This design comes from an exercise in tuning for small area and a short achievable clock period on the open sky130 flow, not from production work. At most, simulation tests tie the RTL to the original design; equivalence was not proved. The series may have gaps, and a smaller design here may also do less where the tests do not look. For runs 3 to 9, only the layout was checked, not whether the RTL still works.

File: run.sh
#!/bin/bash
# synth_recipe.tcl (not shown) runs the flow's synth.tcl, then flattens the netlist and writes it again
# the make line also repeats each setting of config.mk as NAME=value (left out here)
make -C /OpenROAD-flow-scripts/flow DESIGN_CONFIG=/design/flow/config.mk WORK_HOME=/design/flow/orfs CLKGATE_MAP_FILE= SYNTH_SCRIPT=/design/flow/synth_recipe.tcl finish
File: config.mk
export PLATFORM = sky130hd
export DESIGN_NAME = neuron_l2
export DESIGN_NICKNAME = neuron_l2
export VERILOG_FILES = /design/flow/design.v
export SDC_FILE = /design/flow/constraint.sdc
export NUM_CORES = 4
export LEC_CHECK = 0
export CAP_MARGIN = 20
export CORE_MARGIN = 2
export CORE_UTILIZATION = 40
export SLEW_MARGIN = 20
File: constraint.sdc
create_clock -name core_clock -period 7.0 [get_ports {clk}]
set_input_delay 1.4000 -clock core_clock [delete_from_list [all_inputs] [get_ports {clk}]]
set_output_delay 1.4000 -clock core_clock [all_outputs]
set_load 0.01 [all_outputs]
File: design.v
module memory #(parameter inWidth = 121,
    parameter weightWidth = 16,
    parameter memoryDepth = 7)
(
   output reg signed [weightWidth-1:0] data_out,
   input [memoryDepth-1:0] address,
   input signed [weightWidth-1:0] data_in,
   input write_enable,
   input clk,
   input reset
);
   reg [weightWidth-1:0] mem [inWidth-1:0];
    integer i;
   always @(posedge clk or posedge reset) begin
        if (reset) begin
                for (i=0; i<inWidth; i=i+1) mem[i] <= 16'd0;
				data_out <= 0;
        end
        else if (write_enable) begin
                mem[address] <= data_in;
		end
        else begin
			data_out <= mem[address];
		end
   end
endmodule
module mac #(    parameter weightWidth = 16,
	parameter featureWidth = 16,
    parameter memoryDepth = 7
    )
(
    input signed [weightWidth-1:0] a,
    input signed [featureWidth-1:0] b,
    input clk, reset, sload,
    output reg signed [featureWidth+weightWidth:0] f
);
    reg signed [weightWidth-1:0] l1;
    reg signed [featureWidth-1:0] l2;
    reg signed [featureWidth+weightWidth:0] add;
    reg sloadreg;
    wire signed [featureWidth+weightWidth-1:0] mul;
    assign mul = l1 * l2;
    always @ (*)
    begin
		if (reset) begin
			add <= 0;
		end
		else begin
			if (sloadreg) begin
				add <= 0;
			end
			else begin
				add <= f;
			end
		end
    end
    always @ (posedge clk or posedge reset)
    begin
        if (reset) begin
            l1 <= 0;
            l2 <= 0;
            f <= 0;
            sloadreg <= 0;
        end
        else begin
            l1 <= a;
            l2 <= b;
            f <= add + mul;
            sloadreg <= sload;
        end
    end
endmodule
module outDown #(
		parameter weightWidth = 16,
		parameter featureWidth = 16,
		parameter div = 7
    )
	 (
	 input reset,
	 input clk,
	 input enable,
	 input signed [featureWidth+weightWidth:0] in,
	 output signed [featureWidth-1:0] out
	 );
	 reg [featureWidth+weightWidth:0] tmp;
	 always @(posedge clk or posedge reset) begin
	 if (reset) begin
		tmp <= 0;
	 end
	 else begin
		 if (enable) begin
				tmp <= in >> div;
		 end
		 else begin
				tmp <= 0;
		 end
	 end
	 end
	 assign out = tmp[featureWidth-1:0];
endmodule
module relu #(parameter weightWidth = 16,
		parameter featureWidth = 16)
(    
    input signed [featureWidth-1:0] x,
    input enable,
    input clk,
    output reg [featureWidth-1:0] finalout
);
    always @(posedge clk) begin
        if (enable) begin
            if (!x[featureWidth-1])  
                finalout <= x;
            else
                finalout <= 0;
        end
        else begin
            finalout <= 0;    
        end
    end
endmodule
module neuron #(    parameter inWidth = 120,
    parameter weightWidth = 16,
	parameter featureWidth = 16,
    parameter memoryDepth = 7,  
	parameter div = 4,  
    parameter layerselect = 1
	 )
(
    input startup,
    input reset,
    input enable,
    input signed [(inWidth*featureWidth)-1:0] in,
    input signed [weightWidth-1:0] weight,
    input clk,
    output wire signed [featureWidth-1:0] out,  
    output reg outvalid, tmp3
);    
    reg we;
    reg tmp, tmp2, newIn, macreset;  
    reg [memoryDepth-1:0] raddr;
    reg [memoryDepth-1:0] waddr;
    wire signed [weightWidth-1:0] ramOut;
    wire signed [weightWidth+featureWidth:0] macOut;
	 wire signed [featureWidth-1:0] truncateOut;
    reg [memoryDepth-1:0] addr;
    reg signed [featureWidth-1:0] qIn;
    reg signed [weightWidth-1:0] macIna;
    reg signed [featureWidth-1:0] macInb;
    always @(*) begin  
    if (reset) begin
        addr <= 0;
        we <= 0;
    end
    else if (enable) begin
        case (startup)
        1: begin
            addr <= waddr;
            we <= 1;
        end
        0: begin
            addr <= raddr;
            we <= 0;
        end
		default: begin
            we <= 0;
            addr <= 0;
        end			  
        endcase
    end  
    else begin
        addr <= 0;
        we <= 0;
    end  
    end
    always @(*) begin  
    if (reset) begin
        macIna <= 0;
        macInb <= 0;
    end
    else if (enable) begin
        case (startup)
        1: begin
            macIna <= 0;
            macInb <= 0;
        end
        0: begin
            macIna <= ramOut;
            macInb <= qIn;
        end
		default: begin
            macIna <= 0;
            macInb <= 0;
        end							
        endcase
    end  
    else begin
        macIna <= 0;
        macInb <= 0;
    end  
    end
    always @(posedge clk or posedge reset) begin  
    if (reset) begin
        raddr <= 0;
        waddr <= 0;
		newIn <= 0;
    end
    else if (enable) begin
        if (startup) begin
			newIn <= 0;
            raddr <= 0;
			if (waddr < inWidth-1) begin
				waddr <= waddr + 7'd1;
			end 
			else begin
				waddr <=0;
			end
        end
        else begin
            waddr <= 0;
			if (raddr < inWidth-1) begin
				raddr <= raddr + 7'd1;
				newIn <= 0;
			end 
			else begin
				raddr <=0;
				newIn <= 1;
			end
        end
    end  
	else if (!enable) begin
		raddr <=0;
		waddr <= 0;
		newIn <= 0;
	end
    end
    always @(posedge clk or posedge reset) begin  
    if (reset) begin
        tmp <= 0;
		tmp2 <= 0;
		tmp3 <= 0;
		outvalid <= 0;
		macreset <= 1;
    end
    else if (enable) begin
        tmp <= newIn;
		tmp2 <= tmp;
		tmp3 <= tmp2;
		outvalid <= tmp3;
		macreset <= 0;
	end
	else if (!enable) begin
		macreset <= 1;
	end
    end
    always @(posedge clk or posedge reset) begin
    if (reset) begin
        qIn <= 0;
    end
    else if (enable) begin
		if (!startup) begin
			qIn <= in >> (raddr * featureWidth);
		end 
		else begin
			qIn <= 0;
		end
	end
	else if (!enable) begin 
		qIn <= 0;
	end
    end
    memory #(inWidth, weightWidth, memoryDepth) xMEM( .data_out(ramOut), .address(addr), .data_in(weight), .write_enable(we), .clk(clk), .reset(reset) );
    mac #(weightWidth,featureWidth,memoryDepth) xMAC(.clk(clk), .reset(macreset), .a(macIna), .b(macInb), .sload(macreset), .f(macOut));
	generate
		if ( layerselect < 4 ) begin
			outDown #(weightWidth,featureWidth,div) xDown(.clk(clk), .reset(reset), .enable(enable), .in(macOut), .out(truncateOut));
			relu #(weightWidth, featureWidth)  xRELU(.enable(enable), .clk(clk), .x(truncateOut), .finalout(out));
		end
		else begin
			outDown #(weightWidth,featureWidth,div) xDown(.clk(clk), .reset(reset), .enable(enable), .in(macOut), .out(out));
		end
    endgenerate
endmodule
module neuron_l2 (
    input clk,
    input reset,
    input enable,
    input startup,
    input signed [17*16-1:0] in,
    input signed [15:0] weight,
    output wire signed [15:0] out,
    output wire outvalid,
    output wire tmp3
);
    neuron #(17, 16, 16, 5, 12, 2) n2 (.clk(clk), .in(in), .weight(weight), .enable(enable), .reset(reset),
        .startup(startup), .out(out), .outvalid(outvalid), .tmp3(tmp3));
endmodule
==> run_1/layout.png <==
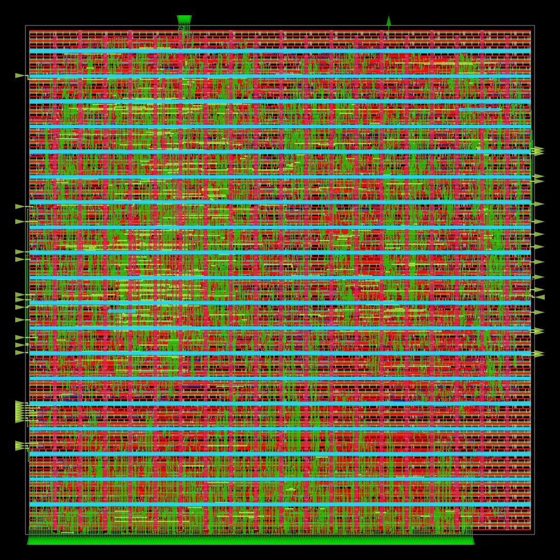
Final Non-Filler Cells: 3803
Design Area, Final: 0.0350 mm^2
chip width: 275 um

==> run_1/placement_by_type.png <==
Scale bar: 100 um.
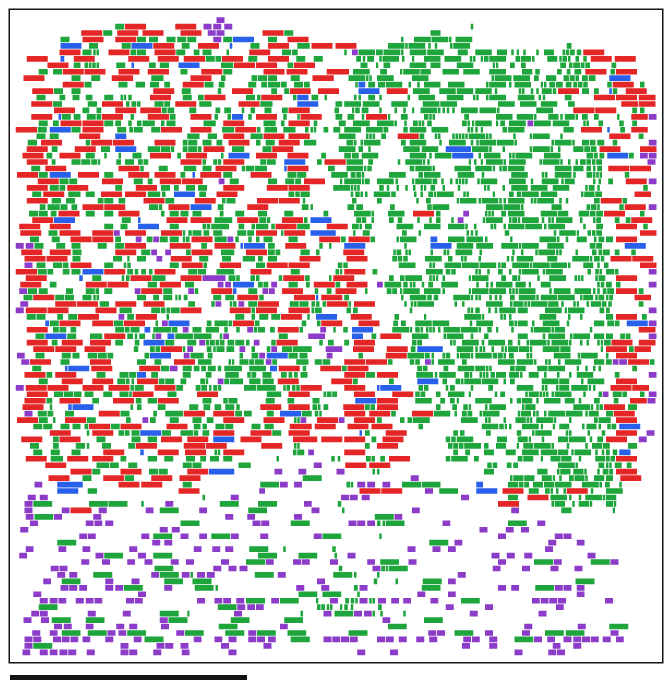
legend:
  blue:
    class: clock drivers and dummy loads
    cells: 80
    share_of_their_area: 4.3%
  green:
    class: combinational and other logic
    cells: 1991
    share_of_their_area: 55%
  purple:
    class: other buffers and delay cells
    cells: 358
    share_of_their_area: 10%
  red:
    class: flops
    cells: 412
    share_of_their_area: 30%

==> summary.txt, run 1 <==
Route
  – DRC Markers: 0
  – Drt pass-1 iters: 5
  – Routed Antenna Nets: 0
  – DR vias/cell: 5.46
  – Via count: 20800
  – Routed WL per cell: 26.5 um
  – First DRT Iteration DRCs: 1527
  – Final wirelength: 101 mm

Final layout
  – Most common cell after layout, fill and taps aside: dfrtp_1
  – Final #Nets: 3445
  – Layout cells sized above 1: 0.190
  – Area Overhead vs Synth: 19.1%
  – Most frequent cells in the layout: dfrtp_1, inv_1, clkdlybuf4s50_1

Run
  – Max-Cap Viols: 0

Worst hold path
  – Hold Path Class: reg -> async

Synthesis
  – Main combinational cell family by area after synthesis: adder cells
  – Syn Nets: 3181
  – Synth unique cells: 88
  – Main synth FF type: dfrtp_1
  – Mapped Cells: 2543
  – Post-synthesis simple-gate area fraction: 0.114
  – Sequential share of the synthesized area: 0.349
  – Syn Std Cell Area: 0.0294 mm^2
  – XOR/XNOR share of the synthesized area: 0.0137
  – Synth Area in Compound Gates: 0.0668
  – Mux share of post-synthesis cell area: 0.176
  – Synth Area in Adders: 0.213
  – Syn Area/Cell: 11.5 um^2
  – Ys Warns: 6
  – Post-synthesis register bit count: 412
  – Post-synth EDFFs: 0
  – Ys async rst share: 0.964

Worst setup path
  – Crit-path cells: nand2_1 -> inv_1 -> fa_1 -> inv_1 -> fa_1 -> fa_1 -> inv_1 -> fa_1 -> fa_1 -> inv_1 -> fa_1 -> inv_1 -> ha_1 -> nand2_1 -> or4_1 -> a211oi_1 -> nor4_1 -> o21bai_1 -> o31ai_1 -> xnor2_1
  – CP startpoint: n2.xMAC.l2[1]
  – RR Endpoint: n2.xMAC.f[27]
  – Worst-path maximum fanout: 16
  – WP data required: 7450 ps
  – Worst R2R Path Depth: 20
  – Critical Path End: n2.xMAC.f[27]
  – Startpoint Class: flop
  – WS Path Type: reg -> reg
  – Top cell by count, worst path: fa_1
  – Max stage delay on crit path: 670 ps
  – Crit-path slowest cell: dfrtp_1
  – Register-to-register setup slack: 590 ps
  – CP arrival: 6860 ps
  – FF-to-FF Start: n2.xMAC.l2[1]
  – Crit path capture type: flop

Placement
  – Detailed Place HPWL: 76.4 mm
  – Placed cells: 3719
  – Cell Area, Placed: 0.0335 mm^2
  – Placer Congestion: 0.894
  – Port Buffers: 308
  – Dpl ws: 618 ps

STA
  – Hold slack: 132 ps
  – Post-Route Setup TNS: 0 ps
  – Final Hold Violating Endpoints: 0
  – Endpoints failing setup: 0
  – RSZ-0062 raised after global routing: no
  – Tcrit/Tclk final: 0.915
  – Worst-Margin Slew: 1090 ps
  – Final setup margin: 594 ps
  – Min cycle time layout: 6410 ps
  – Slew margin rel.: 0.268
  – Slew Limit Fails: 0
  – Layout Skew: 26.0 ps
  – Fmax: 0.156 GHz

Clocking
  – # Post-CTS Setup Buffers: 0
  – Maximum clock insertion buffer count: 3
  – Clock Tree Root: clkbuf_16
  – CTS tree: done
  – Clk slew on worst S/H paths: 60 ps
  – Worst-skew pair later-pin latency: 600 ps
  – Hold Buf Count CTS: 0
  – H-tree depth: 2
  – Num CTS Buffers: 44
  – Cts repair resizes: 0

Global route
  – Vias in the first global route: 22100
  – Global-route wire length before repair: 151 mm
  – Total gr overflow: 0
  – Initial antenna violation count: 8
  – GRT Total Usage: 0.274
  – Largest net degree at the start of global routing: 200

Floorplanning
  – Core Region: 0.0728 mm^2
  – Initial core utilization: 0.403
  – # IOs: 310
  – Row count: 99
  – Die area: 0.0756 mm^2

Status
  – Status: finished clean
==> run_1/placement.png <==
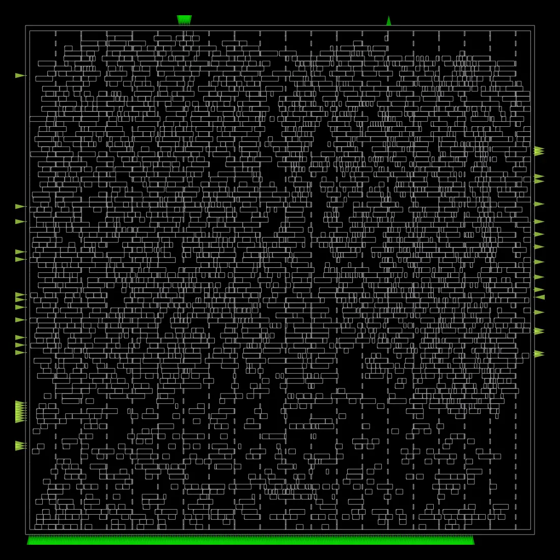
Final Util: 0.480
sequential share of cell area: 0.293

[run 1: cell usage after synthesis, drive strengths merged, types with 10 or more instances]
cell type | instances | share of area
a21o | 10 | 0.0026
a21oi | 48 | 0.0092
a221oi | 12 | 0.0038
a22o | 11 | 0.0033
a22oi | 56 | 0.014
a31oi | 18 | 0.0038
and2 | 224 | 0.048
and3 | 11 | 0.0023
buf | 67 | 0.014
clkbuf | 73 | 0.0093
dfrtp | 396 | 0.34
dfxtp | 15 | 0.010
fa | 255 | 0.17
ha | 91 | 0.039
inv | 352 | 0.045
mux2 | 282 | 0.11
mux2i | 10 | 0.0045
mux4 | 80 | 0.061
nand2 | 196 | 0.026
nand3 | 30 | 0.0059
nand4 | 12 | 0.0031
nor2 | 49 | 0.0075
nor3 | 25 | 0.0068
nor4 | 17 | 0.0072
o21ai | 63 | 0.011
xnor2 | 36 | 0.011
xor2 | 10 | 0.0030
[run 1: final cells by class]
type	count	area [um^2]
Antenna cell	3	7.51
Clock buffer	62	1220
Clock inverter	18	243
Fill cell	6593	37900
Inverter	352	1330
Multi-Input combinational cell	1639	17200
Sequential cell	412	10200
Tap cell	959	1200
Timing Repair Buffer	358	3500
[run 1: sequential cells by signal, summed over array words and instances, names as in the netlist, 5 cells and up]
| register | flops |
|---|---|
| n2.qIn | 16 |
| n2.xMAC.l1 | 16 |
| n2.xMEM.mem | 272 |
| n2.waddr | 5 |
| n2.xMAC.l2 | 16 |
| n2.genblk1.xRELU.finalout | 15 |
| n2.xMEM.data_out | 16 |
| n2.xMAC.f | 28 |
| n2.genblk1.xDown.tmp | 16 |
| n2.raddr | 5 |
[run 1: worst max-delay path, delay by kind of cell, from the launching register on]
kind            cells  cell delay [ps]
compound gates      3              870
xor+xnor            1              130
fa+ha+maj           7             3200
buf+inv             5              410
flops               1              670
simple gates        4             1000
[run 1: routing by layer]
metal | global-route usage | up-vias | wire length, um
met3 | 0.0335 | 135 | 4450
li1 | - | 9039 | -
met4 | 0.0576 | 4 | 2160
met5 | 0 | - | 33
met1 | 0.397 | 11000 | 46800
met2 | 0.443 | 602 | 47300
==> run 2, diff against run 1 <==
==> design.v (replaced) <==
module neuron_l2 (
    input clk,
    input reset,
    input enable,
    input startup,
    input signed [17*16-1:0] in,
    input signed [15:0] weight,
    output reg signed [15:0] out,
    output reg outvalid,
    output reg tmp3
);
    wire load = enable & startup;
    wire comp = enable & ~startup;
    reg [15:0] C [0:16];
    reg [16:0] V;        
    reg [16:0] z;        
    reg [16:0] wz;       
    integer j;
    always @(posedge clk) begin
        for (j = 0; j < 17; j = j + 1)
            C[j] <= (load & wz[j]) ? weight : C[(j + 16) % 17];
    end
    always @(posedge clk or posedge reset) begin
        if (reset) begin
            V <= 17'd0;
            z <= 17'd1;
            wz <= 17'd2;
        end else begin
            V <= ({17{load}} & wz) | {V[15:0], V[16]};
            z <= {z[15:0], z[16]};
            if (!load) wz <= {z[14:0], z[16:15]};
        end
    end
    reg [4:0] raddr;
    reg newIn, s1, s2;
    always @(posedge clk or posedge reset) begin
        if (reset) begin
            raddr <= 0; newIn <= 0; s1 <= 0; s2 <= 0; tmp3 <= 0; outvalid <= 0;
        end else if (enable) begin
            if (startup) begin
                raddr <= 0; newIn <= 0;
            end else if (raddr == 5'd16) begin
                raddr <= 0; newIn <= 1;
            end else begin
                raddr <= raddr + 5'd1; newIn <= 0;
            end
            s1 <= newIn; s2 <= s1; tmp3 <= s2; outvalid <= tmp3;
        end else begin
            raddr <= 0; newIn <= 0;
        end
    end
    wire xon = V[0];
    reg [15:0] xsel;
    integer i;
    always @(*) begin
        xsel = 16'd0;
        for (i = 0; i < 17; i = i + 1)
            xsel = xsel | (in[16*i +: 16] & {16{z[i] & xon}});
    end
    reg signed [15:0] xr;
    always @(posedge clk) xr <= xsel;
    reg [27:0] prod;
    wire signed [15:0] w1 = C[1];
    wire signed [31:0] p = xr * w1;
    always @(posedge clk) prod <= p[27:0];
    reg [27:0] acc;
    wire clr = comp & ~s2 & (raddr == 5'd2);
    always @(posedge clk) acc <= (clr ? 28'd0 : acc) + prod;
    wire g19 = s2 & comp & (raddr == 5'd2);
    wire g20 = tmp3 & comp & (raddr == 5'd3);
    always @(posedge clk) out <= g19 ? (acc[27] ? 16'd0 : acc[27:12]) : (g20 ? out : 16'd0);
endmodule
==> summary.txt, run 2 <==
Clocking
  – Num CTS Buffers: 45
  – H-tree depth: 2
  – Clock Tree Root: clkbuf_16
  – Worst-skew pair later-pin latency: 590 ps
  – CTS tree: done
  – Clk slew on worst S/H paths: 60 ps
  – CTS Sinks: 420
  – Cts repair resizes: 0
  – Hold Buf Count CTS: 0
  – # Post-CTS Setup Buffers: 0
  – Maximum clock insertion buffer count: 3

STA
  – Hold slack: 389 ps
  – Layout Skew: 29.7 ps
  – RSZ-0062 raised after global routing: no
  – Endpoints failing setup: 0
  – Final setup margin: 715 ps
  – Worst-Margin Slew: 1180 ps
  – Fmax: 0.159 GHz
  – Slew margin rel.: 0.212
  – Final Hold Violating Endpoints: 0
  – Tcrit/Tclk final: 0.898
  – Min cycle time layout: 6290 ps
  – Slew Limit Fails: 0
  – Post-Route Setup TNS: 0 ps

Floorplanning
  – Die area: 0.0635 mm^2
  – Chip width: 252 um
  – Initial core utilization: 0.406
  – # IOs: 310
  – Core Region: 0.0606 mm^2
  – Die Height: 252 um

Synthesis
  – Largest area contributor in the netlist: dfxtp_1
  – Syn Area/Cell: 10.7 um^2
  – Syn Nets: 2930
  – Post-synth EDFFs: 15
  – Ys Warns: 2
  – Top cells by area, synth: dfxtp_1, fa_1, mux2_2, dfrtp_1, ha_1
  – Mapped Cells: 2301
  – Synth unique cells: 65
  – Most common cell in the synthesized netlist: dfxtp_1
  – Ys async rst share: 0.145
  – Post-synthesis register bit count: 420
  – Synth top area share: 0.280
  – Synth cell count leaders: dfxtp_1, inv_1, mux2_2
  – Sequential share of the synthesized area: 0.360
  – Main synth FF type: dfxtp_1
  – Syn Std Cell Area: 0.0246 mm^2

Global route
  – GRT Total Usage: 0.226
  – Largest net degree at the start of global routing: 62
  – Vias in the first global route: 18600
  – Total gr overflow: 0
  – Initial antenna violation count: 3
  – Global-route wire length before repair: 111 mm

Final layout
  – Layout cells sized above 1: 0.146
  – Most common cell after layout, fill and taps aside: dfxtp_1
  – Design Area, Final: 0.0299 mm^2
  – Largest registers: C (272), acc (28), prod (28)
  – Most frequent cells in the layout: dfxtp_1, clkdlybuf4s50_1, inv_1
  – Fillers: 5527
  – Max reg flops: 272
  – Final #Nets: 3188
  – Area Overhead vs Synth: 21.6%
  – Final Util: 0.494
  – Reg with most FFs: C

Route
  – Via count: 17400
  – Final wirelength: 70.4 mm
  – DR vias/cell: 5.14
  – DRC Markers: 0
  – First DRT Iteration DRCs: 1340
  – Drt pass-1 iters: 6
  – Routed Antenna Nets: 0
  – Routed WL per cell: 20.8 um

Placement
  – Placed cells: 3294
  – Cell Area, Placed: 0.0283 mm^2
  – Port Buffers: 308
  – Dpl ws: 813 ps
  – Detailed Place HPWL: 54.8 mm
  – Placer Congestion: 0.936

Worst setup path
  – WP data required: 7510 ps
  – Worst-path maximum fanout: 16
  – CP arrival: 6790 ps
  – Startpoint Class: flop
  – WS Path Type: reg -> reg
  – Crit path capture type: flop

Run
  – Max-Cap Viols: 0

Status
  – Status: finished clean

Worst hold path
  – Hold Path Class: reg -> reg
## run 2: cell count changes after synthesis, moves of 39 or more
cell and delta:
inv_1 -69, a22oi_1 +40, mux4_2 -80, dfrtp_1 -337
nand2_1 +42, buf_2 -39, and2_1 -88, dfxtp_1 +329
## run 2: final cells by class
type,instances,area [um^2],area share
Clock buffer,60,1260,0.0423
Inverter,282,1060,0.0354
Timing Repair Buffer,323,3200,0.107
Tap cell,782,978,0.0327
Multi-Input combinational cell,1487,14200,0.476
Antenna cell,2,5.00,0.000167
Clock inverter,23,293,0.00979
Sequential cell,420,8870,0.296
## run 2: cells by family (layout without fill, tap and decap cells)
logic type	after synthesis	after routing	share of synthesized area
buffers and inverters	394	688	0.0605
muxes	277	277	0.127
adders and majority gates	337	337	0.242
AOI/OAI and AO/OA	255	255	0.0767
DFF	420	420	0.360
and+or+nand+nor	550	550	0.110
other	1	3	0.000152
xor gates and xnor gates	67	67	0.0239
## run 2: worst paths after layout
check / start / end / slack [ps] / depth (start not counted)
min reg2reg: z[9] / z[10] / 390 / 0
max: xr[11] / prod[27] / 710 / 19
min: z[9] / z[10] / 390 / 0
min in group asynchronous: reset / raddr[0] / 1380 / 3
max reg2reg: xr[11] / prod[27] / 710 / 19
max in group asynchronous: reset / wz[9] / 4990 / 3
## run 2: metal layers
layer  up-vias  routed length (um)  track usage
met3        77                3870       0.0410
met5         -                  13            0
li1       8110                   -            -
met4         2                1160       0.0407
met2       467               32400        0.368
met1      8714               32900        0.318
## run 2: critical path, stage by stage (launching register included)
cell and delay (ps):
dfxtp_1 750, nand2_1 180, fa_1 530, fa_1 470, fa_1 550, inv_1 60, fa_1 490, fa_1 490
inv_1 50, fa_1 470, inv_1 40, ha_1 350, a211oi_1 370, o211ai_1 190, a32oi_1 280, o311ai_1 150
o211a_1 200, a211o_1 260, a21oi_1 170, xnor2_1 150
==> run_2/placement_by_type.png <==
Scale bar: 100 um.
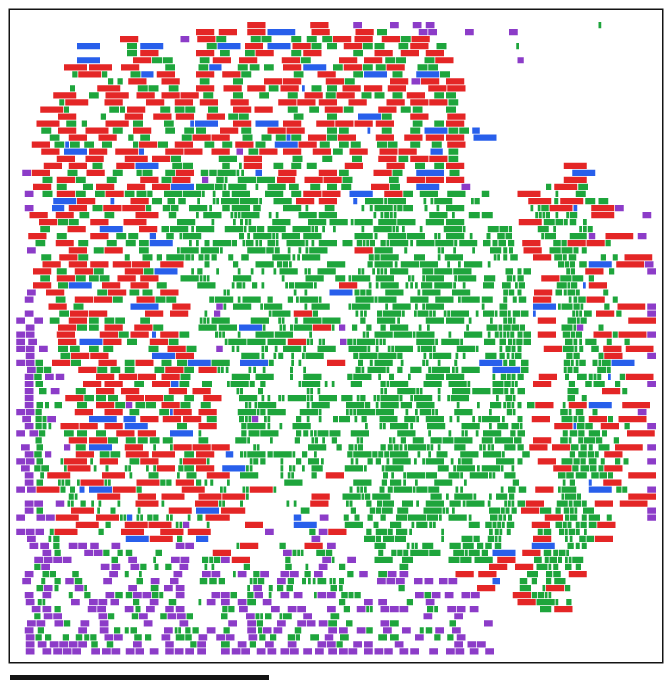
legend:
  green:
    class: combinational and other logic
    cells: 1769
    share_of_their_area: 53%
  purple:
    class: other buffers and delay cells
    cells: 323
    share_of_their_area: 11%
  red:
    class: flops
    cells: 420
    share_of_their_area: 31%
  blue:
    class: clock drivers and dummy loads
    cells: 83
    share_of_their_area: 5.4%

==> run_2/placement.png <==
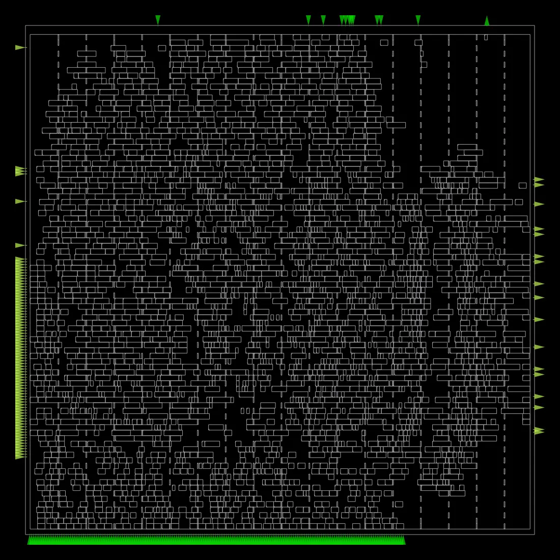
Final Non-Filler Cells: 3379
row count: 90
sequential cells: 420

==> run_2/cell_density.png <==
25 x 25 tiles, from black (low) to pale yellow (high), 0 to 100% covered.
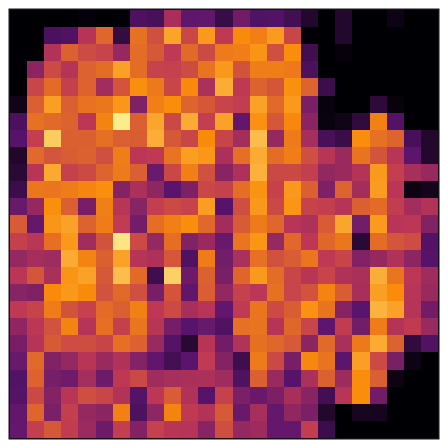
tiles over 75% full: 10%
fullest tile: 96%
nearly empty tiles: 11%
mean over tiles: 46%
emptiest ninth of the die: top right

## Run 3: files that changed since run 2, shown whole
==> design.v <==
module neuron_l2 (
    input clk,
    input reset,
    input enable,
    input startup,
    input signed [17*16-1:0] in,
    input signed [15:0] weight,
    output reg signed [15:0] out,
    output reg outvalid,
    output reg tmp3
);
    wire load = enable & startup;
    wire comp = enable & ~startup;
    reg [15:0] C [0:16];
    reg [16:0] V;        
    reg [16:0] z;        
    reg [16:0] wz;       
    reg [15:0] wr;
    reg ld1;
    integer j;
    always @(posedge clk) begin
        wr <= weight;
        ld1 <= load;
        if (!ld1) wz <= {z[14:0], z[16:15]};
        for (j = 0; j < 17; j = j + 1)
            C[j] <= (ld1 & wz[j]) ? wr : C[(j + 16) % 17];
    end
    always @(posedge clk or posedge reset) begin
        if (reset) begin
            V <= 17'd0;
            z <= 17'd1;
        end else begin
            V <= ({17{ld1}} & wz) | {V[15:0], V[16]};
            z <= {z[15:0], z[16]};
        end
    end
    reg [4:0] raddr;
    reg newIn, s1, s2;
    always @(posedge clk or posedge reset) begin
        if (reset) begin
            raddr <= 0; newIn <= 0; s1 <= 0; s2 <= 0; tmp3 <= 0; outvalid <= 0;
        end else if (enable) begin
            if (startup) begin
                raddr <= 0; newIn <= 0;
            end else if (raddr == 5'd16) begin
                raddr <= 0; newIn <= 1;
            end else begin
                raddr <= raddr + 5'd1; newIn <= 0;
            end
            s1 <= newIn; s2 <= s1; tmp3 <= s2; outvalid <= tmp3;
        end else begin
            raddr <= 0; newIn <= 0;
        end
    end
    reg [15:0] xsel;
    integer i;
    always @(*) begin
        xsel = 16'd0;
        for (i = 0; i < 17; i = i + 1)
            xsel = xsel | (in[16*i +: 16] & {16{z[i] & V[0]}});
    end
    reg [15:0] xr;
    reg [7:0] bp1, bn1, bp2, bn2;
    wire [16:0] we = {C[0], 1'b0};
    integer d;
    always @(posedge clk) begin
        xr <= xsel;
        for (d = 0; d < 8; d = d + 1) begin
            bp1[d] <= ~we[2*d+2] & (we[2*d+1] ^ we[2*d]);
            bn1[d] <=  we[2*d+2] & (we[2*d+1] ^ we[2*d]);
            bp2[d] <= ~we[2*d+2] &  we[2*d+1] &  we[2*d];
            bn2[d] <=  we[2*d+2] & ~we[2*d+1] & ~we[2*d];
        end
    end
    wire [7:0] bneg = bn1 | bn2;
    wire [16:0] x1 = {xr[15], xr};
    wire [16:0] x2 = {xr, 1'b0};
    wire [16:0] pp0 = ({17{bp1[0]}} & x1) | ({17{bn1[0]}} & ~x1) | ({17{bp2[0]}} & x2) | ({17{bn2[0]}} & ~x2);
    wire [16:0] pp1 = ({17{bp1[1]}} & x1) | ({17{bn1[1]}} & ~x1) | ({17{bp2[1]}} & x2) | ({17{bn2[1]}} & ~x2);
    wire [16:0] pp2 = ({17{bp1[2]}} & x1) | ({17{bn1[2]}} & ~x1) | ({17{bp2[2]}} & x2) | ({17{bn2[2]}} & ~x2);
    wire [16:0] pp3 = ({17{bp1[3]}} & x1) | ({17{bn1[3]}} & ~x1) | ({17{bp2[3]}} & x2) | ({17{bn2[3]}} & ~x2);
    wire [16:0] pp4 = ({17{bp1[4]}} & x1) | ({17{bn1[4]}} & ~x1) | ({17{bp2[4]}} & x2) | ({17{bn2[4]}} & ~x2);
    wire [16:0] pp5 = ({17{bp1[5]}} & x1) | ({17{bn1[5]}} & ~x1) | ({17{bp2[5]}} & x2) | ({17{bn2[5]}} & ~x2);
    wire [16:0] pp6 = ({17{bp1[6]}} & x1) | ({17{bn1[6]}} & ~x1) | ({17{bp2[6]}} & x2) | ({17{bn2[6]}} & ~x2);
    wire [16:0] pp7 = ({17{bp1[7]}} & x1) | ({17{bn1[7]}} & ~x1) | ({17{bp2[7]}} & x2) | ({17{bn2[7]}} & ~x2);
    wire a1 = pp0[10] ^ pp1[8];
    wire a2 = pp0[10] & pp1[8];
    wire a3 = pp0[11] ^ pp1[9];
    wire a4 = pp0[11] & pp1[9];
    wire a5 = pp0[12] ^ pp1[10] ^ pp2[8];
    wire a6 = (pp0[12] & pp1[10]) | (pp0[12] & pp2[8]) | (pp1[10] & pp2[8]);
    wire a7 = pp3[6] ^ pp4[4];
    wire a8 = pp3[6] & pp4[4];
    wire a9 = pp0[13] ^ pp1[11] ^ pp2[9];
    wire a10 = (pp0[13] & pp1[11]) | (pp0[13] & pp2[9]) | (pp1[11] & pp2[9]);
    wire a11 = pp3[7] ^ pp4[5];
    wire a12 = pp3[7] & pp4[5];
    wire a13 = pp0[14] ^ pp1[12] ^ pp2[10];
    wire a14 = (pp0[14] & pp1[12]) | (pp0[14] & pp2[10]) | (pp1[12] & pp2[10]);
    wire a15 = pp3[8] ^ pp4[6] ^ pp5[4];
    wire a16 = (pp3[8] & pp4[6]) | (pp3[8] & pp5[4]) | (pp4[6] & pp5[4]);
    wire a17 = pp6[2] ^ pp7[0];
    wire a18 = pp6[2] & pp7[0];
    wire a19 = pp0[15] ^ pp1[13] ^ pp2[11];
    wire a20 = (pp0[15] & pp1[13]) | (pp0[15] & pp2[11]) | (pp1[13] & pp2[11]);
    wire a21 = pp3[9] ^ pp4[7] ^ pp5[5];
    wire a22 = (pp3[9] & pp4[7]) | (pp3[9] & pp5[5]) | (pp4[7] & pp5[5]);
    wire a23 = pp6[3] ^ pp7[1];
    wire a24 = pp6[3] & pp7[1];
    wire a25 = ~pp0[16] ^ pp1[14] ^ pp2[12];
    wire a26 = (~pp0[16] & pp1[14]) | (~pp0[16] & pp2[12]) | (pp1[14] & pp2[12]);
    wire a27 = pp3[10] ^ pp4[8] ^ pp5[6];
    wire a28 = (pp3[10] & pp4[8]) | (pp3[10] & pp5[6]) | (pp4[8] & pp5[6]);
    wire a29 = pp6[4] ^ pp7[2];
    wire a30 = pp6[4] & pp7[2];
    wire a31 = pp1[15] ^ pp2[13] ^ pp3[11];
    wire a32 = (pp1[15] & pp2[13]) | (pp1[15] & pp3[11]) | (pp2[13] & pp3[11]);
    wire a33 = pp4[9] ^ pp5[7] ^ pp6[5];
    wire a34 = (pp4[9] & pp5[7]) | (pp4[9] & pp6[5]) | (pp5[7] & pp6[5]);
    wire a35 = ~pp1[16] ^ pp2[14] ^ pp3[12];
    wire a36 = (~pp1[16] & pp2[14]) | (~pp1[16] & pp3[12]) | (pp2[14] & pp3[12]);
    wire a37 = pp4[10] ^ pp5[8];
    wire a38 = pp4[10] & pp5[8];
    wire a39 = pp2[15] ^ pp3[13] ^ pp4[11];
    wire a40 = (pp2[15] & pp3[13]) | (pp2[15] & pp4[11]) | (pp3[13] & pp4[11]);
    wire a41 = ~pp2[16] ^ pp3[14];
    wire a42 = ~pp2[16] & pp3[14];
    wire a43 = pp0[6] ^ pp1[4];
    wire a44 = pp0[6] & pp1[4];
    wire a45 = pp0[7] ^ pp1[5];
    wire a46 = pp0[7] & pp1[5];
    wire a47 = pp0[8] ^ pp1[6] ^ pp2[4];
    wire a48 = (pp0[8] & pp1[6]) | (pp0[8] & pp2[4]) | (pp1[6] & pp2[4]);
    wire a49 = pp3[2] ^ pp4[0];
    wire a50 = pp3[2] & pp4[0];
    wire a51 = pp0[9] ^ pp1[7] ^ pp2[5];
    wire a52 = (pp0[9] & pp1[7]) | (pp0[9] & pp2[5]) | (pp1[7] & pp2[5]);
    wire a53 = pp3[3] ^ pp4[1];
    wire a54 = pp3[3] & pp4[1];
    wire a55 = a1 ^ pp2[6] ^ pp3[4];
    wire a56 = (a1 & pp2[6]) | (a1 & pp3[4]) | (pp2[6] & pp3[4]);
    wire a57 = pp4[2] ^ pp5[0] ^ bneg[5];
    wire a58 = (pp4[2] & pp5[0]) | (pp4[2] & bneg[5]) | (pp5[0] & bneg[5]);
    wire a59 = a3 ^ pp2[7] ^ pp3[5];
    wire a60 = (a3 & pp2[7]) | (a3 & pp3[5]) | (pp2[7] & pp3[5]);
    wire a61 = pp4[3] ^ pp5[1] ^ a2;
    wire a62 = (pp4[3] & pp5[1]) | (pp4[3] & a2) | (pp5[1] & a2);
    wire a63 = a5 ^ a7 ^ pp5[2];
    wire a64 = (a5 & a7) | (a5 & pp5[2]) | (a7 & pp5[2]);
    wire a65 = pp6[0] ^ bneg[6] ^ a4;
    wire a66 = (pp6[0] & bneg[6]) | (pp6[0] & a4) | (bneg[6] & a4);
    wire a67 = a9 ^ a11 ^ pp5[3];
    wire a68 = (a9 & a11) | (a9 & pp5[3]) | (a11 & pp5[3]);
    wire a69 = pp6[1] ^ a6 ^ a8;
    wire a70 = (pp6[1] & a6) | (pp6[1] & a8) | (a6 & a8);
    wire a71 = a13 ^ a15 ^ a17;
    wire a72 = (a13 & a15) | (a13 & a17) | (a15 & a17);
    wire a73 = bneg[7] ^ a10 ^ a12;
    wire a74 = (bneg[7] & a10) | (bneg[7] & a12) | (a10 & a12);
    wire a75 = a19 ^ a21 ^ a23;
    wire a76 = (a19 & a21) | (a19 & a23) | (a21 & a23);
    wire a77 = a14 ^ a16 ^ a18;
    wire a78 = (a14 & a16) | (a14 & a18) | (a16 & a18);
    wire a79 = a25 ^ a27 ^ a29;
    wire a80 = (a25 & a27) | (a25 & a29) | (a27 & a29);
    wire a81 = a20 ^ a22 ^ a24;
    wire a82 = (a20 & a22) | (a20 & a24) | (a22 & a24);
    wire a83 = a31 ^ a33 ^ pp7[3];
    wire a84 = (a31 & a33) | (a31 & pp7[3]) | (a33 & pp7[3]);
    wire a85 = a26 ^ a28 ^ a30;
    wire a86 = (a26 & a28) | (a26 & a30) | (a28 & a30);
    wire a87 = a35 ^ a37 ^ pp6[6];
    wire a88 = (a35 & a37) | (a35 & pp6[6]) | (a37 & pp6[6]);
    wire a89 = pp7[4] ^ a32 ^ a34;
    wire a90 = (pp7[4] & a32) | (pp7[4] & a34) | (a32 & a34);
    wire a91 = a39 ^ pp5[9] ^ pp6[7];
    wire a92 = (a39 & pp5[9]) | (a39 & pp6[7]) | (pp5[9] & pp6[7]);
    wire a93 = pp7[5] ^ a36 ^ a38;
    wire a94 = (pp7[5] & a36) | (pp7[5] & a38) | (a36 & a38);
    wire a95 = a41 ^ pp4[12] ^ pp5[10];
    wire a96 = (a41 & pp4[12]) | (a41 & pp5[10]) | (pp4[12] & pp5[10]);
    wire a97 = pp6[8] ^ pp7[6] ^ a40;
    wire a98 = (pp6[8] & pp7[6]) | (pp6[8] & a40) | (pp7[6] & a40);
    wire a99 = pp3[15] ^ pp4[13] ^ pp5[11];
    wire a100 = (pp3[15] & pp4[13]) | (pp3[15] & pp5[11]) | (pp4[13] & pp5[11]);
    wire a101 = pp6[9] ^ pp7[7] ^ a42;
    wire a102 = (pp6[9] & pp7[7]) | (pp6[9] & a42) | (pp7[7] & a42);
    wire a103 = ~pp3[16] ^ pp4[14] ^ pp5[12];
    wire a104 = (~pp3[16] & pp4[14]) | (~pp3[16] & pp5[12]) | (pp4[14] & pp5[12]);
    wire a105 = pp6[10] ^ pp7[8];
    wire a106 = pp6[10] & pp7[8];
    wire a107 = pp4[15] ^ pp5[13] ^ pp6[11];
    wire a108 = (pp4[15] & pp5[13]) | (pp4[15] & pp6[11]) | (pp5[13] & pp6[11]);
    wire a109 = ~pp4[16] ^ pp5[14];
    wire a110 = ~pp4[16] & pp5[14];
    wire a111 = pp0[4] ^ pp1[2];
    wire a112 = pp0[4] & pp1[2];
    wire a113 = pp0[5] ^ pp1[3];
    wire a114 = pp0[5] & pp1[3];
    wire a115 = a43 ^ pp2[2] ^ pp3[0];
    wire a116 = (a43 & pp2[2]) | (a43 & pp3[0]) | (pp2[2] & pp3[0]);
    wire a117 = a45 ^ pp2[3] ^ pp3[1];
    wire a118 = (a45 & pp2[3]) | (a45 & pp3[1]) | (pp2[3] & pp3[1]);
    wire a119 = a47 ^ a49 ^ bneg[4];
    wire a120 = (a47 & a49) | (a47 & bneg[4]) | (a49 & bneg[4]);
    wire a121 = a51 ^ a53 ^ a48;
    wire a122 = (a51 & a53) | (a51 & a48) | (a53 & a48);
    wire a123 = a55 ^ a57 ^ a52;
    wire a124 = (a55 & a57) | (a55 & a52) | (a57 & a52);
    wire a125 = a59 ^ a61 ^ a56;
    wire a126 = (a59 & a61) | (a59 & a56) | (a61 & a56);
    wire a127 = a63 ^ a65 ^ a60;
    wire a128 = (a63 & a65) | (a63 & a60) | (a65 & a60);
    wire a129 = a67 ^ a69 ^ a64;
    wire a130 = (a67 & a69) | (a67 & a64) | (a69 & a64);
    wire a131 = a71 ^ a73 ^ a68;
    wire a132 = (a71 & a73) | (a71 & a68) | (a73 & a68);
    wire a133 = a75 ^ a77 ^ a72;
    wire a134 = (a75 & a77) | (a75 & a72) | (a77 & a72);
    wire a135 = a79 ^ a81 ^ a76;
    wire a136 = (a79 & a81) | (a79 & a76) | (a81 & a76);
    wire a137 = a83 ^ a85 ^ a80;
    wire a138 = (a83 & a85) | (a83 & a80) | (a85 & a80);
    wire a139 = a87 ^ a89 ^ a84;
    wire a140 = (a87 & a89) | (a87 & a84) | (a89 & a84);
    wire a141 = a91 ^ a93 ^ a88;
    wire a142 = (a91 & a93) | (a91 & a88) | (a93 & a88);
    wire a143 = a95 ^ a97 ^ a92;
    wire a144 = (a95 & a97) | (a95 & a92) | (a97 & a92);
    wire a145 = a99 ^ a101 ^ a96;
    wire a146 = (a99 & a101) | (a99 & a96) | (a101 & a96);
    wire a147 = a103 ^ a105 ^ a100;
    wire a148 = (a103 & a105) | (a103 & a100) | (a105 & a100);
    wire a149 = a107 ^ pp7[9] ^ a104;
    wire a150 = (a107 & pp7[9]) | (a107 & a104) | (pp7[9] & a104);
    wire a151 = a109 ^ pp6[12] ^ pp7[10];
    wire a152 = (a109 & pp6[12]) | (a109 & pp7[10]) | (pp6[12] & pp7[10]);
    wire a153 = pp5[15] ^ pp6[13] ^ pp7[11];
    wire a154 = (pp5[15] & pp6[13]) | (pp5[15] & pp7[11]) | (pp6[13] & pp7[11]);
    wire a155 = ~pp5[16] ^ pp6[14];
    wire a156 = ~pp5[16] & pp6[14];
    reg [27:0] r1 [0:2];
    always @(posedge clk) begin
        r1[0] <= {pp6[15], a155, a153, a151, a149, a147, a145, a143, a141, a139, a137, a135, a133, a131, a129, a127, a125, a123, a121, a119, a117, a115, a113, a111, pp0[3], pp0[2], pp0[1], pp0[0]};
        r1[1] <= {pp7[13], pp7[12], a110, a108, a106, a102, a98, a94, a90, a86, a82, a78, a74, a70, a66, a62, a58, a54, a50, a46, a44, bneg[3], pp2[1], pp2[0], pp1[1], pp1[0], 1'b0, bneg[0]};
        r1[2] <= {a156, a154, a152, a150, a148, a146, a144, a142, a140, a138, a136, a134, a132, a130, a128, a126, a124, a122, a120, a118, a116, a114, a112, bneg[2], 1'b0, bneg[1], 1'b0, 1'b0};
    end
    reg [27:0] as, ac;
    reg clr;
    always @(posedge clk) clr <= comp & (raddr == 5'd1);
    wire [27:0] fs = clr ? 28'd89849856 : as;
    wire [27:0] fc = clr ? 28'd0 : ac;
    wire b1 = r1[0][2] ^ r1[1][2];
    wire b2 = r1[0][2] & r1[1][2];
    wire b3 = r1[0][3] ^ r1[1][3];
    wire b4 = r1[0][3] & r1[1][3];
    wire b5 = r1[0][4] ^ r1[1][4] ^ r1[2][4];
    wire b6 = (r1[0][4] & r1[1][4]) | (r1[0][4] & r1[2][4]) | (r1[1][4] & r1[2][4]);
    wire b7 = r1[0][5] ^ r1[1][5] ^ r1[2][5];
    wire b8 = (r1[0][5] & r1[1][5]) | (r1[0][5] & r1[2][5]) | (r1[1][5] & r1[2][5]);
    wire b9 = r1[0][6] ^ r1[1][6] ^ r1[2][6];
    wire b10 = (r1[0][6] & r1[1][6]) | (r1[0][6] & r1[2][6]) | (r1[1][6] & r1[2][6]);
    wire b11 = r1[0][7] ^ r1[1][7] ^ r1[2][7];
    wire b12 = (r1[0][7] & r1[1][7]) | (r1[0][7] & r1[2][7]) | (r1[1][7] & r1[2][7]);
    wire b13 = r1[0][8] ^ r1[1][8] ^ r1[2][8];
    wire b14 = (r1[0][8] & r1[1][8]) | (r1[0][8] & r1[2][8]) | (r1[1][8] & r1[2][8]);
    wire b15 = r1[0][9] ^ r1[1][9] ^ r1[2][9];
    wire b16 = (r1[0][9] & r1[1][9]) | (r1[0][9] & r1[2][9]) | (r1[1][9] & r1[2][9]);
    wire b17 = r1[0][10] ^ r1[1][10] ^ r1[2][10];
    wire b18 = (r1[0][10] & r1[1][10]) | (r1[0][10] & r1[2][10]) | (r1[1][10] & r1[2][10]);
    wire b19 = r1[0][11] ^ r1[1][11] ^ r1[2][11];
    wire b20 = (r1[0][11] & r1[1][11]) | (r1[0][11] & r1[2][11]) | (r1[1][11] & r1[2][11]);
    wire b21 = r1[0][12] ^ r1[1][12] ^ r1[2][12];
    wire b22 = (r1[0][12] & r1[1][12]) | (r1[0][12] & r1[2][12]) | (r1[1][12] & r1[2][12]);
    wire b23 = r1[0][13] ^ r1[1][13] ^ r1[2][13];
    wire b24 = (r1[0][13] & r1[1][13]) | (r1[0][13] & r1[2][13]) | (r1[1][13] & r1[2][13]);
    wire b25 = r1[0][14] ^ r1[1][14] ^ r1[2][14];
    wire b26 = (r1[0][14] & r1[1][14]) | (r1[0][14] & r1[2][14]) | (r1[1][14] & r1[2][14]);
    wire b27 = r1[0][15] ^ r1[1][15] ^ r1[2][15];
    wire b28 = (r1[0][15] & r1[1][15]) | (r1[0][15] & r1[2][15]) | (r1[1][15] & r1[2][15]);
    wire b29 = r1[0][16] ^ r1[1][16] ^ r1[2][16];
    wire b30 = (r1[0][16] & r1[1][16]) | (r1[0][16] & r1[2][16]) | (r1[1][16] & r1[2][16]);
    wire b31 = r1[0][17] ^ r1[1][17] ^ r1[2][17];
    wire b32 = (r1[0][17] & r1[1][17]) | (r1[0][17] & r1[2][17]) | (r1[1][17] & r1[2][17]);
    wire b33 = r1[0][18] ^ r1[1][18] ^ r1[2][18];
    wire b34 = (r1[0][18] & r1[1][18]) | (r1[0][18] & r1[2][18]) | (r1[1][18] & r1[2][18]);
    wire b35 = r1[0][19] ^ r1[1][19] ^ r1[2][19];
    wire b36 = (r1[0][19] & r1[1][19]) | (r1[0][19] & r1[2][19]) | (r1[1][19] & r1[2][19]);
    wire b37 = r1[0][20] ^ r1[1][20] ^ r1[2][20];
    wire b38 = (r1[0][20] & r1[1][20]) | (r1[0][20] & r1[2][20]) | (r1[1][20] & r1[2][20]);
    wire b39 = r1[0][21] ^ r1[1][21] ^ r1[2][21];
    wire b40 = (r1[0][21] & r1[1][21]) | (r1[0][21] & r1[2][21]) | (r1[1][21] & r1[2][21]);
    wire b41 = r1[0][22] ^ r1[1][22] ^ r1[2][22];
    wire b42 = (r1[0][22] & r1[1][22]) | (r1[0][22] & r1[2][22]) | (r1[1][22] & r1[2][22]);
    wire b43 = r1[0][23] ^ r1[1][23] ^ r1[2][23];
    wire b44 = (r1[0][23] & r1[1][23]) | (r1[0][23] & r1[2][23]) | (r1[1][23] & r1[2][23]);
    wire b45 = r1[0][24] ^ r1[1][24] ^ r1[2][24];
    wire b46 = (r1[0][24] & r1[1][24]) | (r1[0][24] & r1[2][24]) | (r1[1][24] & r1[2][24]);
    wire b47 = r1[0][25] ^ r1[1][25] ^ r1[2][25];
    wire b48 = (r1[0][25] & r1[1][25]) | (r1[0][25] & r1[2][25]) | (r1[1][25] & r1[2][25]);
    wire b49 = r1[0][26] ^ r1[1][26] ^ r1[2][26];
    wire b50 = (r1[0][26] & r1[1][26]) | (r1[0][26] & r1[2][26]) | (r1[1][26] & r1[2][26]);
    wire b51 = r1[0][27] ^ r1[1][27] ^ r1[2][27];
    wire b52 = (r1[0][27] & r1[1][27]) | (r1[0][27] & r1[2][27]) | (r1[1][27] & r1[2][27]);
    wire b53 = r1[0][0] ^ r1[1][0];
    wire b54 = r1[0][0] & r1[1][0];
    wire b55 = r1[0][1] ^ fs[1];
    wire b56 = r1[0][1] & fs[1];
    wire b57 = b1 ^ r1[2][2] ^ fs[2];
    wire b58 = (b1 & r1[2][2]) | (b1 & fs[2]) | (r1[2][2] & fs[2]);
    wire b59 = b3 ^ fs[3] ^ fc[3];
    wire b60 = (b3 & fs[3]) | (b3 & fc[3]) | (fs[3] & fc[3]);
    wire b61 = b5 ^ fs[4] ^ fc[4];
    wire b62 = (b5 & fs[4]) | (b5 & fc[4]) | (fs[4] & fc[4]);
    wire b63 = b7 ^ fs[5] ^ fc[5];
    wire b64 = (b7 & fs[5]) | (b7 & fc[5]) | (fs[5] & fc[5]);
    wire b65 = b9 ^ fs[6] ^ fc[6];
    wire b66 = (b9 & fs[6]) | (b9 & fc[6]) | (fs[6] & fc[6]);
    wire b67 = b11 ^ fs[7] ^ fc[7];
    wire b68 = (b11 & fs[7]) | (b11 & fc[7]) | (fs[7] & fc[7]);
    wire b69 = b13 ^ fs[8] ^ fc[8];
    wire b70 = (b13 & fs[8]) | (b13 & fc[8]) | (fs[8] & fc[8]);
    wire b71 = b15 ^ fs[9] ^ fc[9];
    wire b72 = (b15 & fs[9]) | (b15 & fc[9]) | (fs[9] & fc[9]);
    wire b73 = b17 ^ fs[10] ^ fc[10];
    wire b74 = (b17 & fs[10]) | (b17 & fc[10]) | (fs[10] & fc[10]);
    wire b75 = b19 ^ fs[11] ^ fc[11];
    wire b76 = (b19 & fs[11]) | (b19 & fc[11]) | (fs[11] & fc[11]);
    wire b77 = b21 ^ fs[12] ^ fc[12];
    wire b78 = (b21 & fs[12]) | (b21 & fc[12]) | (fs[12] & fc[12]);
    wire b79 = b23 ^ fs[13] ^ fc[13];
    wire b80 = (b23 & fs[13]) | (b23 & fc[13]) | (fs[13] & fc[13]);
    wire b81 = b25 ^ fs[14] ^ fc[14];
    wire b82 = (b25 & fs[14]) | (b25 & fc[14]) | (fs[14] & fc[14]);
    wire b83 = b27 ^ fs[15] ^ fc[15];
    wire b84 = (b27 & fs[15]) | (b27 & fc[15]) | (fs[15] & fc[15]);
    wire b85 = b29 ^ fs[16] ^ fc[16];
    wire b86 = (b29 & fs[16]) | (b29 & fc[16]) | (fs[16] & fc[16]);
    wire b87 = b31 ^ fs[17] ^ fc[17];
    wire b88 = (b31 & fs[17]) | (b31 & fc[17]) | (fs[17] & fc[17]);
    wire b89 = b33 ^ fs[18] ^ fc[18];
    wire b90 = (b33 & fs[18]) | (b33 & fc[18]) | (fs[18] & fc[18]);
    wire b91 = b35 ^ fs[19] ^ fc[19];
    wire b92 = (b35 & fs[19]) | (b35 & fc[19]) | (fs[19] & fc[19]);
    wire b93 = b37 ^ fs[20] ^ fc[20];
    wire b94 = (b37 & fs[20]) | (b37 & fc[20]) | (fs[20] & fc[20]);
    wire b95 = b39 ^ fs[21] ^ fc[21];
    wire b96 = (b39 & fs[21]) | (b39 & fc[21]) | (fs[21] & fc[21]);
    wire b97 = b41 ^ fs[22] ^ fc[22];
    wire b98 = (b41 & fs[22]) | (b41 & fc[22]) | (fs[22] & fc[22]);
    wire b99 = b43 ^ fs[23] ^ fc[23];
    wire b100 = (b43 & fs[23]) | (b43 & fc[23]) | (fs[23] & fc[23]);
    wire b101 = b45 ^ fs[24] ^ fc[24];
    wire b102 = (b45 & fs[24]) | (b45 & fc[24]) | (fs[24] & fc[24]);
    wire b103 = b47 ^ fs[25] ^ fc[25];
    wire b104 = (b47 & fs[25]) | (b47 & fc[25]) | (fs[25] & fc[25]);
    wire b105 = b49 ^ fs[26] ^ fc[26];
    wire b106 = (b49 & fs[26]) | (b49 & fc[26]) | (fs[26] & fc[26]);
    wire b107 = b51 ^ fs[27] ^ fc[27];
    wire b108 = (b51 & fs[27]) | (b51 & fc[27]) | (fs[27] & fc[27]);
    wire b109 = b53 ^ fs[0];
    wire b110 = b53 & fs[0];
    wire b111 = b55 ^ fc[1] ^ b54;
    wire b112 = (b55 & fc[1]) | (b55 & b54) | (fc[1] & b54);
    wire b113 = b57 ^ fc[2] ^ b56;
    wire b114 = (b57 & fc[2]) | (b57 & b56) | (fc[2] & b56);
    wire b115 = b59 ^ b2 ^ b58;
    wire b116 = (b59 & b2) | (b59 & b58) | (b2 & b58);
    wire b117 = b61 ^ b4 ^ b60;
    wire b118 = (b61 & b4) | (b61 & b60) | (b4 & b60);
    wire b119 = b63 ^ b6 ^ b62;
    wire b120 = (b63 & b6) | (b63 & b62) | (b6 & b62);
    wire b121 = b65 ^ b8 ^ b64;
    wire b122 = (b65 & b8) | (b65 & b64) | (b8 & b64);
    wire b123 = b67 ^ b10 ^ b66;
    wire b124 = (b67 & b10) | (b67 & b66) | (b10 & b66);
    wire b125 = b69 ^ b12 ^ b68;
    wire b126 = (b69 & b12) | (b69 & b68) | (b12 & b68);
    wire b127 = b71 ^ b14 ^ b70;
    wire b128 = (b71 & b14) | (b71 & b70) | (b14 & b70);
    wire b129 = b73 ^ b16 ^ b72;
    wire b130 = (b73 & b16) | (b73 & b72) | (b16 & b72);
    wire b131 = b75 ^ b18 ^ b74;
    wire b132 = (b75 & b18) | (b75 & b74) | (b18 & b74);
    wire b133 = b77 ^ b20 ^ b76;
    wire b134 = (b77 & b20) | (b77 & b76) | (b20 & b76);
    wire b135 = b79 ^ b22 ^ b78;
    wire b136 = (b79 & b22) | (b79 & b78) | (b22 & b78);
    wire b137 = b81 ^ b24 ^ b80;
    wire b138 = (b81 & b24) | (b81 & b80) | (b24 & b80);
    wire b139 = b83 ^ b26 ^ b82;
    wire b140 = (b83 & b26) | (b83 & b82) | (b26 & b82);
    wire b141 = b85 ^ b28 ^ b84;
    wire b142 = (b85 & b28) | (b85 & b84) | (b28 & b84);
    wire b143 = b87 ^ b30 ^ b86;
    wire b144 = (b87 & b30) | (b87 & b86) | (b30 & b86);
    wire b145 = b89 ^ b32 ^ b88;
    wire b146 = (b89 & b32) | (b89 & b88) | (b32 & b88);
    wire b147 = b91 ^ b34 ^ b90;
    wire b148 = (b91 & b34) | (b91 & b90) | (b34 & b90);
    wire b149 = b93 ^ b36 ^ b92;
    wire b150 = (b93 & b36) | (b93 & b92) | (b36 & b92);
    wire b151 = b95 ^ b38 ^ b94;
    wire b152 = (b95 & b38) | (b95 & b94) | (b38 & b94);
    wire b153 = b97 ^ b40 ^ b96;
    wire b154 = (b97 & b40) | (b97 & b96) | (b40 & b96);
    wire b155 = b99 ^ b42 ^ b98;
    wire b156 = (b99 & b42) | (b99 & b98) | (b42 & b98);
    wire b157 = b101 ^ b44 ^ b100;
    wire b158 = (b101 & b44) | (b101 & b100) | (b44 & b100);
    wire b159 = b103 ^ b46 ^ b102;
    wire b160 = (b103 & b46) | (b103 & b102) | (b46 & b102);
    wire b161 = b105 ^ b48 ^ b104;
    wire b162 = (b105 & b48) | (b105 & b104) | (b48 & b104);
    wire b163 = b107 ^ b50 ^ b106;
    wire b164 = (b107 & b50) | (b107 & b106) | (b50 & b106);
    always @(posedge clk) begin
        as <= {b163, b161, b159, b157, b155, b153, b151, b149, b147, b145, b143, b141, b139, b137, b135, b133, b131, b129, b127, b125, b123, b121, b119, b117, b115, b113, b111, b109};
        ac <= {b162, b160, b158, b156, b154, b152, b150, b148, b146, b144, b142, b140, b138, b136, b134, b132, b130, b128, b126, b124, b122, b120, b118, b116, b114, b112, b110, fc[0]};
    end
    wire [27:0] acc = as + ac;
    wire g19 = s2 & (raddr == 5'd2);
    wire g20 = tmp3 & (raddr == 5'd3);
    always @(posedge clk) out <= g19 ? (acc[27] ? 16'd0 : acc[27:12]) : (g20 ? out : 16'd0);
endmodule
==> summary.txt, run 3 <==
Synthesis
  – Mapped Cells: 2092
  – Main combinational cell family by area after synthesis: multiplexers
  – Top cells by area, synth: dfxtp_1, mux2_2, fa_1, mux2i_1, dfrtp_1
  – XOR/XNOR share of the synthesized area: 0.00884
  – Synth cell count leaders: dfxtp_1, mux2_2, mux2i_1
  – Ys async rst share: 0.0803
  – Largest area contributor in the netlist: dfxtp_1
  – Main synth FF type: dfxtp_1
  – Post-synthesis simple-gate area fraction: 0.0808
  – Sequential share of the synthesized area: 0.465
  – Ys Warns: 3
  – Synth unique cells: 63
  – Synth top area share: 0.381
  – Synth Area in Compound Gates: 0.0708
  – Syn Nets: 2570
  – Synth Area in Adders: 0.135
  – Mux share of post-synthesis cell area: 0.206
  – Syn Std Cell Area: 0.0248 mm^2
  – Syn Area/Cell: 11.8 um^2
  – Most common cell in the synthesized netlist: dfxtp_1
  – Post-synthesis register bit count: 548
  – Post-synth EDFFs: 32

Worst hold path
  – Hold Path Class: reg -> reg

Floorplanning
  – Row count: 91
  – # IOs: 310
  – Chip width: 253 um
  – Die Height: 253 um
  – Initial core utilization: 0.403
  – Die area: 0.0639 mm^2

Route
  – M1 wire length: 34.9 mm
  – Routed Antenna Nets: 0
  – Routed WL per cell: 23.3 um
  – First DRT Iteration DRCs: 1170
  – DRC Markers: 0
  – Final wirelength: 73.3 mm
  – Via count: 16500
  – Met2 WL: 33.5 mm
  – Drt pass-1 iters: 7
  – Met3 routed WL: 3.33 mm
  – DR vias/cell: 5.23
  – Top Metal Used: met4

Clocking
  – H-tree depth: 2
  – Cts repair resizes: 0
  – Clock Tree Root: clkbuf_16
  – # Post-CTS Setup Buffers: 0
  – CTS Sinks: 548
  – Worst-skew pair later-pin latency: 630 ps
  – CTS tree: done
  – Maximum clock insertion buffer count: 3
  – Num CTS Buffers: 55
  – Clk slew on worst S/H paths: 60 ps
  – Hold Buf Count CTS: 0

Worst setup path
  – CP startpoint: xr[9]
  – Critical path buffers and inverters: 1
  – Max stage delay on crit path: 990 ps
  – Crit path capture type: flop
  – WP data required: 7480 ps
  – Worst R2R Path Depth: 6
  – Crit-path slowest cell: dfxtp_1
  – WS Path Type: reg -> reg
  – RR Endpoint: r1[0][14]
  – Critical Path End: r1[0][14]
  – CP arrival: 3750 ps
  – Crit-path cells: mux2_2 -> a211oi_1 -> fa_1 -> inv_1 -> fa_1 -> fa_1
  – Worst-path maximum fanout: 17
  – FF-to-FF Start: xr[9]
  – Worst path top cell family by delay: adder cells
  – Crit path depth: 6
  – Top cell by count, worst path: fa_1
  – Register-to-register setup slack: 3730 ps
  – Startpoint Class: flop

STA
  – Final Hold Violating Endpoints: 0
  – Endpoints failing setup: 0
  – Layout Skew: 28.7 ps
  – Worst-Margin Slew: 1190 ps
  – Fmax: 0.306 GHz
  – Slew Limit Fails: 0
  – Min cycle time layout: 3270 ps
  – Hold slack: 391 ps
  – Tcrit/Tclk final: 0.467
  – Post-Route Setup TNS: 0 ps
  – RSZ-0062 raised after global routing: no
  – Slew margin rel.: 0.209

Final layout
  – Layout cells sized above 1: 0.176
  – Reg with most FFs: C
  – Area Overhead vs Synth: 22.1%
  – Most frequent cells in the layout: dfxtp_1, clkdlybuf4s50_1, mux2_2
  – Most common cell after layout, fill and taps aside: dfxtp_1
  – Final #Nets: 2786
  – Max reg flops: 272
  – Largest registers: C (272), r1 (80), as (28)
  – Final Util: 0.492

Placement
  – Placed cells: 3041
  – Placer Congestion: 1.03
  – Port Buffers: 308
  – Detailed Place HPWL: 54.7 mm

Global route
  – Initial antenna violation count: 1
  – Largest net degree at the start of global routing: 55
  – Total gr overflow: 0
  – GRT Total Usage: 0.232
  – Vias in the first global route: 17100
  – Global-route wire length before repair: 111 mm

Run
  – Max-Cap Viols: 0

Status
  – Status: finished clean
[run 3: cell count changes after synthesis, moves of 13 or more]
cell | previous run | this run
edfxtp_1 | 15 | 32
mux2i_1 | 1 | 185
clkbuf_1 | 109 | 149
and2_1 | 136 | 20
mux2_2 | 276 | 289
fa_1 | 230 | 134
dfxtp_1 | 344 | 472
nand2_1 | 228 | 155
inv_1 | 282 | 58
ha_1 | 107 | 52
dfrtp_1 | 59 | 43
nor2b_1 | 31 | 64
xnor2_1 | 50 | 20
[run 3: per-layer routing]
| layer | up-vias | track usage |
|---|---|---|
| li1 | 7725 | - |
| met1 | 8224 | 0.335 |
| met2 | 423 | 0.365 |
| met3 | 89 | 0.0325 |
| met4 | 0 | 0.0561 |
| met5 | - | 0 |
[run 3: cell type report]
cell class                 count  area, um^2  area share
clock buffer                  80        1630      0.0539
tap                          790         988      0.0327
antenna                        3        7.51    0.000248
inverter                      59         223     0.00736
multi-input combinational   1324       12400       0.411
clock inverter                23         293     0.00968
timing repair buffer         320        3170       0.105
sequential                   548       11500       0.381
[run 3: through the flow]
step / area (um^2) / worst slack [ps]
3_3_place_gp: 28300 / 3820
3_5_place_dp: 28300 / 3760
4_1_cts: 30200 / 3760
6_report: 30200 / 3730
2_1_floorplan: 24800 / 4080
5_1_grt: 30200 / 3610
[run 3: worst register-to-register path, stage by stage (launching register included)]
cell      delay [ps]
dfxtp_1          990
mux2_2           430
a211oi_1         310
fa_1             470
inv_1             90
fa_1             430
fa_1             430
[run 3: cells by family (layout without fill, tap and decap cells)]
group,count (synthesis),in the layout
buf+inv,220,482
xor+xnor,25,25
simple gates,413,413
flops,548,548
mux,474,474
other cells,1,4
fa+ha+maj,186,186
compound gates,225,225
[run 3: worst min path at each step]
stage	from	to	cells after the start
floorplan	z[9]	z[10]	0
global placement	z[13]	z[14]	0
detailed placement	z[9]	z[10]	0
CTS	z[9]	z[10]	0
global route	z[9]	z[10]	0
finish	z[9]	z[10]	0
==> run_3/placement.png <==
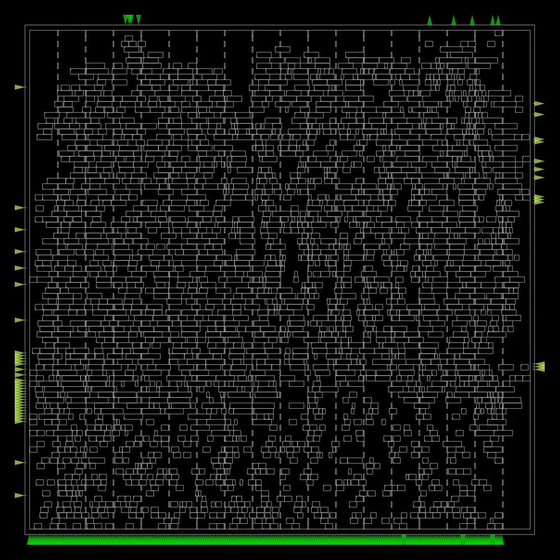
Core Region: 0.0615 mm^2
Fillers: 5426
sequential cells: 548
tap cells: 790
Final Non-Filler Cells: 3147

==> run_3/cell_density.png <==
25 x 25 tiles, from black (low) to pale yellow (high), 0 to 100% covered.
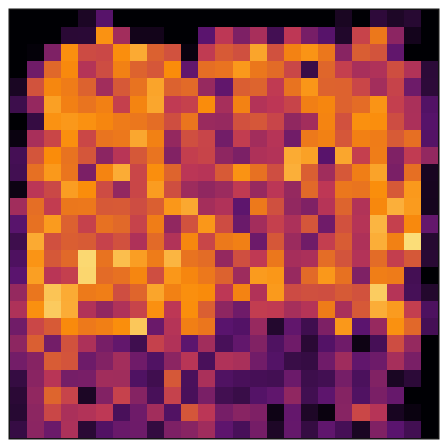
fullest tile: 93%
nearly empty tiles: 6.2%
emptiest ninth of the die: bottom right
mean over tiles: 46%

==> run_3/detail.png <==
Region (51, 51) to (76, 76) um. Cells in grey, sequential cells in the stronger grey; small squares are vias.
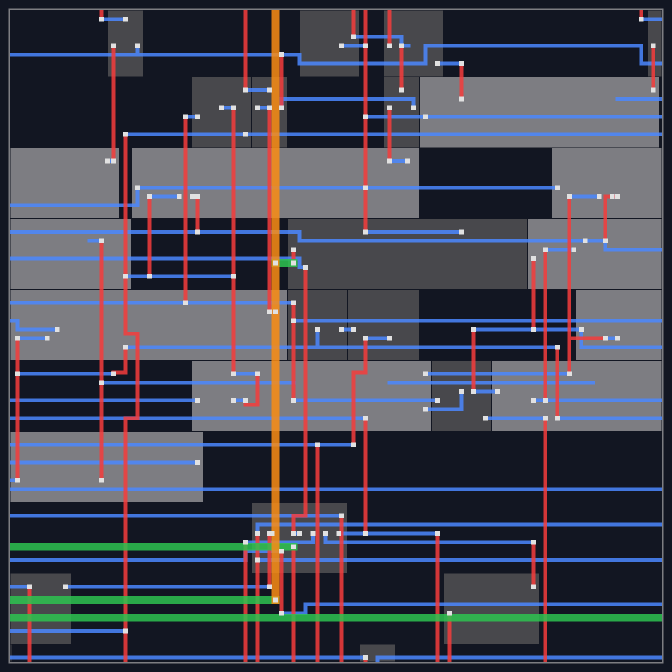
legend:
  orange:
    layer: metal 4
  green:
    layer: metal 3
  red:
    layer: metal 2
  blue:
    layer: metal 1
cells with their middle in the window: 20
sequential cells in the window: 7
most frequent: dfrtp_1 (5), nand2_1 (3), and2_1 (3)
netlist names of flops here include: z (4), wz (2)

==> run 4, diff against run 3 <==
--- a/config.mk
+++ b/config.mk
@@ -8,4 +8,5 @@
 export CAP_MARGIN = 20
 export CORE_MARGIN = 2
 export CORE_UTILIZATION = 40
+export SETUP_SLACK_MARGIN = 4.5
 export SLEW_MARGIN = 20
==> summary.txt, run 4 <==
STA
  – Post-Route Setup TNS: 0 ps
  – Fmax: 0.387 GHz
  – Worst-Margin Slew: 1120 ps
  – Layout Skew: 25.4 ps
  – Slew margin rel.: 0.250
  – Hold slack: 386 ps
  – Min cycle time layout: 2590 ps
  – Final Hold Violating Endpoints: 0
  – Slew Limit Fails: 0

Global route
  – GRT Total Usage: 0.238
  – Vias in the first global route: 17600
  – Initial antenna violation count: 4
  – Largest net degree at the start of global routing: 55
  – Total gr overflow: 0
  – Global-route wire length before repair: 115 mm

Worst setup path
  – RR Endpoint: out[8]
  – WP data required: 7460 ps
  – Register-to-register setup slack: 4410 ps
  – FF-to-FF Start: ac[9]
  – Worst-path maximum fanout: 3
  – Startpoint Class: flop
  – Crit path capture type: flop
  – WS Path Type: reg -> reg

Synthesis
  – Synth cell count leaders: dfxtp_1, mux2_2, mux2i_1
  – Syn Area/Cell: 11.8 um^2
  – Most common cell in the synthesized netlist: dfxtp_1
  – Main synth FF type: dfxtp_1
  – Syn Std Cell Area: 0.0248 mm^2
  – Sequential share of the synthesized area: 0.465
  – Synth top area share: 0.381
  – Top cells by area, synth: dfxtp_1, mux2_2, fa_1, mux2i_1, dfrtp_1
  – Synth unique cells: 63
  – Post-synth EDFFs: 32
  – Ys Warns: 3

Route
  – Met2 WL: 34.6 mm
  – Routed WL per cell: 23.3 um
  – DR vias/cell: 5.19
  – M1 wire length: 35.3 mm
  – Top Metal Used: met4
  – Via count: 16700
  – First DRT Iteration DRCs: 1293
  – Drt pass-1 iters: 6
  – Met3 routed WL: 3.46 mm
  – Routed Antenna Nets: 0

Placement
  – Placed cells: 3047
  – Detailed Place HPWL: 54.7 mm
  – Placer Congestion: 1.03

Clocking
  – Clk slew on worst S/H paths: 60 ps
  – CTS Sinks: 548
  – Clock Tree Root: clkbuf_16
  – Worst-skew pair later-pin latency: 620 ps
  – Num CTS Buffers: 55

Final layout
  – Area Overhead vs Synth: 26.4%
  – Most frequent cells in the layout: dfxtp_1, clkdlybuf4s50_1, mux2_2
  – Most common cell after layout, fill and taps aside: dfxtp_1
  – Final #Nets: 2858

Worst hold path
  – Hold Path End: z[14]
  – Worst hold stages: 0

Floorplanning
  – Die area: 0.0639 mm^2
  – # IOs: 310
  – Initial core utilization: 0.403
  – Core Region: 0.0615 mm^2
  – Chip width: 253 um

Status
  – Status: finished clean
## run 4: cell count changes in the layout (fill, tap and decap cells not counted), sizes merged
cell	before	now
clkinvlp	1	2
inv	61	60
clkdlybuf4s50	308	291
diode	3	4
clkbuf	80	79
clkinv	15	17
buf	12	101
## run 4: critical path, stage by stage, from the launching register on
cell and delay [ps]:
dfxtp_1 380, ha_4 220, o21a_1 210, o21a_1 200
nand4_1 190, buf_4 160, nand3b_4 100, a21oi_4 210
o21bai_4 90, or4b_4 550, a31oi_4 130
## run 4: how the worst max path moves through the flow
stage,start,endpoint,depth (start not counted)
3_5_place_dp,xr[11],r1[0][15],6
2_1_floorplan,xr[13],r1[0][16],7
5_1_grt,ac[9],out[8],10
4_1_cts,ac[8],out[0],10
3_3_place_gp,xr[9],r1[0][14],6
6_report,ac[9],out[8],10
## run 4: layer usage
metal	vias to the layer above	track usage
li1	7862	-
met1	8337	0.343
met2	436	0.376
met3	97	0.0270
met4	0	0.0676
met5	-	0
## run 4: final cells by class
class	count	area (um^2)	area share
diodes	4	10.0	0.000320
clock buffers	79	1600	0.0510
clock inverters	25	329	0.0105
inverters	59	231	0.00739
multi-input cells	1324	12800	0.408
flip-flops and latches	548	11600	0.371
well taps	790	988	0.0316
repair buffers	392	3750	0.120
## run 4: timing repair
item	in CTS	in global routing
buffers inserted	33	32
setup endpoints to repair	61	53
gates cloned	1	0
hold buffers	0	0
pin swaps	25	30
gates resized for setup	181	44
## run 4: through the flow
step / utilization / setup WS [ps] / cell area, um^2
4_1_cts: 0.503 / 4430 / 30900
2_1_floorplan: - / 4480 / 24900
6_report: 0.509 / 4410 / 31300
3_3_place_gp: 0.462 / 3860 / 28400
3_5_place_dp: 0.462 / 3810 / 28400
5_1_grt: 0.509 / 4310 / 31300
## run 4: logic make-up after synthesis
kind of cell | share of synthesized area
other cells | 0.000151
buf+inv | 0.0341
simple gates | 0.0808
mux | 0.206
xor+xnor | 0.00884
fa+ha+maj | 0.135
flops | 0.465
compound gates | 0.0708
==> run_4/placement.png <==
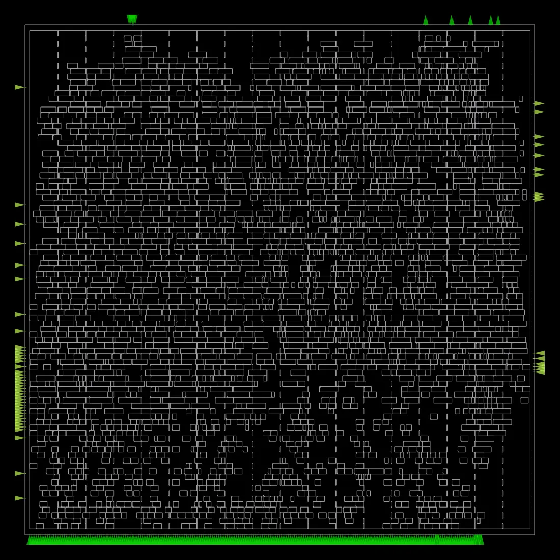
sequential share of cell area: 0.371
Final Non-Filler Cells: 3221
Fillers: 5473
row count: 91
Final Util: 0.509

==> run_4/layout.png <==
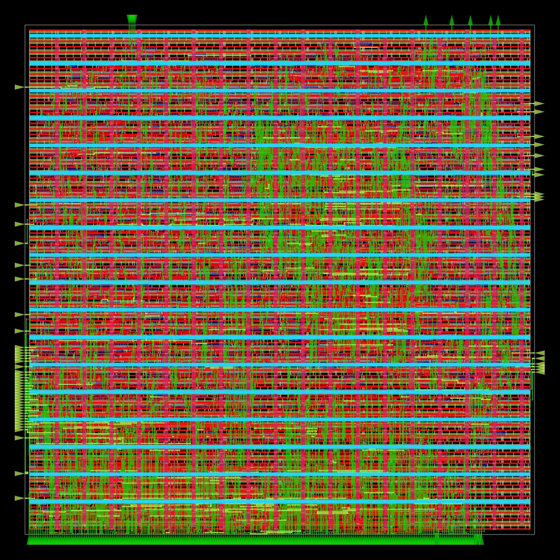
Die Height: 253 um
final wirelength: 75.2 mm
Design Area, Final: 0.0313 mm^2

==> run_4/flops_by_reg.png <==
Other sequential cells in the stronger grey, the rest of the logic in the fainter grey.
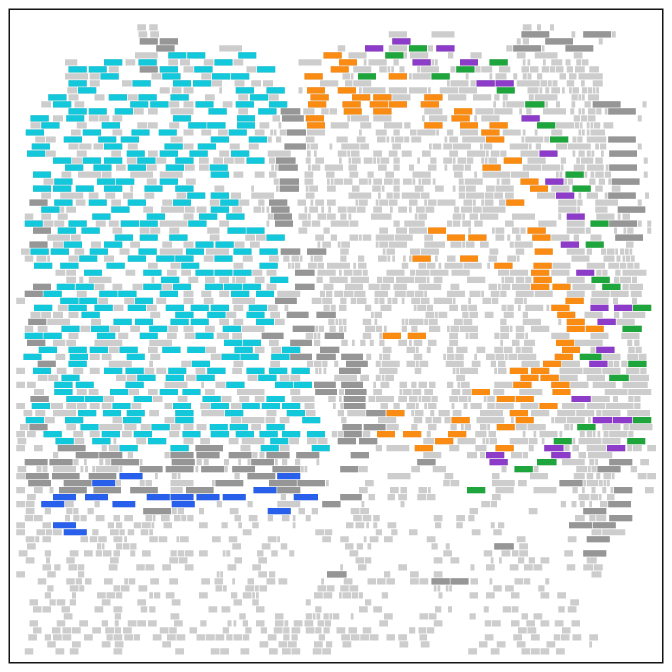
legend:
  cyan:
    name_in_the_netlist: C
    placed_flops: 272
  blue:
    name_in_the_netlist: z
    placed_flops: 17
    where: bottom left
  purple:
    name_in_the_netlist: ac
    placed_flops: 27
  orange:
    name_in_the_netlist: r1
    placed_flops: 80
  green:
    name_in_the_netlist: as
    placed_flops: 28
not coloured: 124

==> run 5, diff against run 4 <==
--- a/config.mk
+++ b/config.mk
@@ -5,6 +5,7 @@
 export SDC_FILE = /design/flow/constraint.sdc
 export NUM_CORES = 4
 export LEC_CHECK = 0
+export ABC_CLOCK_PERIOD_IN_PS = 2000
 export CAP_MARGIN = 20
 export CORE_MARGIN = 2
 export CORE_UTILIZATION = 40
==> summary.txt, run 5 <==
Final layout
  – Final Non-Filler Cells: 3221
  – Layout cells sized above 1: 0.247
  – Final Util: 0.509
  – Most common cell after layout, fill and taps aside: dfxtp_1
  – Reg with most FFs: C
  – Max reg flops: 272
  – Final #Nets: 2858
  – Design Area, Final: 0.0313 mm^2
  – Area Overhead vs Synth: 26.4%
  – Most frequent cells in the layout: dfxtp_1, clkdlybuf4s50_1, mux2_2
  – Largest registers: C (272), r1 (80), as (28)

Synthesis
  – Synth Area in Compound Gates: 0.0708
  – Mapped Cells: 2092
  – Synth Area in Adders: 0.135
  – Main synth FF type: dfxtp_1
  – Syn Std Cell Area: 0.0248 mm^2
  – Post-synth EDFFs: 32
  – Sequential share of the synthesized area: 0.465
  – Mux share of post-synthesis cell area: 0.206
  – Syn Area/Cell: 11.8 um^2
  – Main combinational cell family by area after synthesis: multiplexers
  – Ys Warns: 3
  – Syn Nets: 2570
  – Synth unique cells: 63
  – Post-synthesis register bit count: 548
  – Largest area contributor in the netlist: dfxtp_1
  – Synth cell count leaders: dfxtp_1, mux2_2, mux2i_1
  – XOR/XNOR share of the synthesized area: 0.00884
  – Post-synthesis simple-gate area fraction: 0.0808
  – Top cells by area, synth: dfxtp_1, mux2_2, fa_1, mux2i_1, dfrtp_1
  – Synth top area share: 0.381

Route
  – Final wirelength: 75.2 mm
  – Routed Antenna Nets: 0
  – Via count: 16700
  – DRC Markers: 0
  – Drt pass-1 iters: 6
  – DR vias/cell: 5.19
  – Routed WL per cell: 23.3 um
  – First DRT Iteration DRCs: 1293

Clocking
  – Maximum clock insertion buffer count: 3
  – H-tree depth: 2
  – Num CTS Buffers: 55
  – Worst-skew pair later-pin latency: 620 ps
  – Clock Tree Root: clkbuf_16
  – CTS tree: done
  – CTS Sinks: 548
  – Clk slew on worst S/H paths: 60 ps

STA
  – Tcrit/Tclk final: 0.369
  – Post-Route Setup TNS: 0 ps
  – Final setup margin: 4410 ps
  – Worst-Margin Slew: 1120 ps
  – Slew margin rel.: 0.250
  – RSZ-0062 raised after global routing: yes
  – Layout Skew: 25.4 ps
  – Endpoints failing setup: 0
  – Hold slack: 386 ps
  – Fmax: 0.387 GHz
  – Min cycle time layout: 2590 ps
  – Slew Limit Fails: 0

Placement
  – Placed cells: 3047
  – Cell Area, Placed: 0.0284 mm^2
  – Detailed Place HPWL: 54.7 mm
  – Dpl ws: 3810 ps
  – Placer Congestion: 1.03

Worst setup path
  – Startpoint Class: flop
  – Critical path buffers and inverters: 1
  – WS Path Type: reg -> reg
  – Worst R2R Path Depth: 10
  – Crit-path slowest cell: or4b_4
  – Worst path top cell family by delay: simple AND/OR/NAND/NOR gates
  – Worst-path maximum fanout: 3
  – Crit path capture type: flop
  – CP arrival: 3050 ps
  – Register-to-register setup slack: 4410 ps
  – Crit path depth: 10
  – Top cell by count, worst path: o21a_1
  – Max stage delay on crit path: 550 ps
  – RR Endpoint: out[8]
  – Crit-path cells: ha_4 -> o21a_1 -> o21a_1 -> nand4_1 -> buf_4 -> nand3b_4 -> a21oi_4 -> o21bai_4 -> or4b_4 -> a31oi_4
  – FF-to-FF Start: ac[9]

Run
  – Max-Cap Viols: 0

Floorplanning
  – Die Height: 253 um
  – Initial core utilization: 0.403
  – Die area: 0.0639 mm^2
  – Chip width: 253 um
  – Row count: 91
  – # IOs: 310
  – Core Region: 0.0615 mm^2

Worst hold path
  – Hold Crit Start: z[13]
  – Hold Path Class: reg -> reg
  – Hold Path End: z[14]
  – Worst hold stages: 0

Global route
  – GRT Total Usage: 0.238
  – Vias in the first global route: 17600
  – Largest net degree at the start of global routing: 55
  – Total gr overflow: 0
  – Initial antenna violation count: 4

Status
  – Status: finished clean
## run 5: cell counts after synthesis
Identical to the previous run, type by type.
## run 5: cell families (layout without fill, tap and decap cells)
| family | count (synthesis) | count (layout) |
|---|---|---|
| muxes | 474 | 474 |
| xor gates and xnor gates | 25 | 25 |
| buffers and inverters | 220 | 555 |
| AOI/OAI and AO/OA | 225 | 225 |
| adders and majority gates | 186 | 186 |
| and+or+nand+nor | 413 | 413 |
| other | 1 | 5 |
| DFF | 548 | 548 |
## run 5: layer usage
metal / up-vias / track usage / part of all wire
met5: - / 0 / 0
met4: 0 / 0.0676 / 0.025
met3: 97 / 0.0270 / 0.046
met2: 436 / 0.376 / 0.46
met1: 8337 / 0.343 / 0.47
li1: 7862 / - / -
## run 5: cell type report
class	instances	area, um^2
Antenna cell	4	10.0
Clock buffer	79	1600
Clock inverter	25	329
Fill cell	5473	30200
Inverter	59	231
Multi-Input combinational cell	1324	12800
Sequential cell	548	11600
Tap cell	790	988
Timing Repair Buffer	392	3750
## run 5: repair_timing
| action | in CTS | in global routing |
|---|---|---|
| pin swaps | 25 | 30 |
| buffers inserted | 33 | 32 |
| gates resized for setup | 181 | 44 |
| endpoints found under the setup margin | 61 | 53 |
| gates cloned | 1 | 0 |
| endpoints found under the hold margin | 0 | 0 |
## run 5: worst reg2reg max path, stage by stage, from the launching register on
cell,delay [ps]
dfxtp_1,380
ha_4,220
o21a_1,210
o21a_1,200
nand4_1,190
buf_4,160
nand3b_4,100
a21oi_4,220
o21bai_4,90
or4b_4,550
a31oi_4,130
## run 5: worst max-delay path by stage
stage | endpoint | startpoint | slack (ps)
4_1_cts | out[0] | ac[8] | 4430
2_1_floorplan | r1[0][16] | xr[13] | 4480
3_5_place_dp | r1[0][15] | xr[11] | 3810
5_1_grt | out[8] | ac[9] | 4310
6_report | out[8] | ac[9] | 4410
3_3_place_gp | r1[0][14] | xr[9] | 3860
==> run_5/detail.png <==
Region (51, 51) to (76, 76) um. Cells in grey, sequential cells in the stronger grey; small squares are vias.
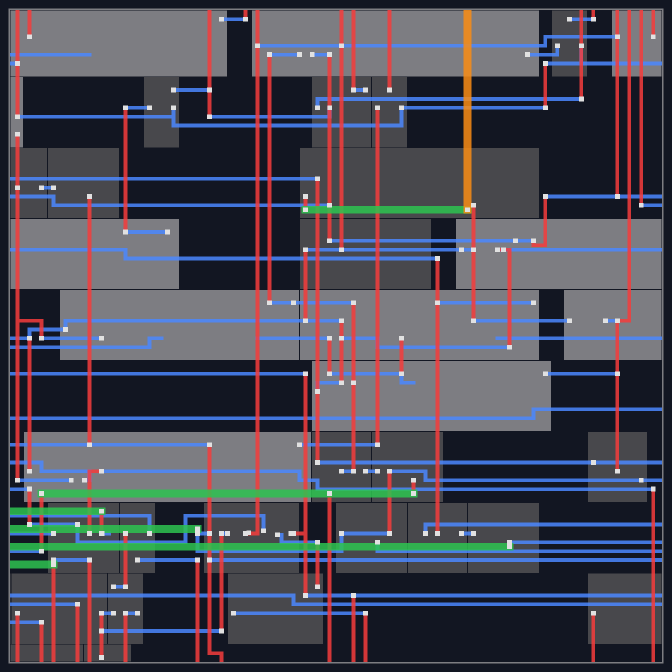
legend:
  blue:
    layer: metal 1
  green:
    layer: metal 3
  orange:
    layer: metal 4
  red:
    layer: metal 2
cells with their middle in the window: 29
netlist names of flops here include: wz (4), z (3)
sequential cells in the window: 8

==> run_5/cell_density.png <==
25 x 25 tiles, from black (low) to pale yellow (high), 0 to 100% covered.
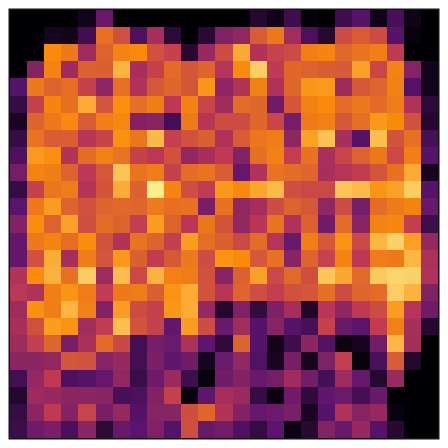
fullest tile: 96%
emptiest ninth of the die: bottom right
nearly empty tiles: 6.1%

==> run_5/placement_by_type.png <==
Scale bar: 100 um.
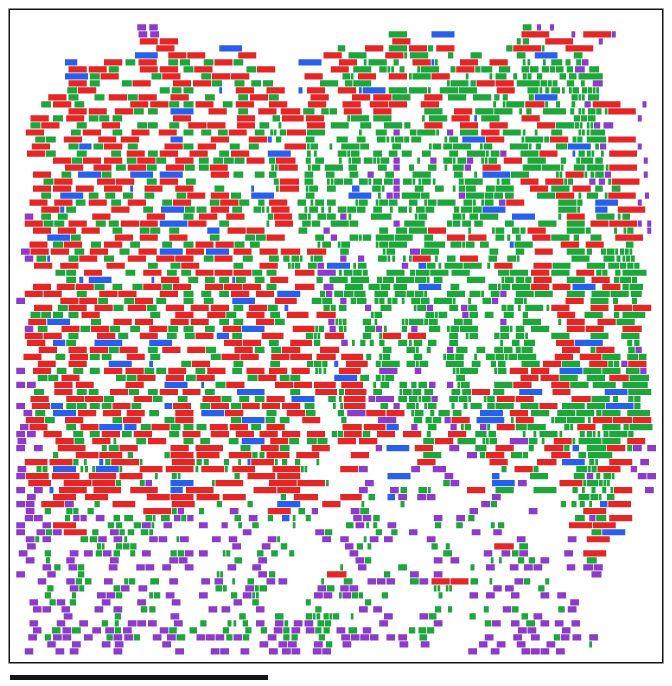
legend:
  blue:
    class: clock drivers and dummy loads
    cells: 104
    share_of_their_area: 6.4%
  purple:
    class: other buffers and delay cells
    cells: 392
    share_of_their_area: 12%
  green:
    class: combinational and other logic
    cells: 1383
    share_of_their_area: 43%
  red:
    class: flops
    cells: 548
    share_of_their_area: 38%

==> run 6, diff against run 5 <==
==> flow/run.sh (new file) <==
#!/bin/bash
# Standard layout, with plain buffers (not delay cells) on the ports.
set -euo pipefail
export BUFFER_PORTS_ARGS="-buffer_cell sky130_fd_sc_hd__buf_2"
bash standard.sh synth > make_synth.log 2>&1
bash standard.sh finish > make_finish.log 2>&1
==> standard.sh (new file) <==
#!/bin/bash
# synth_recipe.tcl (not shown) runs the flow's synth.tcl, then flattens the netlist and writes it again
# the make line also repeats each setting of config.mk as NAME=value (left out here)
make -C /OpenROAD-flow-scripts/flow DESIGN_CONFIG=/design/flow/config.mk WORK_HOME=/design/flow/orfs CLKGATE_MAP_FILE= SYNTH_SCRIPT=/design/flow/synth_recipe.tcl "${@:-finish}"
--- a/config.mk
+++ b/config.mk
@@ -5,7 +5,6 @@
 export SDC_FILE = /design/flow/constraint.sdc
 export NUM_CORES = 4
 export LEC_CHECK = 0
-export ABC_CLOCK_PERIOD_IN_PS = 2000
 export CAP_MARGIN = 20
 export CORE_MARGIN = 2
 export CORE_UTILIZATION = 40
removed: run.sh
==> summary.txt, run 6 <==
Status
  – Status: finished clean

STA
  – Endpoints failing setup: 0
  – RSZ-0062 raised after global routing: yes
  – Layout Skew: 43.0 ps
  – Slew margin rel.: 0.246
  – Final Hold Violating Endpoints: 0
  – Slew Limit Fails: 0
  – Fmax: 0.380 GHz
  – Worst-Margin Slew: 1130 ps
  – Post-Route Setup TNS: 0 ps
  – Tcrit/Tclk final: 0.376
  – Min cycle time layout: 2630 ps

Synthesis
  – Largest area contributor in the netlist: dfxtp_1
  – Syn Area/Cell: 11.8 um^2
  – Most common cell in the synthesized netlist: dfxtp_1
  – Top cells by area, synth: dfxtp_1, mux2_2, fa_1, mux2i_1, dfrtp_1
  – Synth top area share: 0.381
  – Ys Warns: 3
  – Syn Nets: 2570
  – Syn Std Cell Area: 0.0248 mm^2
  – Post-synth EDFFs: 32
  – Main synth FF type: dfxtp_1
  – Post-synthesis register bit count: 548
  – Synth cell count leaders: dfxtp_1, mux2_2, mux2i_1

Worst setup path
  – FF-to-FF Start: ac[8]
  – Register-to-register setup slack: 4370 ps
  – Worst R2R Path Depth: 9
  – Startpoint Class: flop
  – RR Endpoint: out[8]
  – Crit path capture type: flop
  – CP arrival: 3060 ps
  – Worst-path maximum fanout: 4
  – WS Path Type: reg -> reg

Floorplanning
  – Initial core utilization: 0.403
  – Row count: 91
  – Chip width: 253 um
  – Die Height: 253 um
  – Die area: 0.0639 mm^2
  – # IOs: 310
  – Core Region: 0.0615 mm^2

Global route
  – GRT Total Usage: 0.232
  – Largest net degree at the start of global routing: 55
  – Total gr overflow: 0

Placement
  – Port Buffers: 308
  – Detailed Place HPWL: 54.1 mm

Route
  – Drt pass-1 iters: 6
  – DR vias/cell: 5.25
  – Routed WL per cell: 23.0 um
  – Routed Antenna Nets: 0
  – Via count: 16900
  – Final wirelength: 73.9 mm

Final layout
  – Most common cell after layout, fill and taps aside: dfxtp_1
  – Layout cells sized above 1: 0.374
  – Largest registers: C (272), r1 (80), as (28)
  – Final #Nets: 2855

Clocking
  – Clk slew on worst S/H paths: 70 ps
  – CTS Sinks: 548
  – Num CTS Buffers: 54
  – Maximum clock insertion buffer count: 3
  – Worst-skew pair later-pin latency: 620 ps
  – Hold Buf Count CTS: 0

Worst hold path
  – Hold Path End: z[7]
  – Worst hold stages: 0
  – Hold Crit Start: z[6]
  – Hold Path Class: reg -> reg

Run
  – Max-Cap Viols: 0
## run 6: worst max path at each step
stage,from,endpoint,slack [ps],depth (start not counted)
after floorplan,xr[13],r1[0][16],4480,7
after global placement,xr[12],r1[0][15],3940,6
after detailed placement,xr[12],r1[0][15],3870,6
after CTS,xr[11],r1[0][15],4380,7
after global routing,ac[2],out[2],4320,10
final,ac[8],out[8],4370,9
## run 6: layer usage
layer / up-vias / wire length (um) / global-route usage
met5: - / 9 / 0
met1: 8438 / 33900 / 0.322
met3: 93 / 4150 / 0.0449
met2: 489 / 34300 / 0.375
met4: 2 / 1490 / 0.0511
li1: 7867 / - / -
## run 6: final cells by class
class / count / area (um^2)
Timing Repair Buffer: 389 / 2270
Fill cell: 5529 / 31500
Inverter: 59 / 231
Clock buffer: 76 / 1610
Sequential cell: 548 / 11600
Clock inverter: 23 / 318
Multi-Input combinational cell: 1325 / 13000
Antenna cell: 4 / 10.0
Tap cell: 790 / 988
## run 6: cell families (layout without fill, tap and decap cells)
| group | count (synthesis) | in the layout | share of synthesized area |
|---|---|---|---|
| AOI/OAI and AO/OA | 225 | 226 | 0.0708 |
| xor gates and xnor gates | 25 | 25 | 0.00884 |
| adders and majority gates | 186 | 186 | 0.135 |
| buffers and inverters | 220 | 547 | 0.0341 |
| DFF | 548 | 548 | 0.465 |
| muxes | 474 | 474 | 0.206 |
| other | 1 | 5 | 0.000151 |
| and+or+nand+nor | 413 | 413 | 0.0808 |
## run 6: metrics by stage
stage               std cells  area (um^2)  setup WS (ps)
CTS                      3172        29400           4380
floorplan                2092        24900           4480
global route             3213        30000           4320
detailed placement       3039        26800           3870
global placement         3039        26800           3940
finish                   3214        30000           4370
## run 6: what timing repair did
item | 4_1_cts | 5_1_grt
setup endpoints to repair | 70 | 67
buffers inserted | 33 | 38
resized for setup | 123 | 60
pin swaps | 40 | 33
gates cloned | 1 | 0
## run 6: critical path, stage by stage, from the launching register on
cell	delay, ps
dfxtp_2	330
ha_4	260
a211o_1	310
a31oi_4	240
a2bb2oi_4	220
nand3b_4	120
a21oi_4	230
o21bai_4	80
or4b_4	510
a31oi_2	130
==> run_6/placement_by_type.png <==
Scale bar: 100 um.
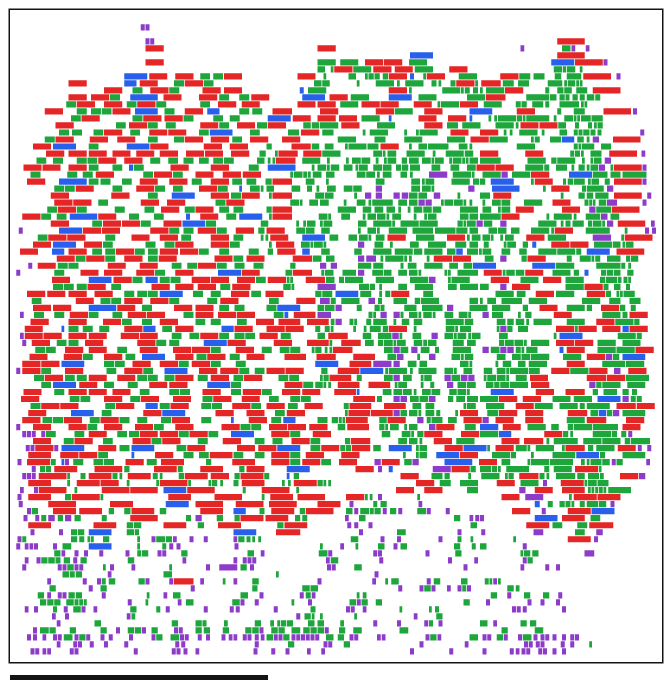
legend:
  green:
    class: combinational and other logic
    cells: 1384
    share_of_their_area: 45%
  blue:
    class: clock drivers and dummy loads
    cells: 99
    share_of_their_area: 6.6%
  purple:
    class: other buffers and delay cells
    cells: 389
    share_of_their_area: 7.8%
  red:
    class: flops
    cells: 548
    share_of_their_area: 40%

==> run_6/placement.png <==
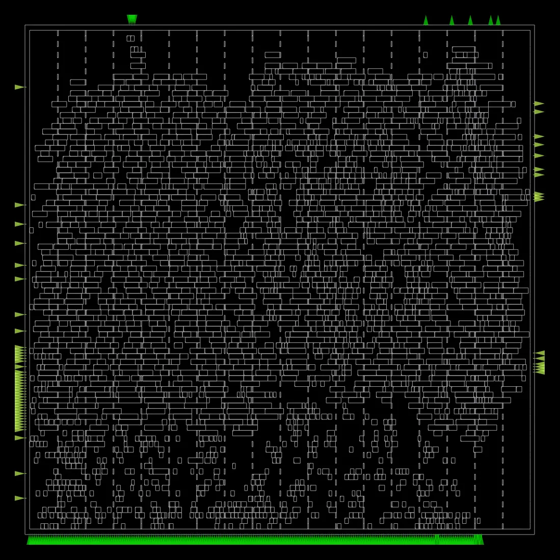
Final Non-Filler Cells: 3214
Final Util: 0.488
Fillers: 5529
sequential share of cell area: 0.387

==> run_6/flops_by_reg.png <==
Other sequential cells in the stronger grey, the rest of the logic in the fainter grey.
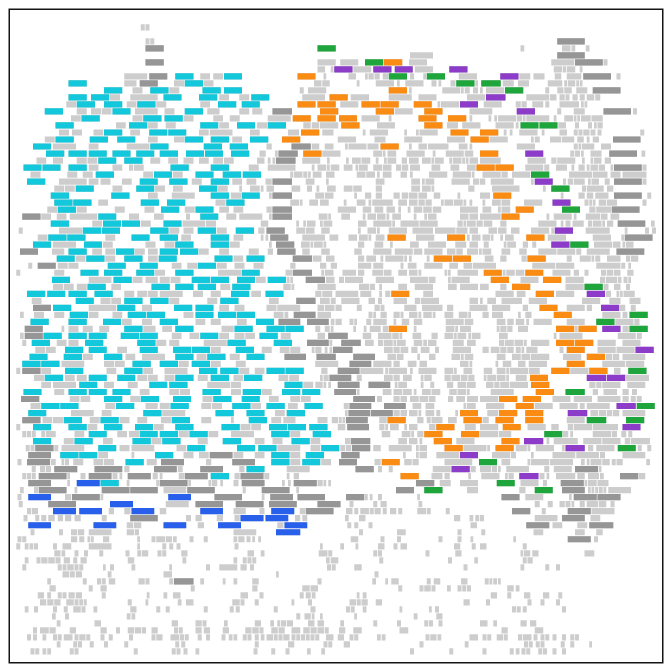
legend:
  blue:
    name_in_the_netlist: z
    placed_flops: 17
  cyan:
    name_in_the_netlist: C
    placed_flops: 272
  green:
    name_in_the_netlist: as
    placed_flops: 28
  purple:
    name_in_the_netlist: ac
    placed_flops: 27
  orange:
    name_in_the_netlist: r1
    placed_flops: 80
not coloured: 124

==> run 7, diff against run 6 <==
--- a/design.v
+++ b/design.v
@@ -15,22 +15,18 @@
     reg [16:0] V;        
     reg [16:0] z;        
     reg [16:0] wz;       
-    reg [15:0] wr;
-    reg ld1;
     integer j;
     always @(posedge clk) begin
-        wr <= weight;
-        ld1 <= load;
-        if (!ld1) wz <= {z[14:0], z[16:15]};
+        if (!load) wz <= {z[14:0], z[16:15]};
         for (j = 0; j < 17; j = j + 1)
-            C[j] <= (ld1 & wz[j]) ? wr : C[(j + 16) % 17];
+            C[j] <= (load & wz[j]) ? weight : C[(j + 16) % 17];
     end
     always @(posedge clk or posedge reset) begin
         if (reset) begin
             V <= 17'd0;
             z <= 17'd1;
         end else begin
-            V <= ({17{ld1}} & wz) | {V[15:0], V[16]};
+            V <= ({17{load}} & wz) | {V[15:0], V[16]};
             z <= {z[15:0], z[16]};
         end
     end
@@ -52,12 +48,13 @@
             raddr <= 0; newIn <= 0;
         end
     end
+    wire xon = V[0] & ~newIn;
     reg [15:0] xsel;
     integer i;
     always @(*) begin
         xsel = 16'd0;
         for (i = 0; i < 17; i = i + 1)
-            xsel = xsel | (in[16*i +: 16] & {16{z[i] & V[0]}});
+            xsel = xsel | (in[16*i +: 16] & {16{z[i] & xon}});
     end
     reg [15:0] xr;
     reg [7:0] bp1, bn1, bp2, bn2;
@@ -247,8 +244,8 @@
     end
     reg [27:0] as, ac;
     reg clr;
-    always @(posedge clk) clr <= comp & (raddr == 5'd1);
-    wire [27:0] fs = clr ? 28'd89849856 : as;
+    always @(posedge clk) clr <= comp & ~s1 & (raddr == 5'd1);
+    wire [27:0] fs = clr ? 28'd393216 : as;
     wire [27:0] fc = clr ? 28'd0 : ac;
     wire b1 = r1[0][2] ^ r1[1][2];
     wire b2 = r1[0][2] & r1[1][2];
@@ -419,7 +416,6 @@
         ac <= {b162, b160, b158, b156, b154, b152, b150, b148, b146, b144, b142, b140, b138, b136, b134, b132, b130, b128, b126, b124, b122, b120, b118, b116, b114, b112, b110, fc[0]};
     end
     wire [27:0] acc = as + ac;
-    wire g19 = s2 & (raddr == 5'd2);
     wire g20 = tmp3 & (raddr == 5'd3);
-    always @(posedge clk) out <= g19 ? (acc[27] ? 16'd0 : acc[27:12]) : (g20 ? out : 16'd0);
+    always @(posedge clk) out <= (g20 & ~acc[27]) ? acc[27:12] : 16'd0;
 endmodule
==> summary.txt, run 7 <==
Status
  – Status: finished clean

STA
  – Final Hold Violating Endpoints: 0
  – Slew margin rel.: 0.393
  – Layout Skew: 37.7 ps
  – RSZ-0062 raised after global routing: yes
  – Worst-Margin Slew: 911 ps
  – Min cycle time layout: 2600 ps
  – Endpoints failing setup: 0
  – Hold slack: 390 ps
  – Post-Route Setup TNS: 0 ps
  – Fmax: 0.385 GHz
  – Final setup margin: 4400 ps
  – Slew Limit Fails: 0
  – Tcrit/Tclk final: 0.371

Route
  – Final wirelength: 80.9 mm
  – Routed Antenna Nets: 0
  – DRC Markers: 0
  – Routed WL per cell: 25.5 um
  – Drt pass-1 iters: 6
  – First DRT Iteration DRCs: 1104
  – DR vias/cell: 5.24
  – Via count: 16600

Clocking
  – Hold Buf Count CTS: 0
  – Maximum clock insertion buffer count: 3
  – CTS tree: done
  – H-tree depth: 2
  – Num CTS Buffers: 54
  – Worst-skew pair later-pin latency: 630 ps
  – Clk slew on worst S/H paths: 80 ps
  – CTS Sinks: 532
  – Clock Tree Root: clkbuf_16

Placement
  – Port Buffers: 309
  – Detailed Place HPWL: 58.8 mm
  – Placed cells: 3012
  – Placer Congestion: 0.987
  – Cell Area, Placed: 0.0267 mm^2
  – Dpl ws: 3570 ps

Floorplanning
  – Die Height: 250 um
  – Core Region: 0.0600 mm^2
  – Chip width: 250 um
  – Initial core utilization: 0.403

Worst setup path
  – Startpoint Class: flop
  – Top cell by count, worst path: fa_1
  – Crit path capture type: flop
  – WP data required: 7480 ps
  – Critical path buffers and inverters: 1
  – Max stage delay on crit path: 470 ps
  – Crit-path cells: mux2_2 -> a211oi_4 -> fa_1 -> inv_1 -> fa_1 -> fa_1
  – Worst-path maximum fanout: 6
  – WS Path Type: reg -> reg
  – Worst path top cell family by delay: adder cells
  – Crit-path slowest cell: dfxtp_4
  – CP arrival: 3080 ps

Synthesis
  – Syn Area/Cell: 11.7 um^2
  – Ys async rst share: 0.0827
  – Sequential share of the synthesized area: 0.456
  – Most common cell in the synthesized netlist: dfxtp_1
  – Synth cell count leaders: dfxtp_1, mux2_2, mux2i_1
  – Main synth FF type: dfxtp_1
  – Mapped Cells: 2059
  – Post-synthesis register bit count: 532
  – Syn Nets: 2536
  – Synth top area share: 0.390
  – Syn Std Cell Area: 0.0242 mm^2
  – Post-synth EDFFs: 17
  – Top cells by area, synth: dfxtp_1, mux2_2, fa_1, mux2i_1, dfrtp_1
  – Largest area contributor in the netlist: dfxtp_1
  – Synth unique cells: 58
  – Ys Warns: 3

Run
  – Max-Cap Viols: 0

Final layout
  – Fillers: 5350
  – Max reg flops: 272
  – Reg with most FFs: C
  – Layout cells sized above 1: 0.377
  – Final #Nets: 2825
  – Area Overhead vs Synth: 22.6%
  – Most common cell after layout, fill and taps aside: dfxtp_1
  – Most frequent cells in the layout: dfxtp_1, buf_2, mux2_2
  – Largest registers: C (272), r1 (80), as (28)

Worst hold path
  – Hold Path Class: reg -> reg

Global route
  – Initial antenna violation count: 12
  – Global-route wire length before repair: 118 mm
  – Vias in the first global route: 17000
  – Largest net degree at the start of global routing: 55
  – Total gr overflow: 0
  – GRT Total Usage: 0.256
## run 7: changes by cell type after synthesis, moves of 3 or more
cell	previous run	this run
a22o_1	8	5
nand2_1	155	151
nand2b_1	32	28
inv_1	58	45
a31oi_1	3	0
o21ai_0	12	15
and3_1	3	6
o21ai_1	3	0
edfxtp_1	32	17
nand3_1	31	28
a22oi_1	96	102
nor2b_1	64	76
## run 7: worst reg2reg max path, delay by kind of cell (launching register included)
| kind | cells | cell delay [ps] |
|---|---|---|
| buffers and inverters | 1 | 80 |
| AO/OA/AOI/OAI | 1 | 200 |
| adder cells (fa/ha/maj) | 3 | 1310 |
| flip-flops | 1 | 470 |
| multiplexers | 1 | 400 |
## run 7: final cells by class
type / instances / area [um^2] / share of cell area
Clock buffer: 83 / 1580 / 0.0533
Inverter: 46 / 186 / 0.00629
Clock inverter: 16 / 179 / 0.00603
Tap cell: 782 / 978 / 0.0330
Sequential cell: 532 / 11100 / 0.375
Multi-Input combinational cell: 1323 / 13300 / 0.448
Timing Repair Buffer: 391 / 2320 / 0.0784
Antenna cell: 2 / 5.00 / 0.000169
## run 7: logic make-up after synthesis
kind of cell | Yosys count | share of synthesized area
fa+ha+maj | 185 | 0.137
buf+inv | 204 | 0.0320
xor+xnor | 24 | 0.00869
mux | 474 | 0.212
compound gates | 219 | 0.0686
flops | 532 | 0.456
simple gates | 420 | 0.0853
other cells | 1 | 0.000155
## run 7: path summary, 6_finish.rpt
path                       startpoint         to  slack [ps]  cells after the start
max reg2reg                    xr[12]  r1[0][15]        4400                      6
min                              z[9]      z[10]         390                      0
min reg2reg                      z[9]      z[10]         390                      0
max in group asynchronous       reset      z[14]        5500                      2
min in group asynchronous       reset      V[10]         930                      2
max                            xr[12]  r1[0][15]        4400                      6
## run 7: layer usage
layer,vias to the layer above,part of all wire,track usage
met4,2,0.018,0.0491
met1,8369,0.47,0.371
met2,435,0.46,0.405
met3,104,0.053,0.0418
met5,-,0.00016,0
li1,7730,-,-
## run 7: timing repair
item | CTS | global route
pin swaps | 22 | 32
gates cloned | 1 | 0
endpoints found under the setup margin | 211 | 171
resized for setup | 88 | 90
setup buffers | 20 | 41
==> run_7/placement.png <==
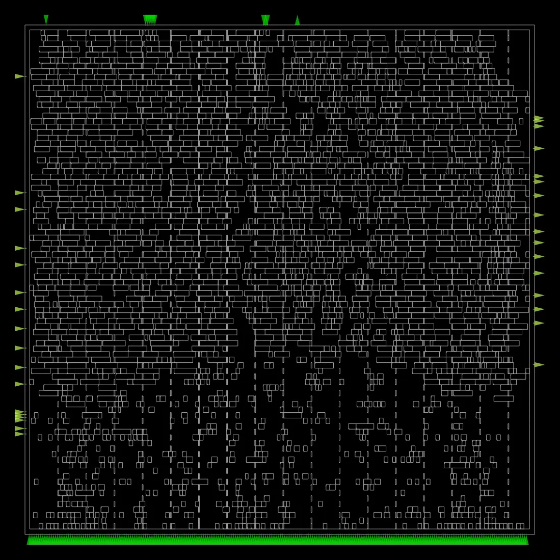
sequential cells: 532
sequential share of cell area: 0.375
Final Non-Filler Cells: 3175
Final Util: 0.494

==> run_7/placement_by_type.png <==
Scale bar: 50 um.
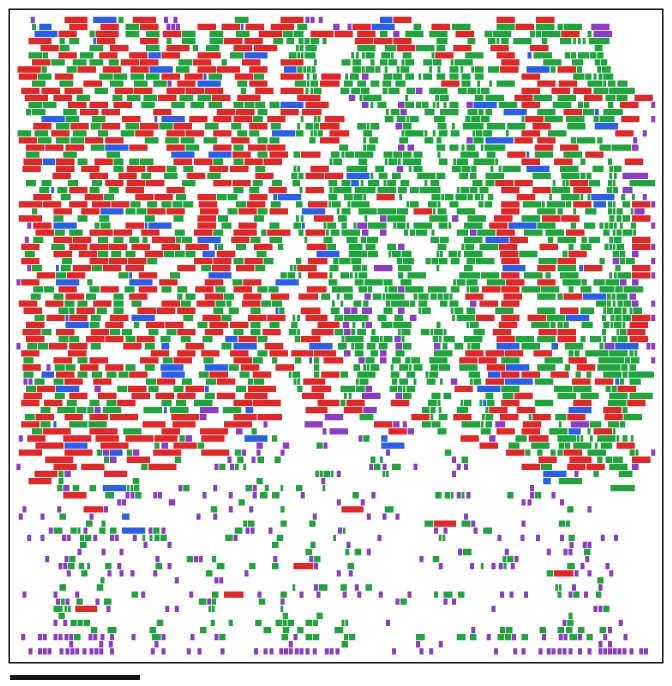
legend:
  blue:
    class: clock drivers and dummy loads
    cells: 99
    share_of_their_area: 6.1%
  purple:
    class: other buffers and delay cells
    cells: 391
    share_of_their_area: 8.1%
  green:
    class: combinational and other logic
    cells: 1369
    share_of_their_area: 47%
  red:
    class: flops
    cells: 532
    share_of_their_area: 39%

==> run_7/layout.png <==
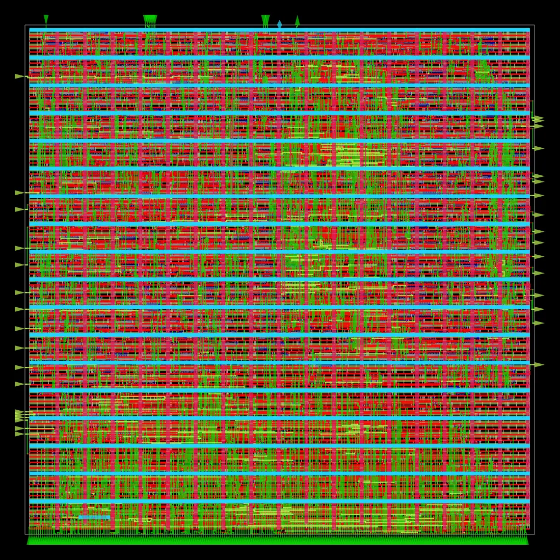
# IOs: 310
Design Area, Final: 0.0297 mm^2
die area: 0.0625 mm^2
row count: 90

--- run 8: outline of the changes from run 7 ---
design.v: 421 -> 422 lines; modules unchanged: 0
  neuron_l2: edited, 421 -> 422 lines
==> summary.txt, run 8 <==
Final layout
  – Reg area: 0.0115 mm^2
  – Layout cells sized above 1: 0.333
  – Most common cell after layout, fill and taps aside: dfxtp_1
  – Most frequent cells in the layout: dfxtp_1, buf_2, mux2_2
  – Max reg flops: 272
  – Reg with most FFs: C
  – Largest registers: C (272), r1 (100), as (28)
  – Area of the multi-input gates: 0.0129 mm^2
  – Final #Nets: 2820
  – Final Non-Filler Cells: 3236
  – Design Area, Final: 0.0295 mm^2
  – Area Overhead vs Synth: 18.8%

Synthesis
  – Synth unique cells: 64
  – Largest area contributor in the netlist: dfxtp_1
  – Ys async rst share: 0.0797
  – Sequential share of the synthesized area: 0.461
  – Most common cell in the synthesized netlist: dfxtp_1
  – Syn Area/Cell: 11.8 um^2
  – Post-synth EDFFs: 17
  – Main synth FF type: dfxtp_1
  – Synth top area share: 0.396
  – Ys Warns: 3
  – Synth cell count leaders: dfxtp_1, mux2_2, mux2i_1
  – Post-synthesis register bit count: 552
  – Syn Std Cell Area: 0.0248 mm^2
  – Mapped Cells: 2104
  – Top cells by area, synth: dfxtp_1, mux2_2, fa_1, mux2i_1, dfrtp_1
  – Syn Nets: 2581

Global route
  – Total gr overflow: 0
  – GRT Total Usage: 0.247
  – Global-route wire length before repair: 116 mm
  – Vias in the first global route: 17400
  – Largest net degree at the start of global routing: 55
  – Initial antenna violation count: 10

Status
  – Status: finished clean

Floorplanning
  – Core Region: 0.0616 mm^2
  – Die area: 0.0641 mm^2
  – Initial core utilization: 0.403
  – # IOs: 310
  – Chip width: 253 um
  – Die Height: 253 um

Worst setup path
  – Crit-path slowest cell: dfrtp_1
  – Max stage delay on crit path: 380 ps
  – CP arrival: 1140 ps
  – Startpoint Class: flop
  – Worst-path maximum fanout: 2
  – Crit path capture type: primary output
  – WS Path Type: reg -> out
  – Crit-path cells: buf_2
  – Critical path buffers and inverters: 1
  – Worst path top cell family by delay: flip-flops
  – WP data required: 5600 ps

Clocking
  – Clock Tree Root: clkbuf_16
  – Clk slew on worst S/H paths: 70 ps
  – Worst-skew pair later-pin latency: 630 ps
  – H-tree depth: 2
  – CTS tree: done
  – Num CTS Buffers: 56
  – Hold Buf Count CTS: 0
  – CTS Sinks: 552
  – Maximum clock insertion buffer count: 3

Route
  – Drt pass-1 iters: 6
  – First DRT Iteration DRCs: 1140
  – DR vias/cell: 5.14
  – Via count: 16600
  – DRC Markers: 0
  – Routed Antenna Nets: 0
  – Final wirelength: 78.5 mm
  – Routed WL per cell: 24.3 um

Worst hold path
  – Hold Path Class: reg -> reg

STA
  – Tcrit/Tclk final: 0.363
  – Endpoints failing setup: 0
  – Final Hold Violating Endpoints: 0
  – Layout Skew: 42.6 ps
  – Worst-Margin Slew: 1050 ps
  – Post-Route Setup TNS: 0 ps
  – Min cycle time layout: 2540 ps
  – Slew margin rel.: 0.301
  – RSZ-0062 raised after global routing: yes
  – Slew Limit Fails: 0
  – Fmax: 0.393 GHz

Placement
  – Placed cells: 3107
  – Placer Congestion: 0.987
  – Cell Area, Placed: 0.0272 mm^2
  – Detailed Place HPWL: 57.9 mm
  – Port Buffers: 309

Run
  – Max-Cap Viols: 0
## run 8: cell types whose count changed after synthesis, sizes merged, moves of 4 or more
cell	delta
clkbuf	-25
and3	-4
nand2	+9
o21a	-4
dfxtp	+20
a211o	+4
a22oi	-6
buf	+28
nand3	+8
## run 8: layer usage
layer,global-route usage,part of all wire,vias to the layer above
met2,0.381,0.45,413
met3,0.0614,0.061,99
li1,-,-,7820
met1,0.347,0.47,8300
met5,0,0.00017,-
met4,0.0585,0.021,2
## run 8: timing repair
| action | 4_1_cts | 5_1_grt |
|---|---|---|
| gates resized for setup | 29 | 18 |
| endpoints found under the setup margin | 228 | 32 |
| gates cloned | 0 | 1 |
| pin swaps | 1 | 8 |
| setup buffers | 8 | 6 |
## run 8: worst paths after layout
| path | start | endpoint | slack (ps) | depth (start not counted) |
|---|---|---|---|---|
| setup / recovery | tmp3 | tmp3 | 4460 | 1 |
| max in group asynchronous | reset | V[0] | 5490 | 2 |
| hold reg to reg | z[12] | z[13] | 390 | 0 |
| setup reg to reg | xr[13] | r1[0][18] | 4550 | 5 |
| hold / removal | z[12] | z[13] | 390 | 0 |
| min in group asynchronous | reset | V[6] | 930 | 2 |
## run 8: cell type report
| class | count | area share |
|---|---|---|
| tap | 837 | 0.0355 |
| clock inverter | 29 | 0.0137 |
| antenna | 10 | 0.000848 |
| multi-input combinational | 1344 | 0.438 |
| timing repair buffer | 342 | 0.0626 |
| sequential | 552 | 0.389 |
| inverter | 47 | 0.00615 |
| clock buffer | 75 | 0.0547 |
## run 8: through the flow
| step | util | setup WS, ps | hold WS, ps |
|---|---|---|---|
| 6_report | 0.479 | 4460 | 386 |
| 3_5_place_dp | 0.441 | 3550 | 381 |
| 2_1_floorplan | - | 4440 | 362 |
| 5_1_grt | 0.479 | 4410 | 396 |
| 4_1_cts | 0.476 | 4320 | 385 |
| 3_3_place_gp | 0.441 | 3640 | 372 |
## run 8: kinds of logic (layout without fill, tap and decap cells)
group                    after synthesis  after routing  synth area share
other                                  1             11          0.000151
adder cells (fa/ha/maj)              185            185             0.134
XOR/XNOR                              28             28           0.00987
multiplexers                         475            475             0.206
flip-flops                           552            552             0.461
buffers and inverters                208            493            0.0332
AND/OR/NAND/NOR                      428            428            0.0842
AO/OA/AOI/OAI                        227            227            0.0722
==> run_8/flops_by_reg.png <==
Other sequential cells in the stronger grey, the rest of the logic in the fainter grey.
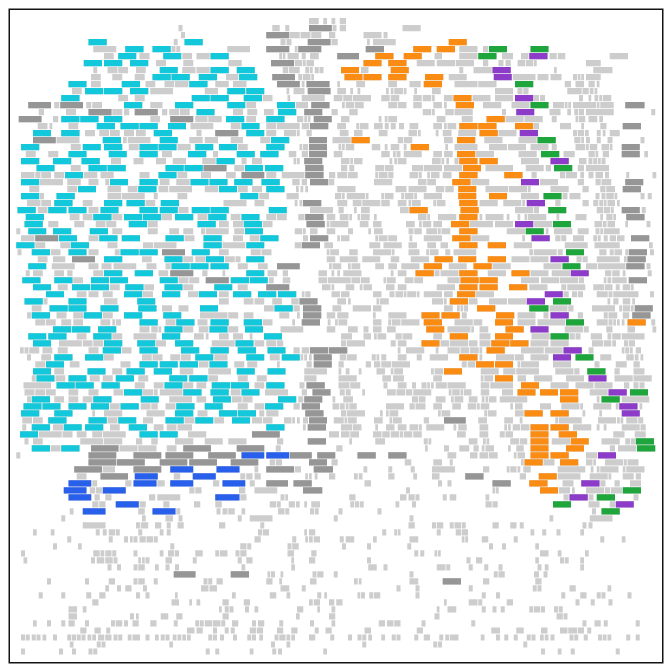
legend:
  cyan:
    name_in_the_netlist: C
    placed_flops: 272
  orange:
    name_in_the_netlist: r1
    placed_flops: 100
  blue:
    name_in_the_netlist: z
    placed_flops: 17
    where: bottom left
  green:
    name_in_the_netlist: as
    placed_flops: 28
  purple:
    name_in_the_netlist: ac
    placed_flops: 27
not coloured: 108

==> run_8/placement.png <==
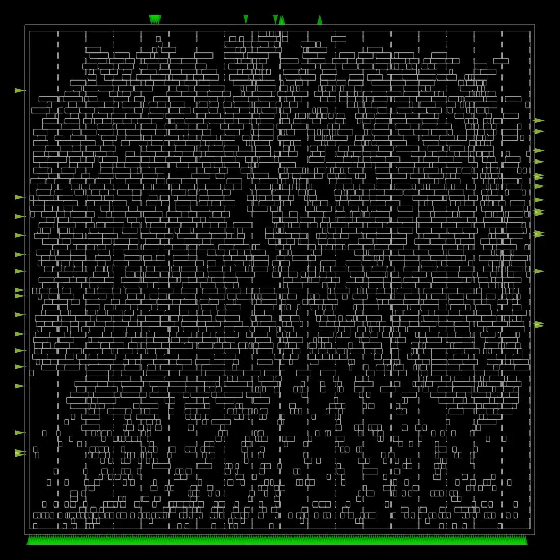
row count: 91
Fillers: 5578
sequential share of cell area: 0.389

==> run_8/detail.png <==
Region (51, 51) to (76, 76) um. Cells in grey, sequential cells in the stronger grey; small squares are vias.
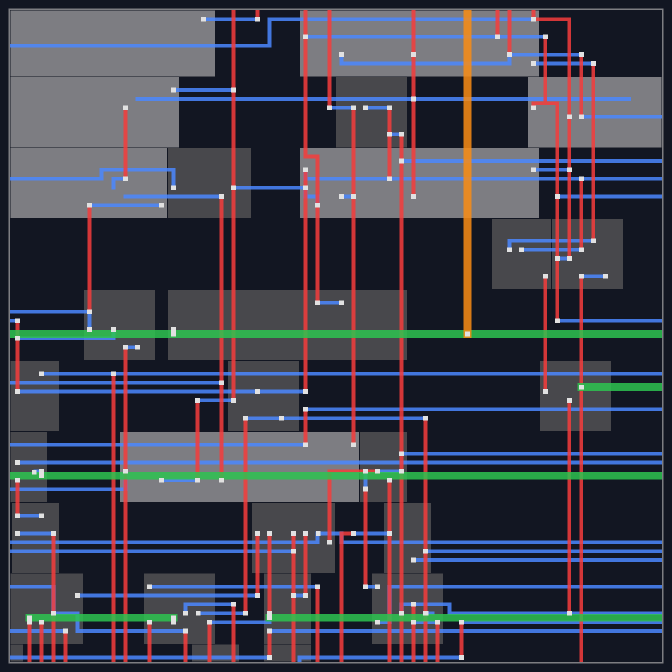
legend:
  blue:
    layer: metal 1
  red:
    layer: metal 2
  green:
    layer: metal 3
  orange:
    layer: metal 4
cells with their middle in the window: 25
most frequent: dfrtp_1 (6), and2_2 (5)
netlist names of flops here include: z (6), wz (1)
sequential cells in the window: 7

==> run 9, diff against run 8 <==
--- a/config.mk
+++ b/config.mk
@@ -8,5 +8,7 @@
 export CAP_MARGIN = 20
 export CORE_MARGIN = 2
 export CORE_UTILIZATION = 40
-export SETUP_SLACK_MARGIN = 4.5
+export CTS_CLUSTER_DIAMETER = 100
+export CTS_CLUSTER_SIZE = 30
+export SETUP_SLACK_MARGIN = 5.0
 export SLEW_MARGIN = 20
==> summary.txt, run 9 <==
Status
  – Status: finished clean

Global route
  – Largest net degree at the start of global routing: 45
  – Vias in the first global route: 18100
  – GRT Total Usage: 0.271
  – GRT met3 Usage: 0.0350
  – GRT busiest layer: met2
  – Total gr overflow: 0
  – M2 GR Usage: 0.461
  – Initial antenna violation count: 5
  – Global-route wire length before repair: 127 mm
  – Global Route met1 Usage: 0.378

Worst setup path
  – Startpoint Class: flop
  – Critical path buffers and inverters: 1
  – Worst path top cell family by delay: flip-flops
  – Crit path capture type: primary output
  – WS Path Type: reg -> out
  – Max stage delay on crit path: 390 ps
  – Crit-path cells: buf_2
  – Worst-path maximum fanout: 2
  – WP data required: 5600 ps
  – Crit-path slowest cell: dfrtp_1
  – CP arrival: 1130 ps

STA
  – Min cycle time layout: 2530 ps
  – Worst-Margin Slew: 845 ps
  – Endpoints failing setup: 0
  – Final Hold Violating Endpoints: 0
  – Post-Route Setup TNS: 0 ps
  – Fmax: 0.395 GHz
  – RSZ-0062 raised after global routing: yes
  – Slew Limit Fails: 0
  – Slew margin rel.: 0.437
  – Tcrit/Tclk final: 0.361
  – Layout Skew: 23.7 ps

Synthesis
  – Synth Area in Adders: 0.134
  – Top cells by area, synth: dfxtp_1, mux2_2, fa_1, mux2i_1, dfrtp_1
  – Sequential share of the synthesized area: 0.461
  – Mux share of post-synthesis cell area: 0.206
  – Main combinational cell family by area after synthesis: multiplexers
  – Syn Area/Cell: 11.8 um^2
  – Synth cell count leaders: dfxtp_1, mux2_2, mux2i_1
  – Ys Warns: 3
  – Mapped Cells: 2104
  – Largest area contributor in the netlist: dfxtp_1
  – Synth top area share: 0.396
  – Post-synthesis register bit count: 552
  – Main synth FF type: dfxtp_1
  – Post-synth EDFFs: 17
  – Synth Area in Compound Gates: 0.0722
  – Most common cell in the synthesized netlist: dfxtp_1
  – XOR/XNOR share of the synthesized area: 0.00987
  – Syn Std Cell Area: 0.0248 mm^2
  – Ys async rst share: 0.0797
  – Syn Nets: 2581
  – Post-synthesis simple-gate area fraction: 0.0842
  – Synth unique cells: 64

Final layout
  – Largest registers: C (272), r1 (100), as (28)
  – Area Overhead vs Synth: 29.1%
  – Final #Nets: 2983
  – Most common cell after layout, fill and taps aside: dfxtp_1
  – Most frequent cells in the layout: dfxtp_1, buf_2, mux2_2
  – Layout cells sized above 1: 0.472
  – Max reg flops: 272
  – Design Area, Final: 0.0321 mm^2
  – Reg with most FFs: C

Clocking
  – CTS tree: done
  – Worst-skew pair later-pin latency: 600 ps
  – H-tree depth: 1
  – CTS Sinks: 552
  – Maximum clock insertion buffer count: 3
  – Clk slew on worst S/H paths: 110 ps
  – Num CTS Buffers: 22
  – Clock Tree Root: clkbuf_16

Floorplanning
  – # IOs: 310
  – Initial core utilization: 0.403
  – Chip width: 253 um
  – Row count: 91
  – Core Region: 0.0616 mm^2

Placement
  – Detailed Place HPWL: 59.5 mm
  – Placer Congestion: 1.00
  – Cell Area, Placed: 0.0277 mm^2
  – Port Buffers: 309

Run
  – Max-Cap Viols: 0

Route
  – Drt pass-1 iters: 7
  – Via count: 17500
  – Routed Antenna Nets: 0
  – DR vias/cell: 5.20
  – DRC Markers: 0
  – First DRT Iteration DRCs: 1139
  – Routed WL per cell: 26.1 um

Worst hold path
  – Hold Path Class: reg -> reg
[run 9: cell type report]
| cell class | instances | area [um^2] |
|---|---|---|
| Fill cell | 5345 | 29500 |
| Clock inverter | 2 | 50.0 |
| Antenna cell | 5 | 12.5 |
| Timing Repair Buffer | 516 | 4030 |
| Multi-Input combinational cell | 1367 | 14600 |
| Tap cell | 837 | 1050 |
| Inverter | 47 | 193 |
| Sequential cell | 552 | 11600 |
| Clock buffer | 31 | 588 |
[run 9: through the flow]
step	utilization	worst slack, ps	hold slack [ps]	cells
after global placement	0.450	3790	371	3113
after floorplan	-	4450	362	2104
after global routing	0.520	4430	426	3352
after CTS	0.503	4440	413	3306
after detailed placement	0.450	3740	381	3113
final	0.521	4470	411	3357
[run 9: path summary, 6_finish.rpt]
path	start	to	slack, ps	cells after the start
max	outvalid	outvalid	4470	1
min	z[12]	z[13]	410	0
max reg2reg	clr	as[20]	4510	7
min reg2reg	z[12]	z[13]	410	0
max in group asynchronous	reset	z[4]	5560	3
min in group asynchronous	reset	s1	970	3
[run 9: repair_timing]
| item | 4_1_cts | 5_1_grt |
|---|---|---|
| hold buffers | 0 | 0 |
| hold endpoints to repair | 0 | 0 |
| pin swaps | 96 | 106 |
| gates resized for setup | 305 | 147 |
| setup buffers | 126 | 44 |
| endpoints found under the setup margin | 456 | 281 |
| cloned | 34 | 2 |
[run 9: logic make-up after synthesis]
logic type	count (synthesis)
adders and majority gates	185
AOI/OAI and AO/OA	227
muxes	475
and+or+nand+nor	428
buffers and inverters	208
other	1
DFF	552
xor gates and xnor gates	28
[run 9: routing by layer]
metal / share of wire / wire length [um]
met1: 0.47 / 40900
met2: 0.48 / 42300
met3: 0.036 / 3150
met4: 0.014 / 1200
met5: 0 / 0
==> run_9/flops_by_reg.png <==
Other sequential cells in the stronger grey, the rest of the logic in the fainter grey.
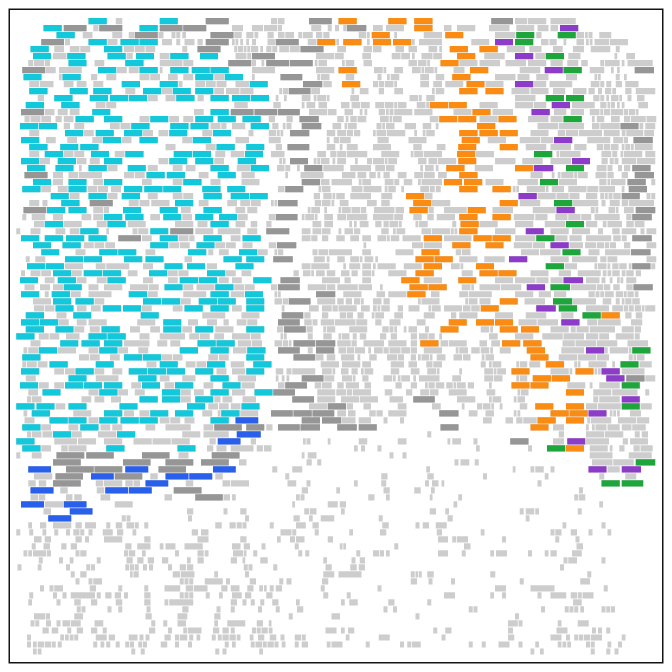
legend:
  purple:
    name_in_the_netlist: ac
    placed_flops: 27
  green:
    name_in_the_netlist: as
    placed_flops: 28
  blue:
    name_in_the_netlist: z
    placed_flops: 17
  orange:
    name_in_the_netlist: r1
    placed_flops: 100
  cyan:
    name_in_the_netlist: C
    placed_flops: 272
not coloured: 108

==> run_9/layout.png <==
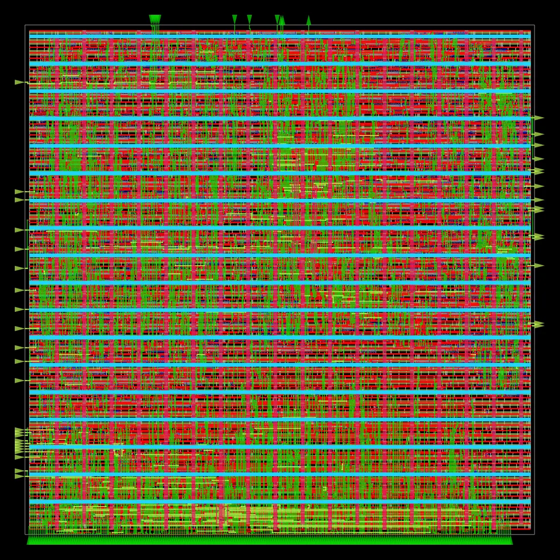
Final Non-Filler Cells: 3357
die area: 0.0641 mm^2
final wirelength: 87.5 mm
Die Height: 253 um
Final Util: 0.521

==> run_9/cell_density.png <==
25 x 25 tiles, from black (low) to pale yellow (high), 0 to 100% covered.
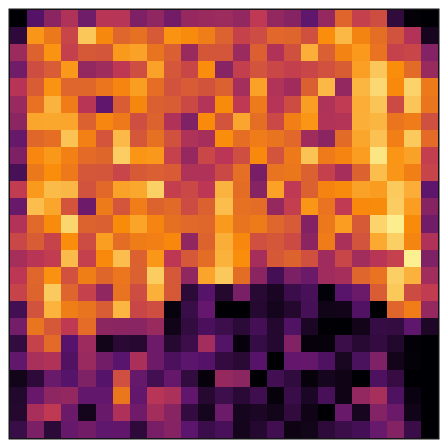
fullest tile: 97%
nearly empty tiles: 4.5%
tiles over 75% full: 16%
emptiest ninth of the die: bottom right

## what the ideal ports hide
No port has a modelled driver above. Below, the same layouts with a new extraction and two added sets of constraints. Step 1 assumes that a clkbuf_16 drives the clock port and a buf_2 every other input. Step 2, shift: input delay + t, output delay - t, t = (earliest + latest rising clock arrival at the registers) / 2. This alone moves slack from input paths to output paths. Slacks: no drivers / after step 1 / after step 2; pairs: no drivers / after step 1.
run	shift t [ns]	setup slack, ns	hold slack, ns	worst data-port slew with drivers (ns)
run 1	0.649	0.594 / 0.594 / 0.594	0.132 / 0.132 / 0.132	0.19
run 2	0.635	0.715 / 0.715 / 0.715	0.389 / 0.389 / 0.389	0.18
run 3	0.663	3.733 / 3.733 / 3.733	0.391 / 0.391 / 0.391	0.16
run 4	0.665	4.414 / 4.414 / 3.865	0.386 / 0.386 / 0.386	0.11
run 5	0.665	4.414 / 4.414 / 3.865	0.386 / 0.386 / 0.386	0.11
run 6	0.654	4.370 / 4.370 / 4.294	0.393 / 0.393 / 0.393	0.14
run 7	0.665	4.401 / 4.401 / 4.216	0.390 / 0.390 / 0.390	0.21
run 8	0.666	4.456 / 4.401 / 4.131	0.386 / 0.386 / 0.386	0.20
run 9	0.643	4.471 / 4.415 / 4.306	0.411 / 0.411 / 0.411	0.24
After both steps every run listed still meets setup and hold.
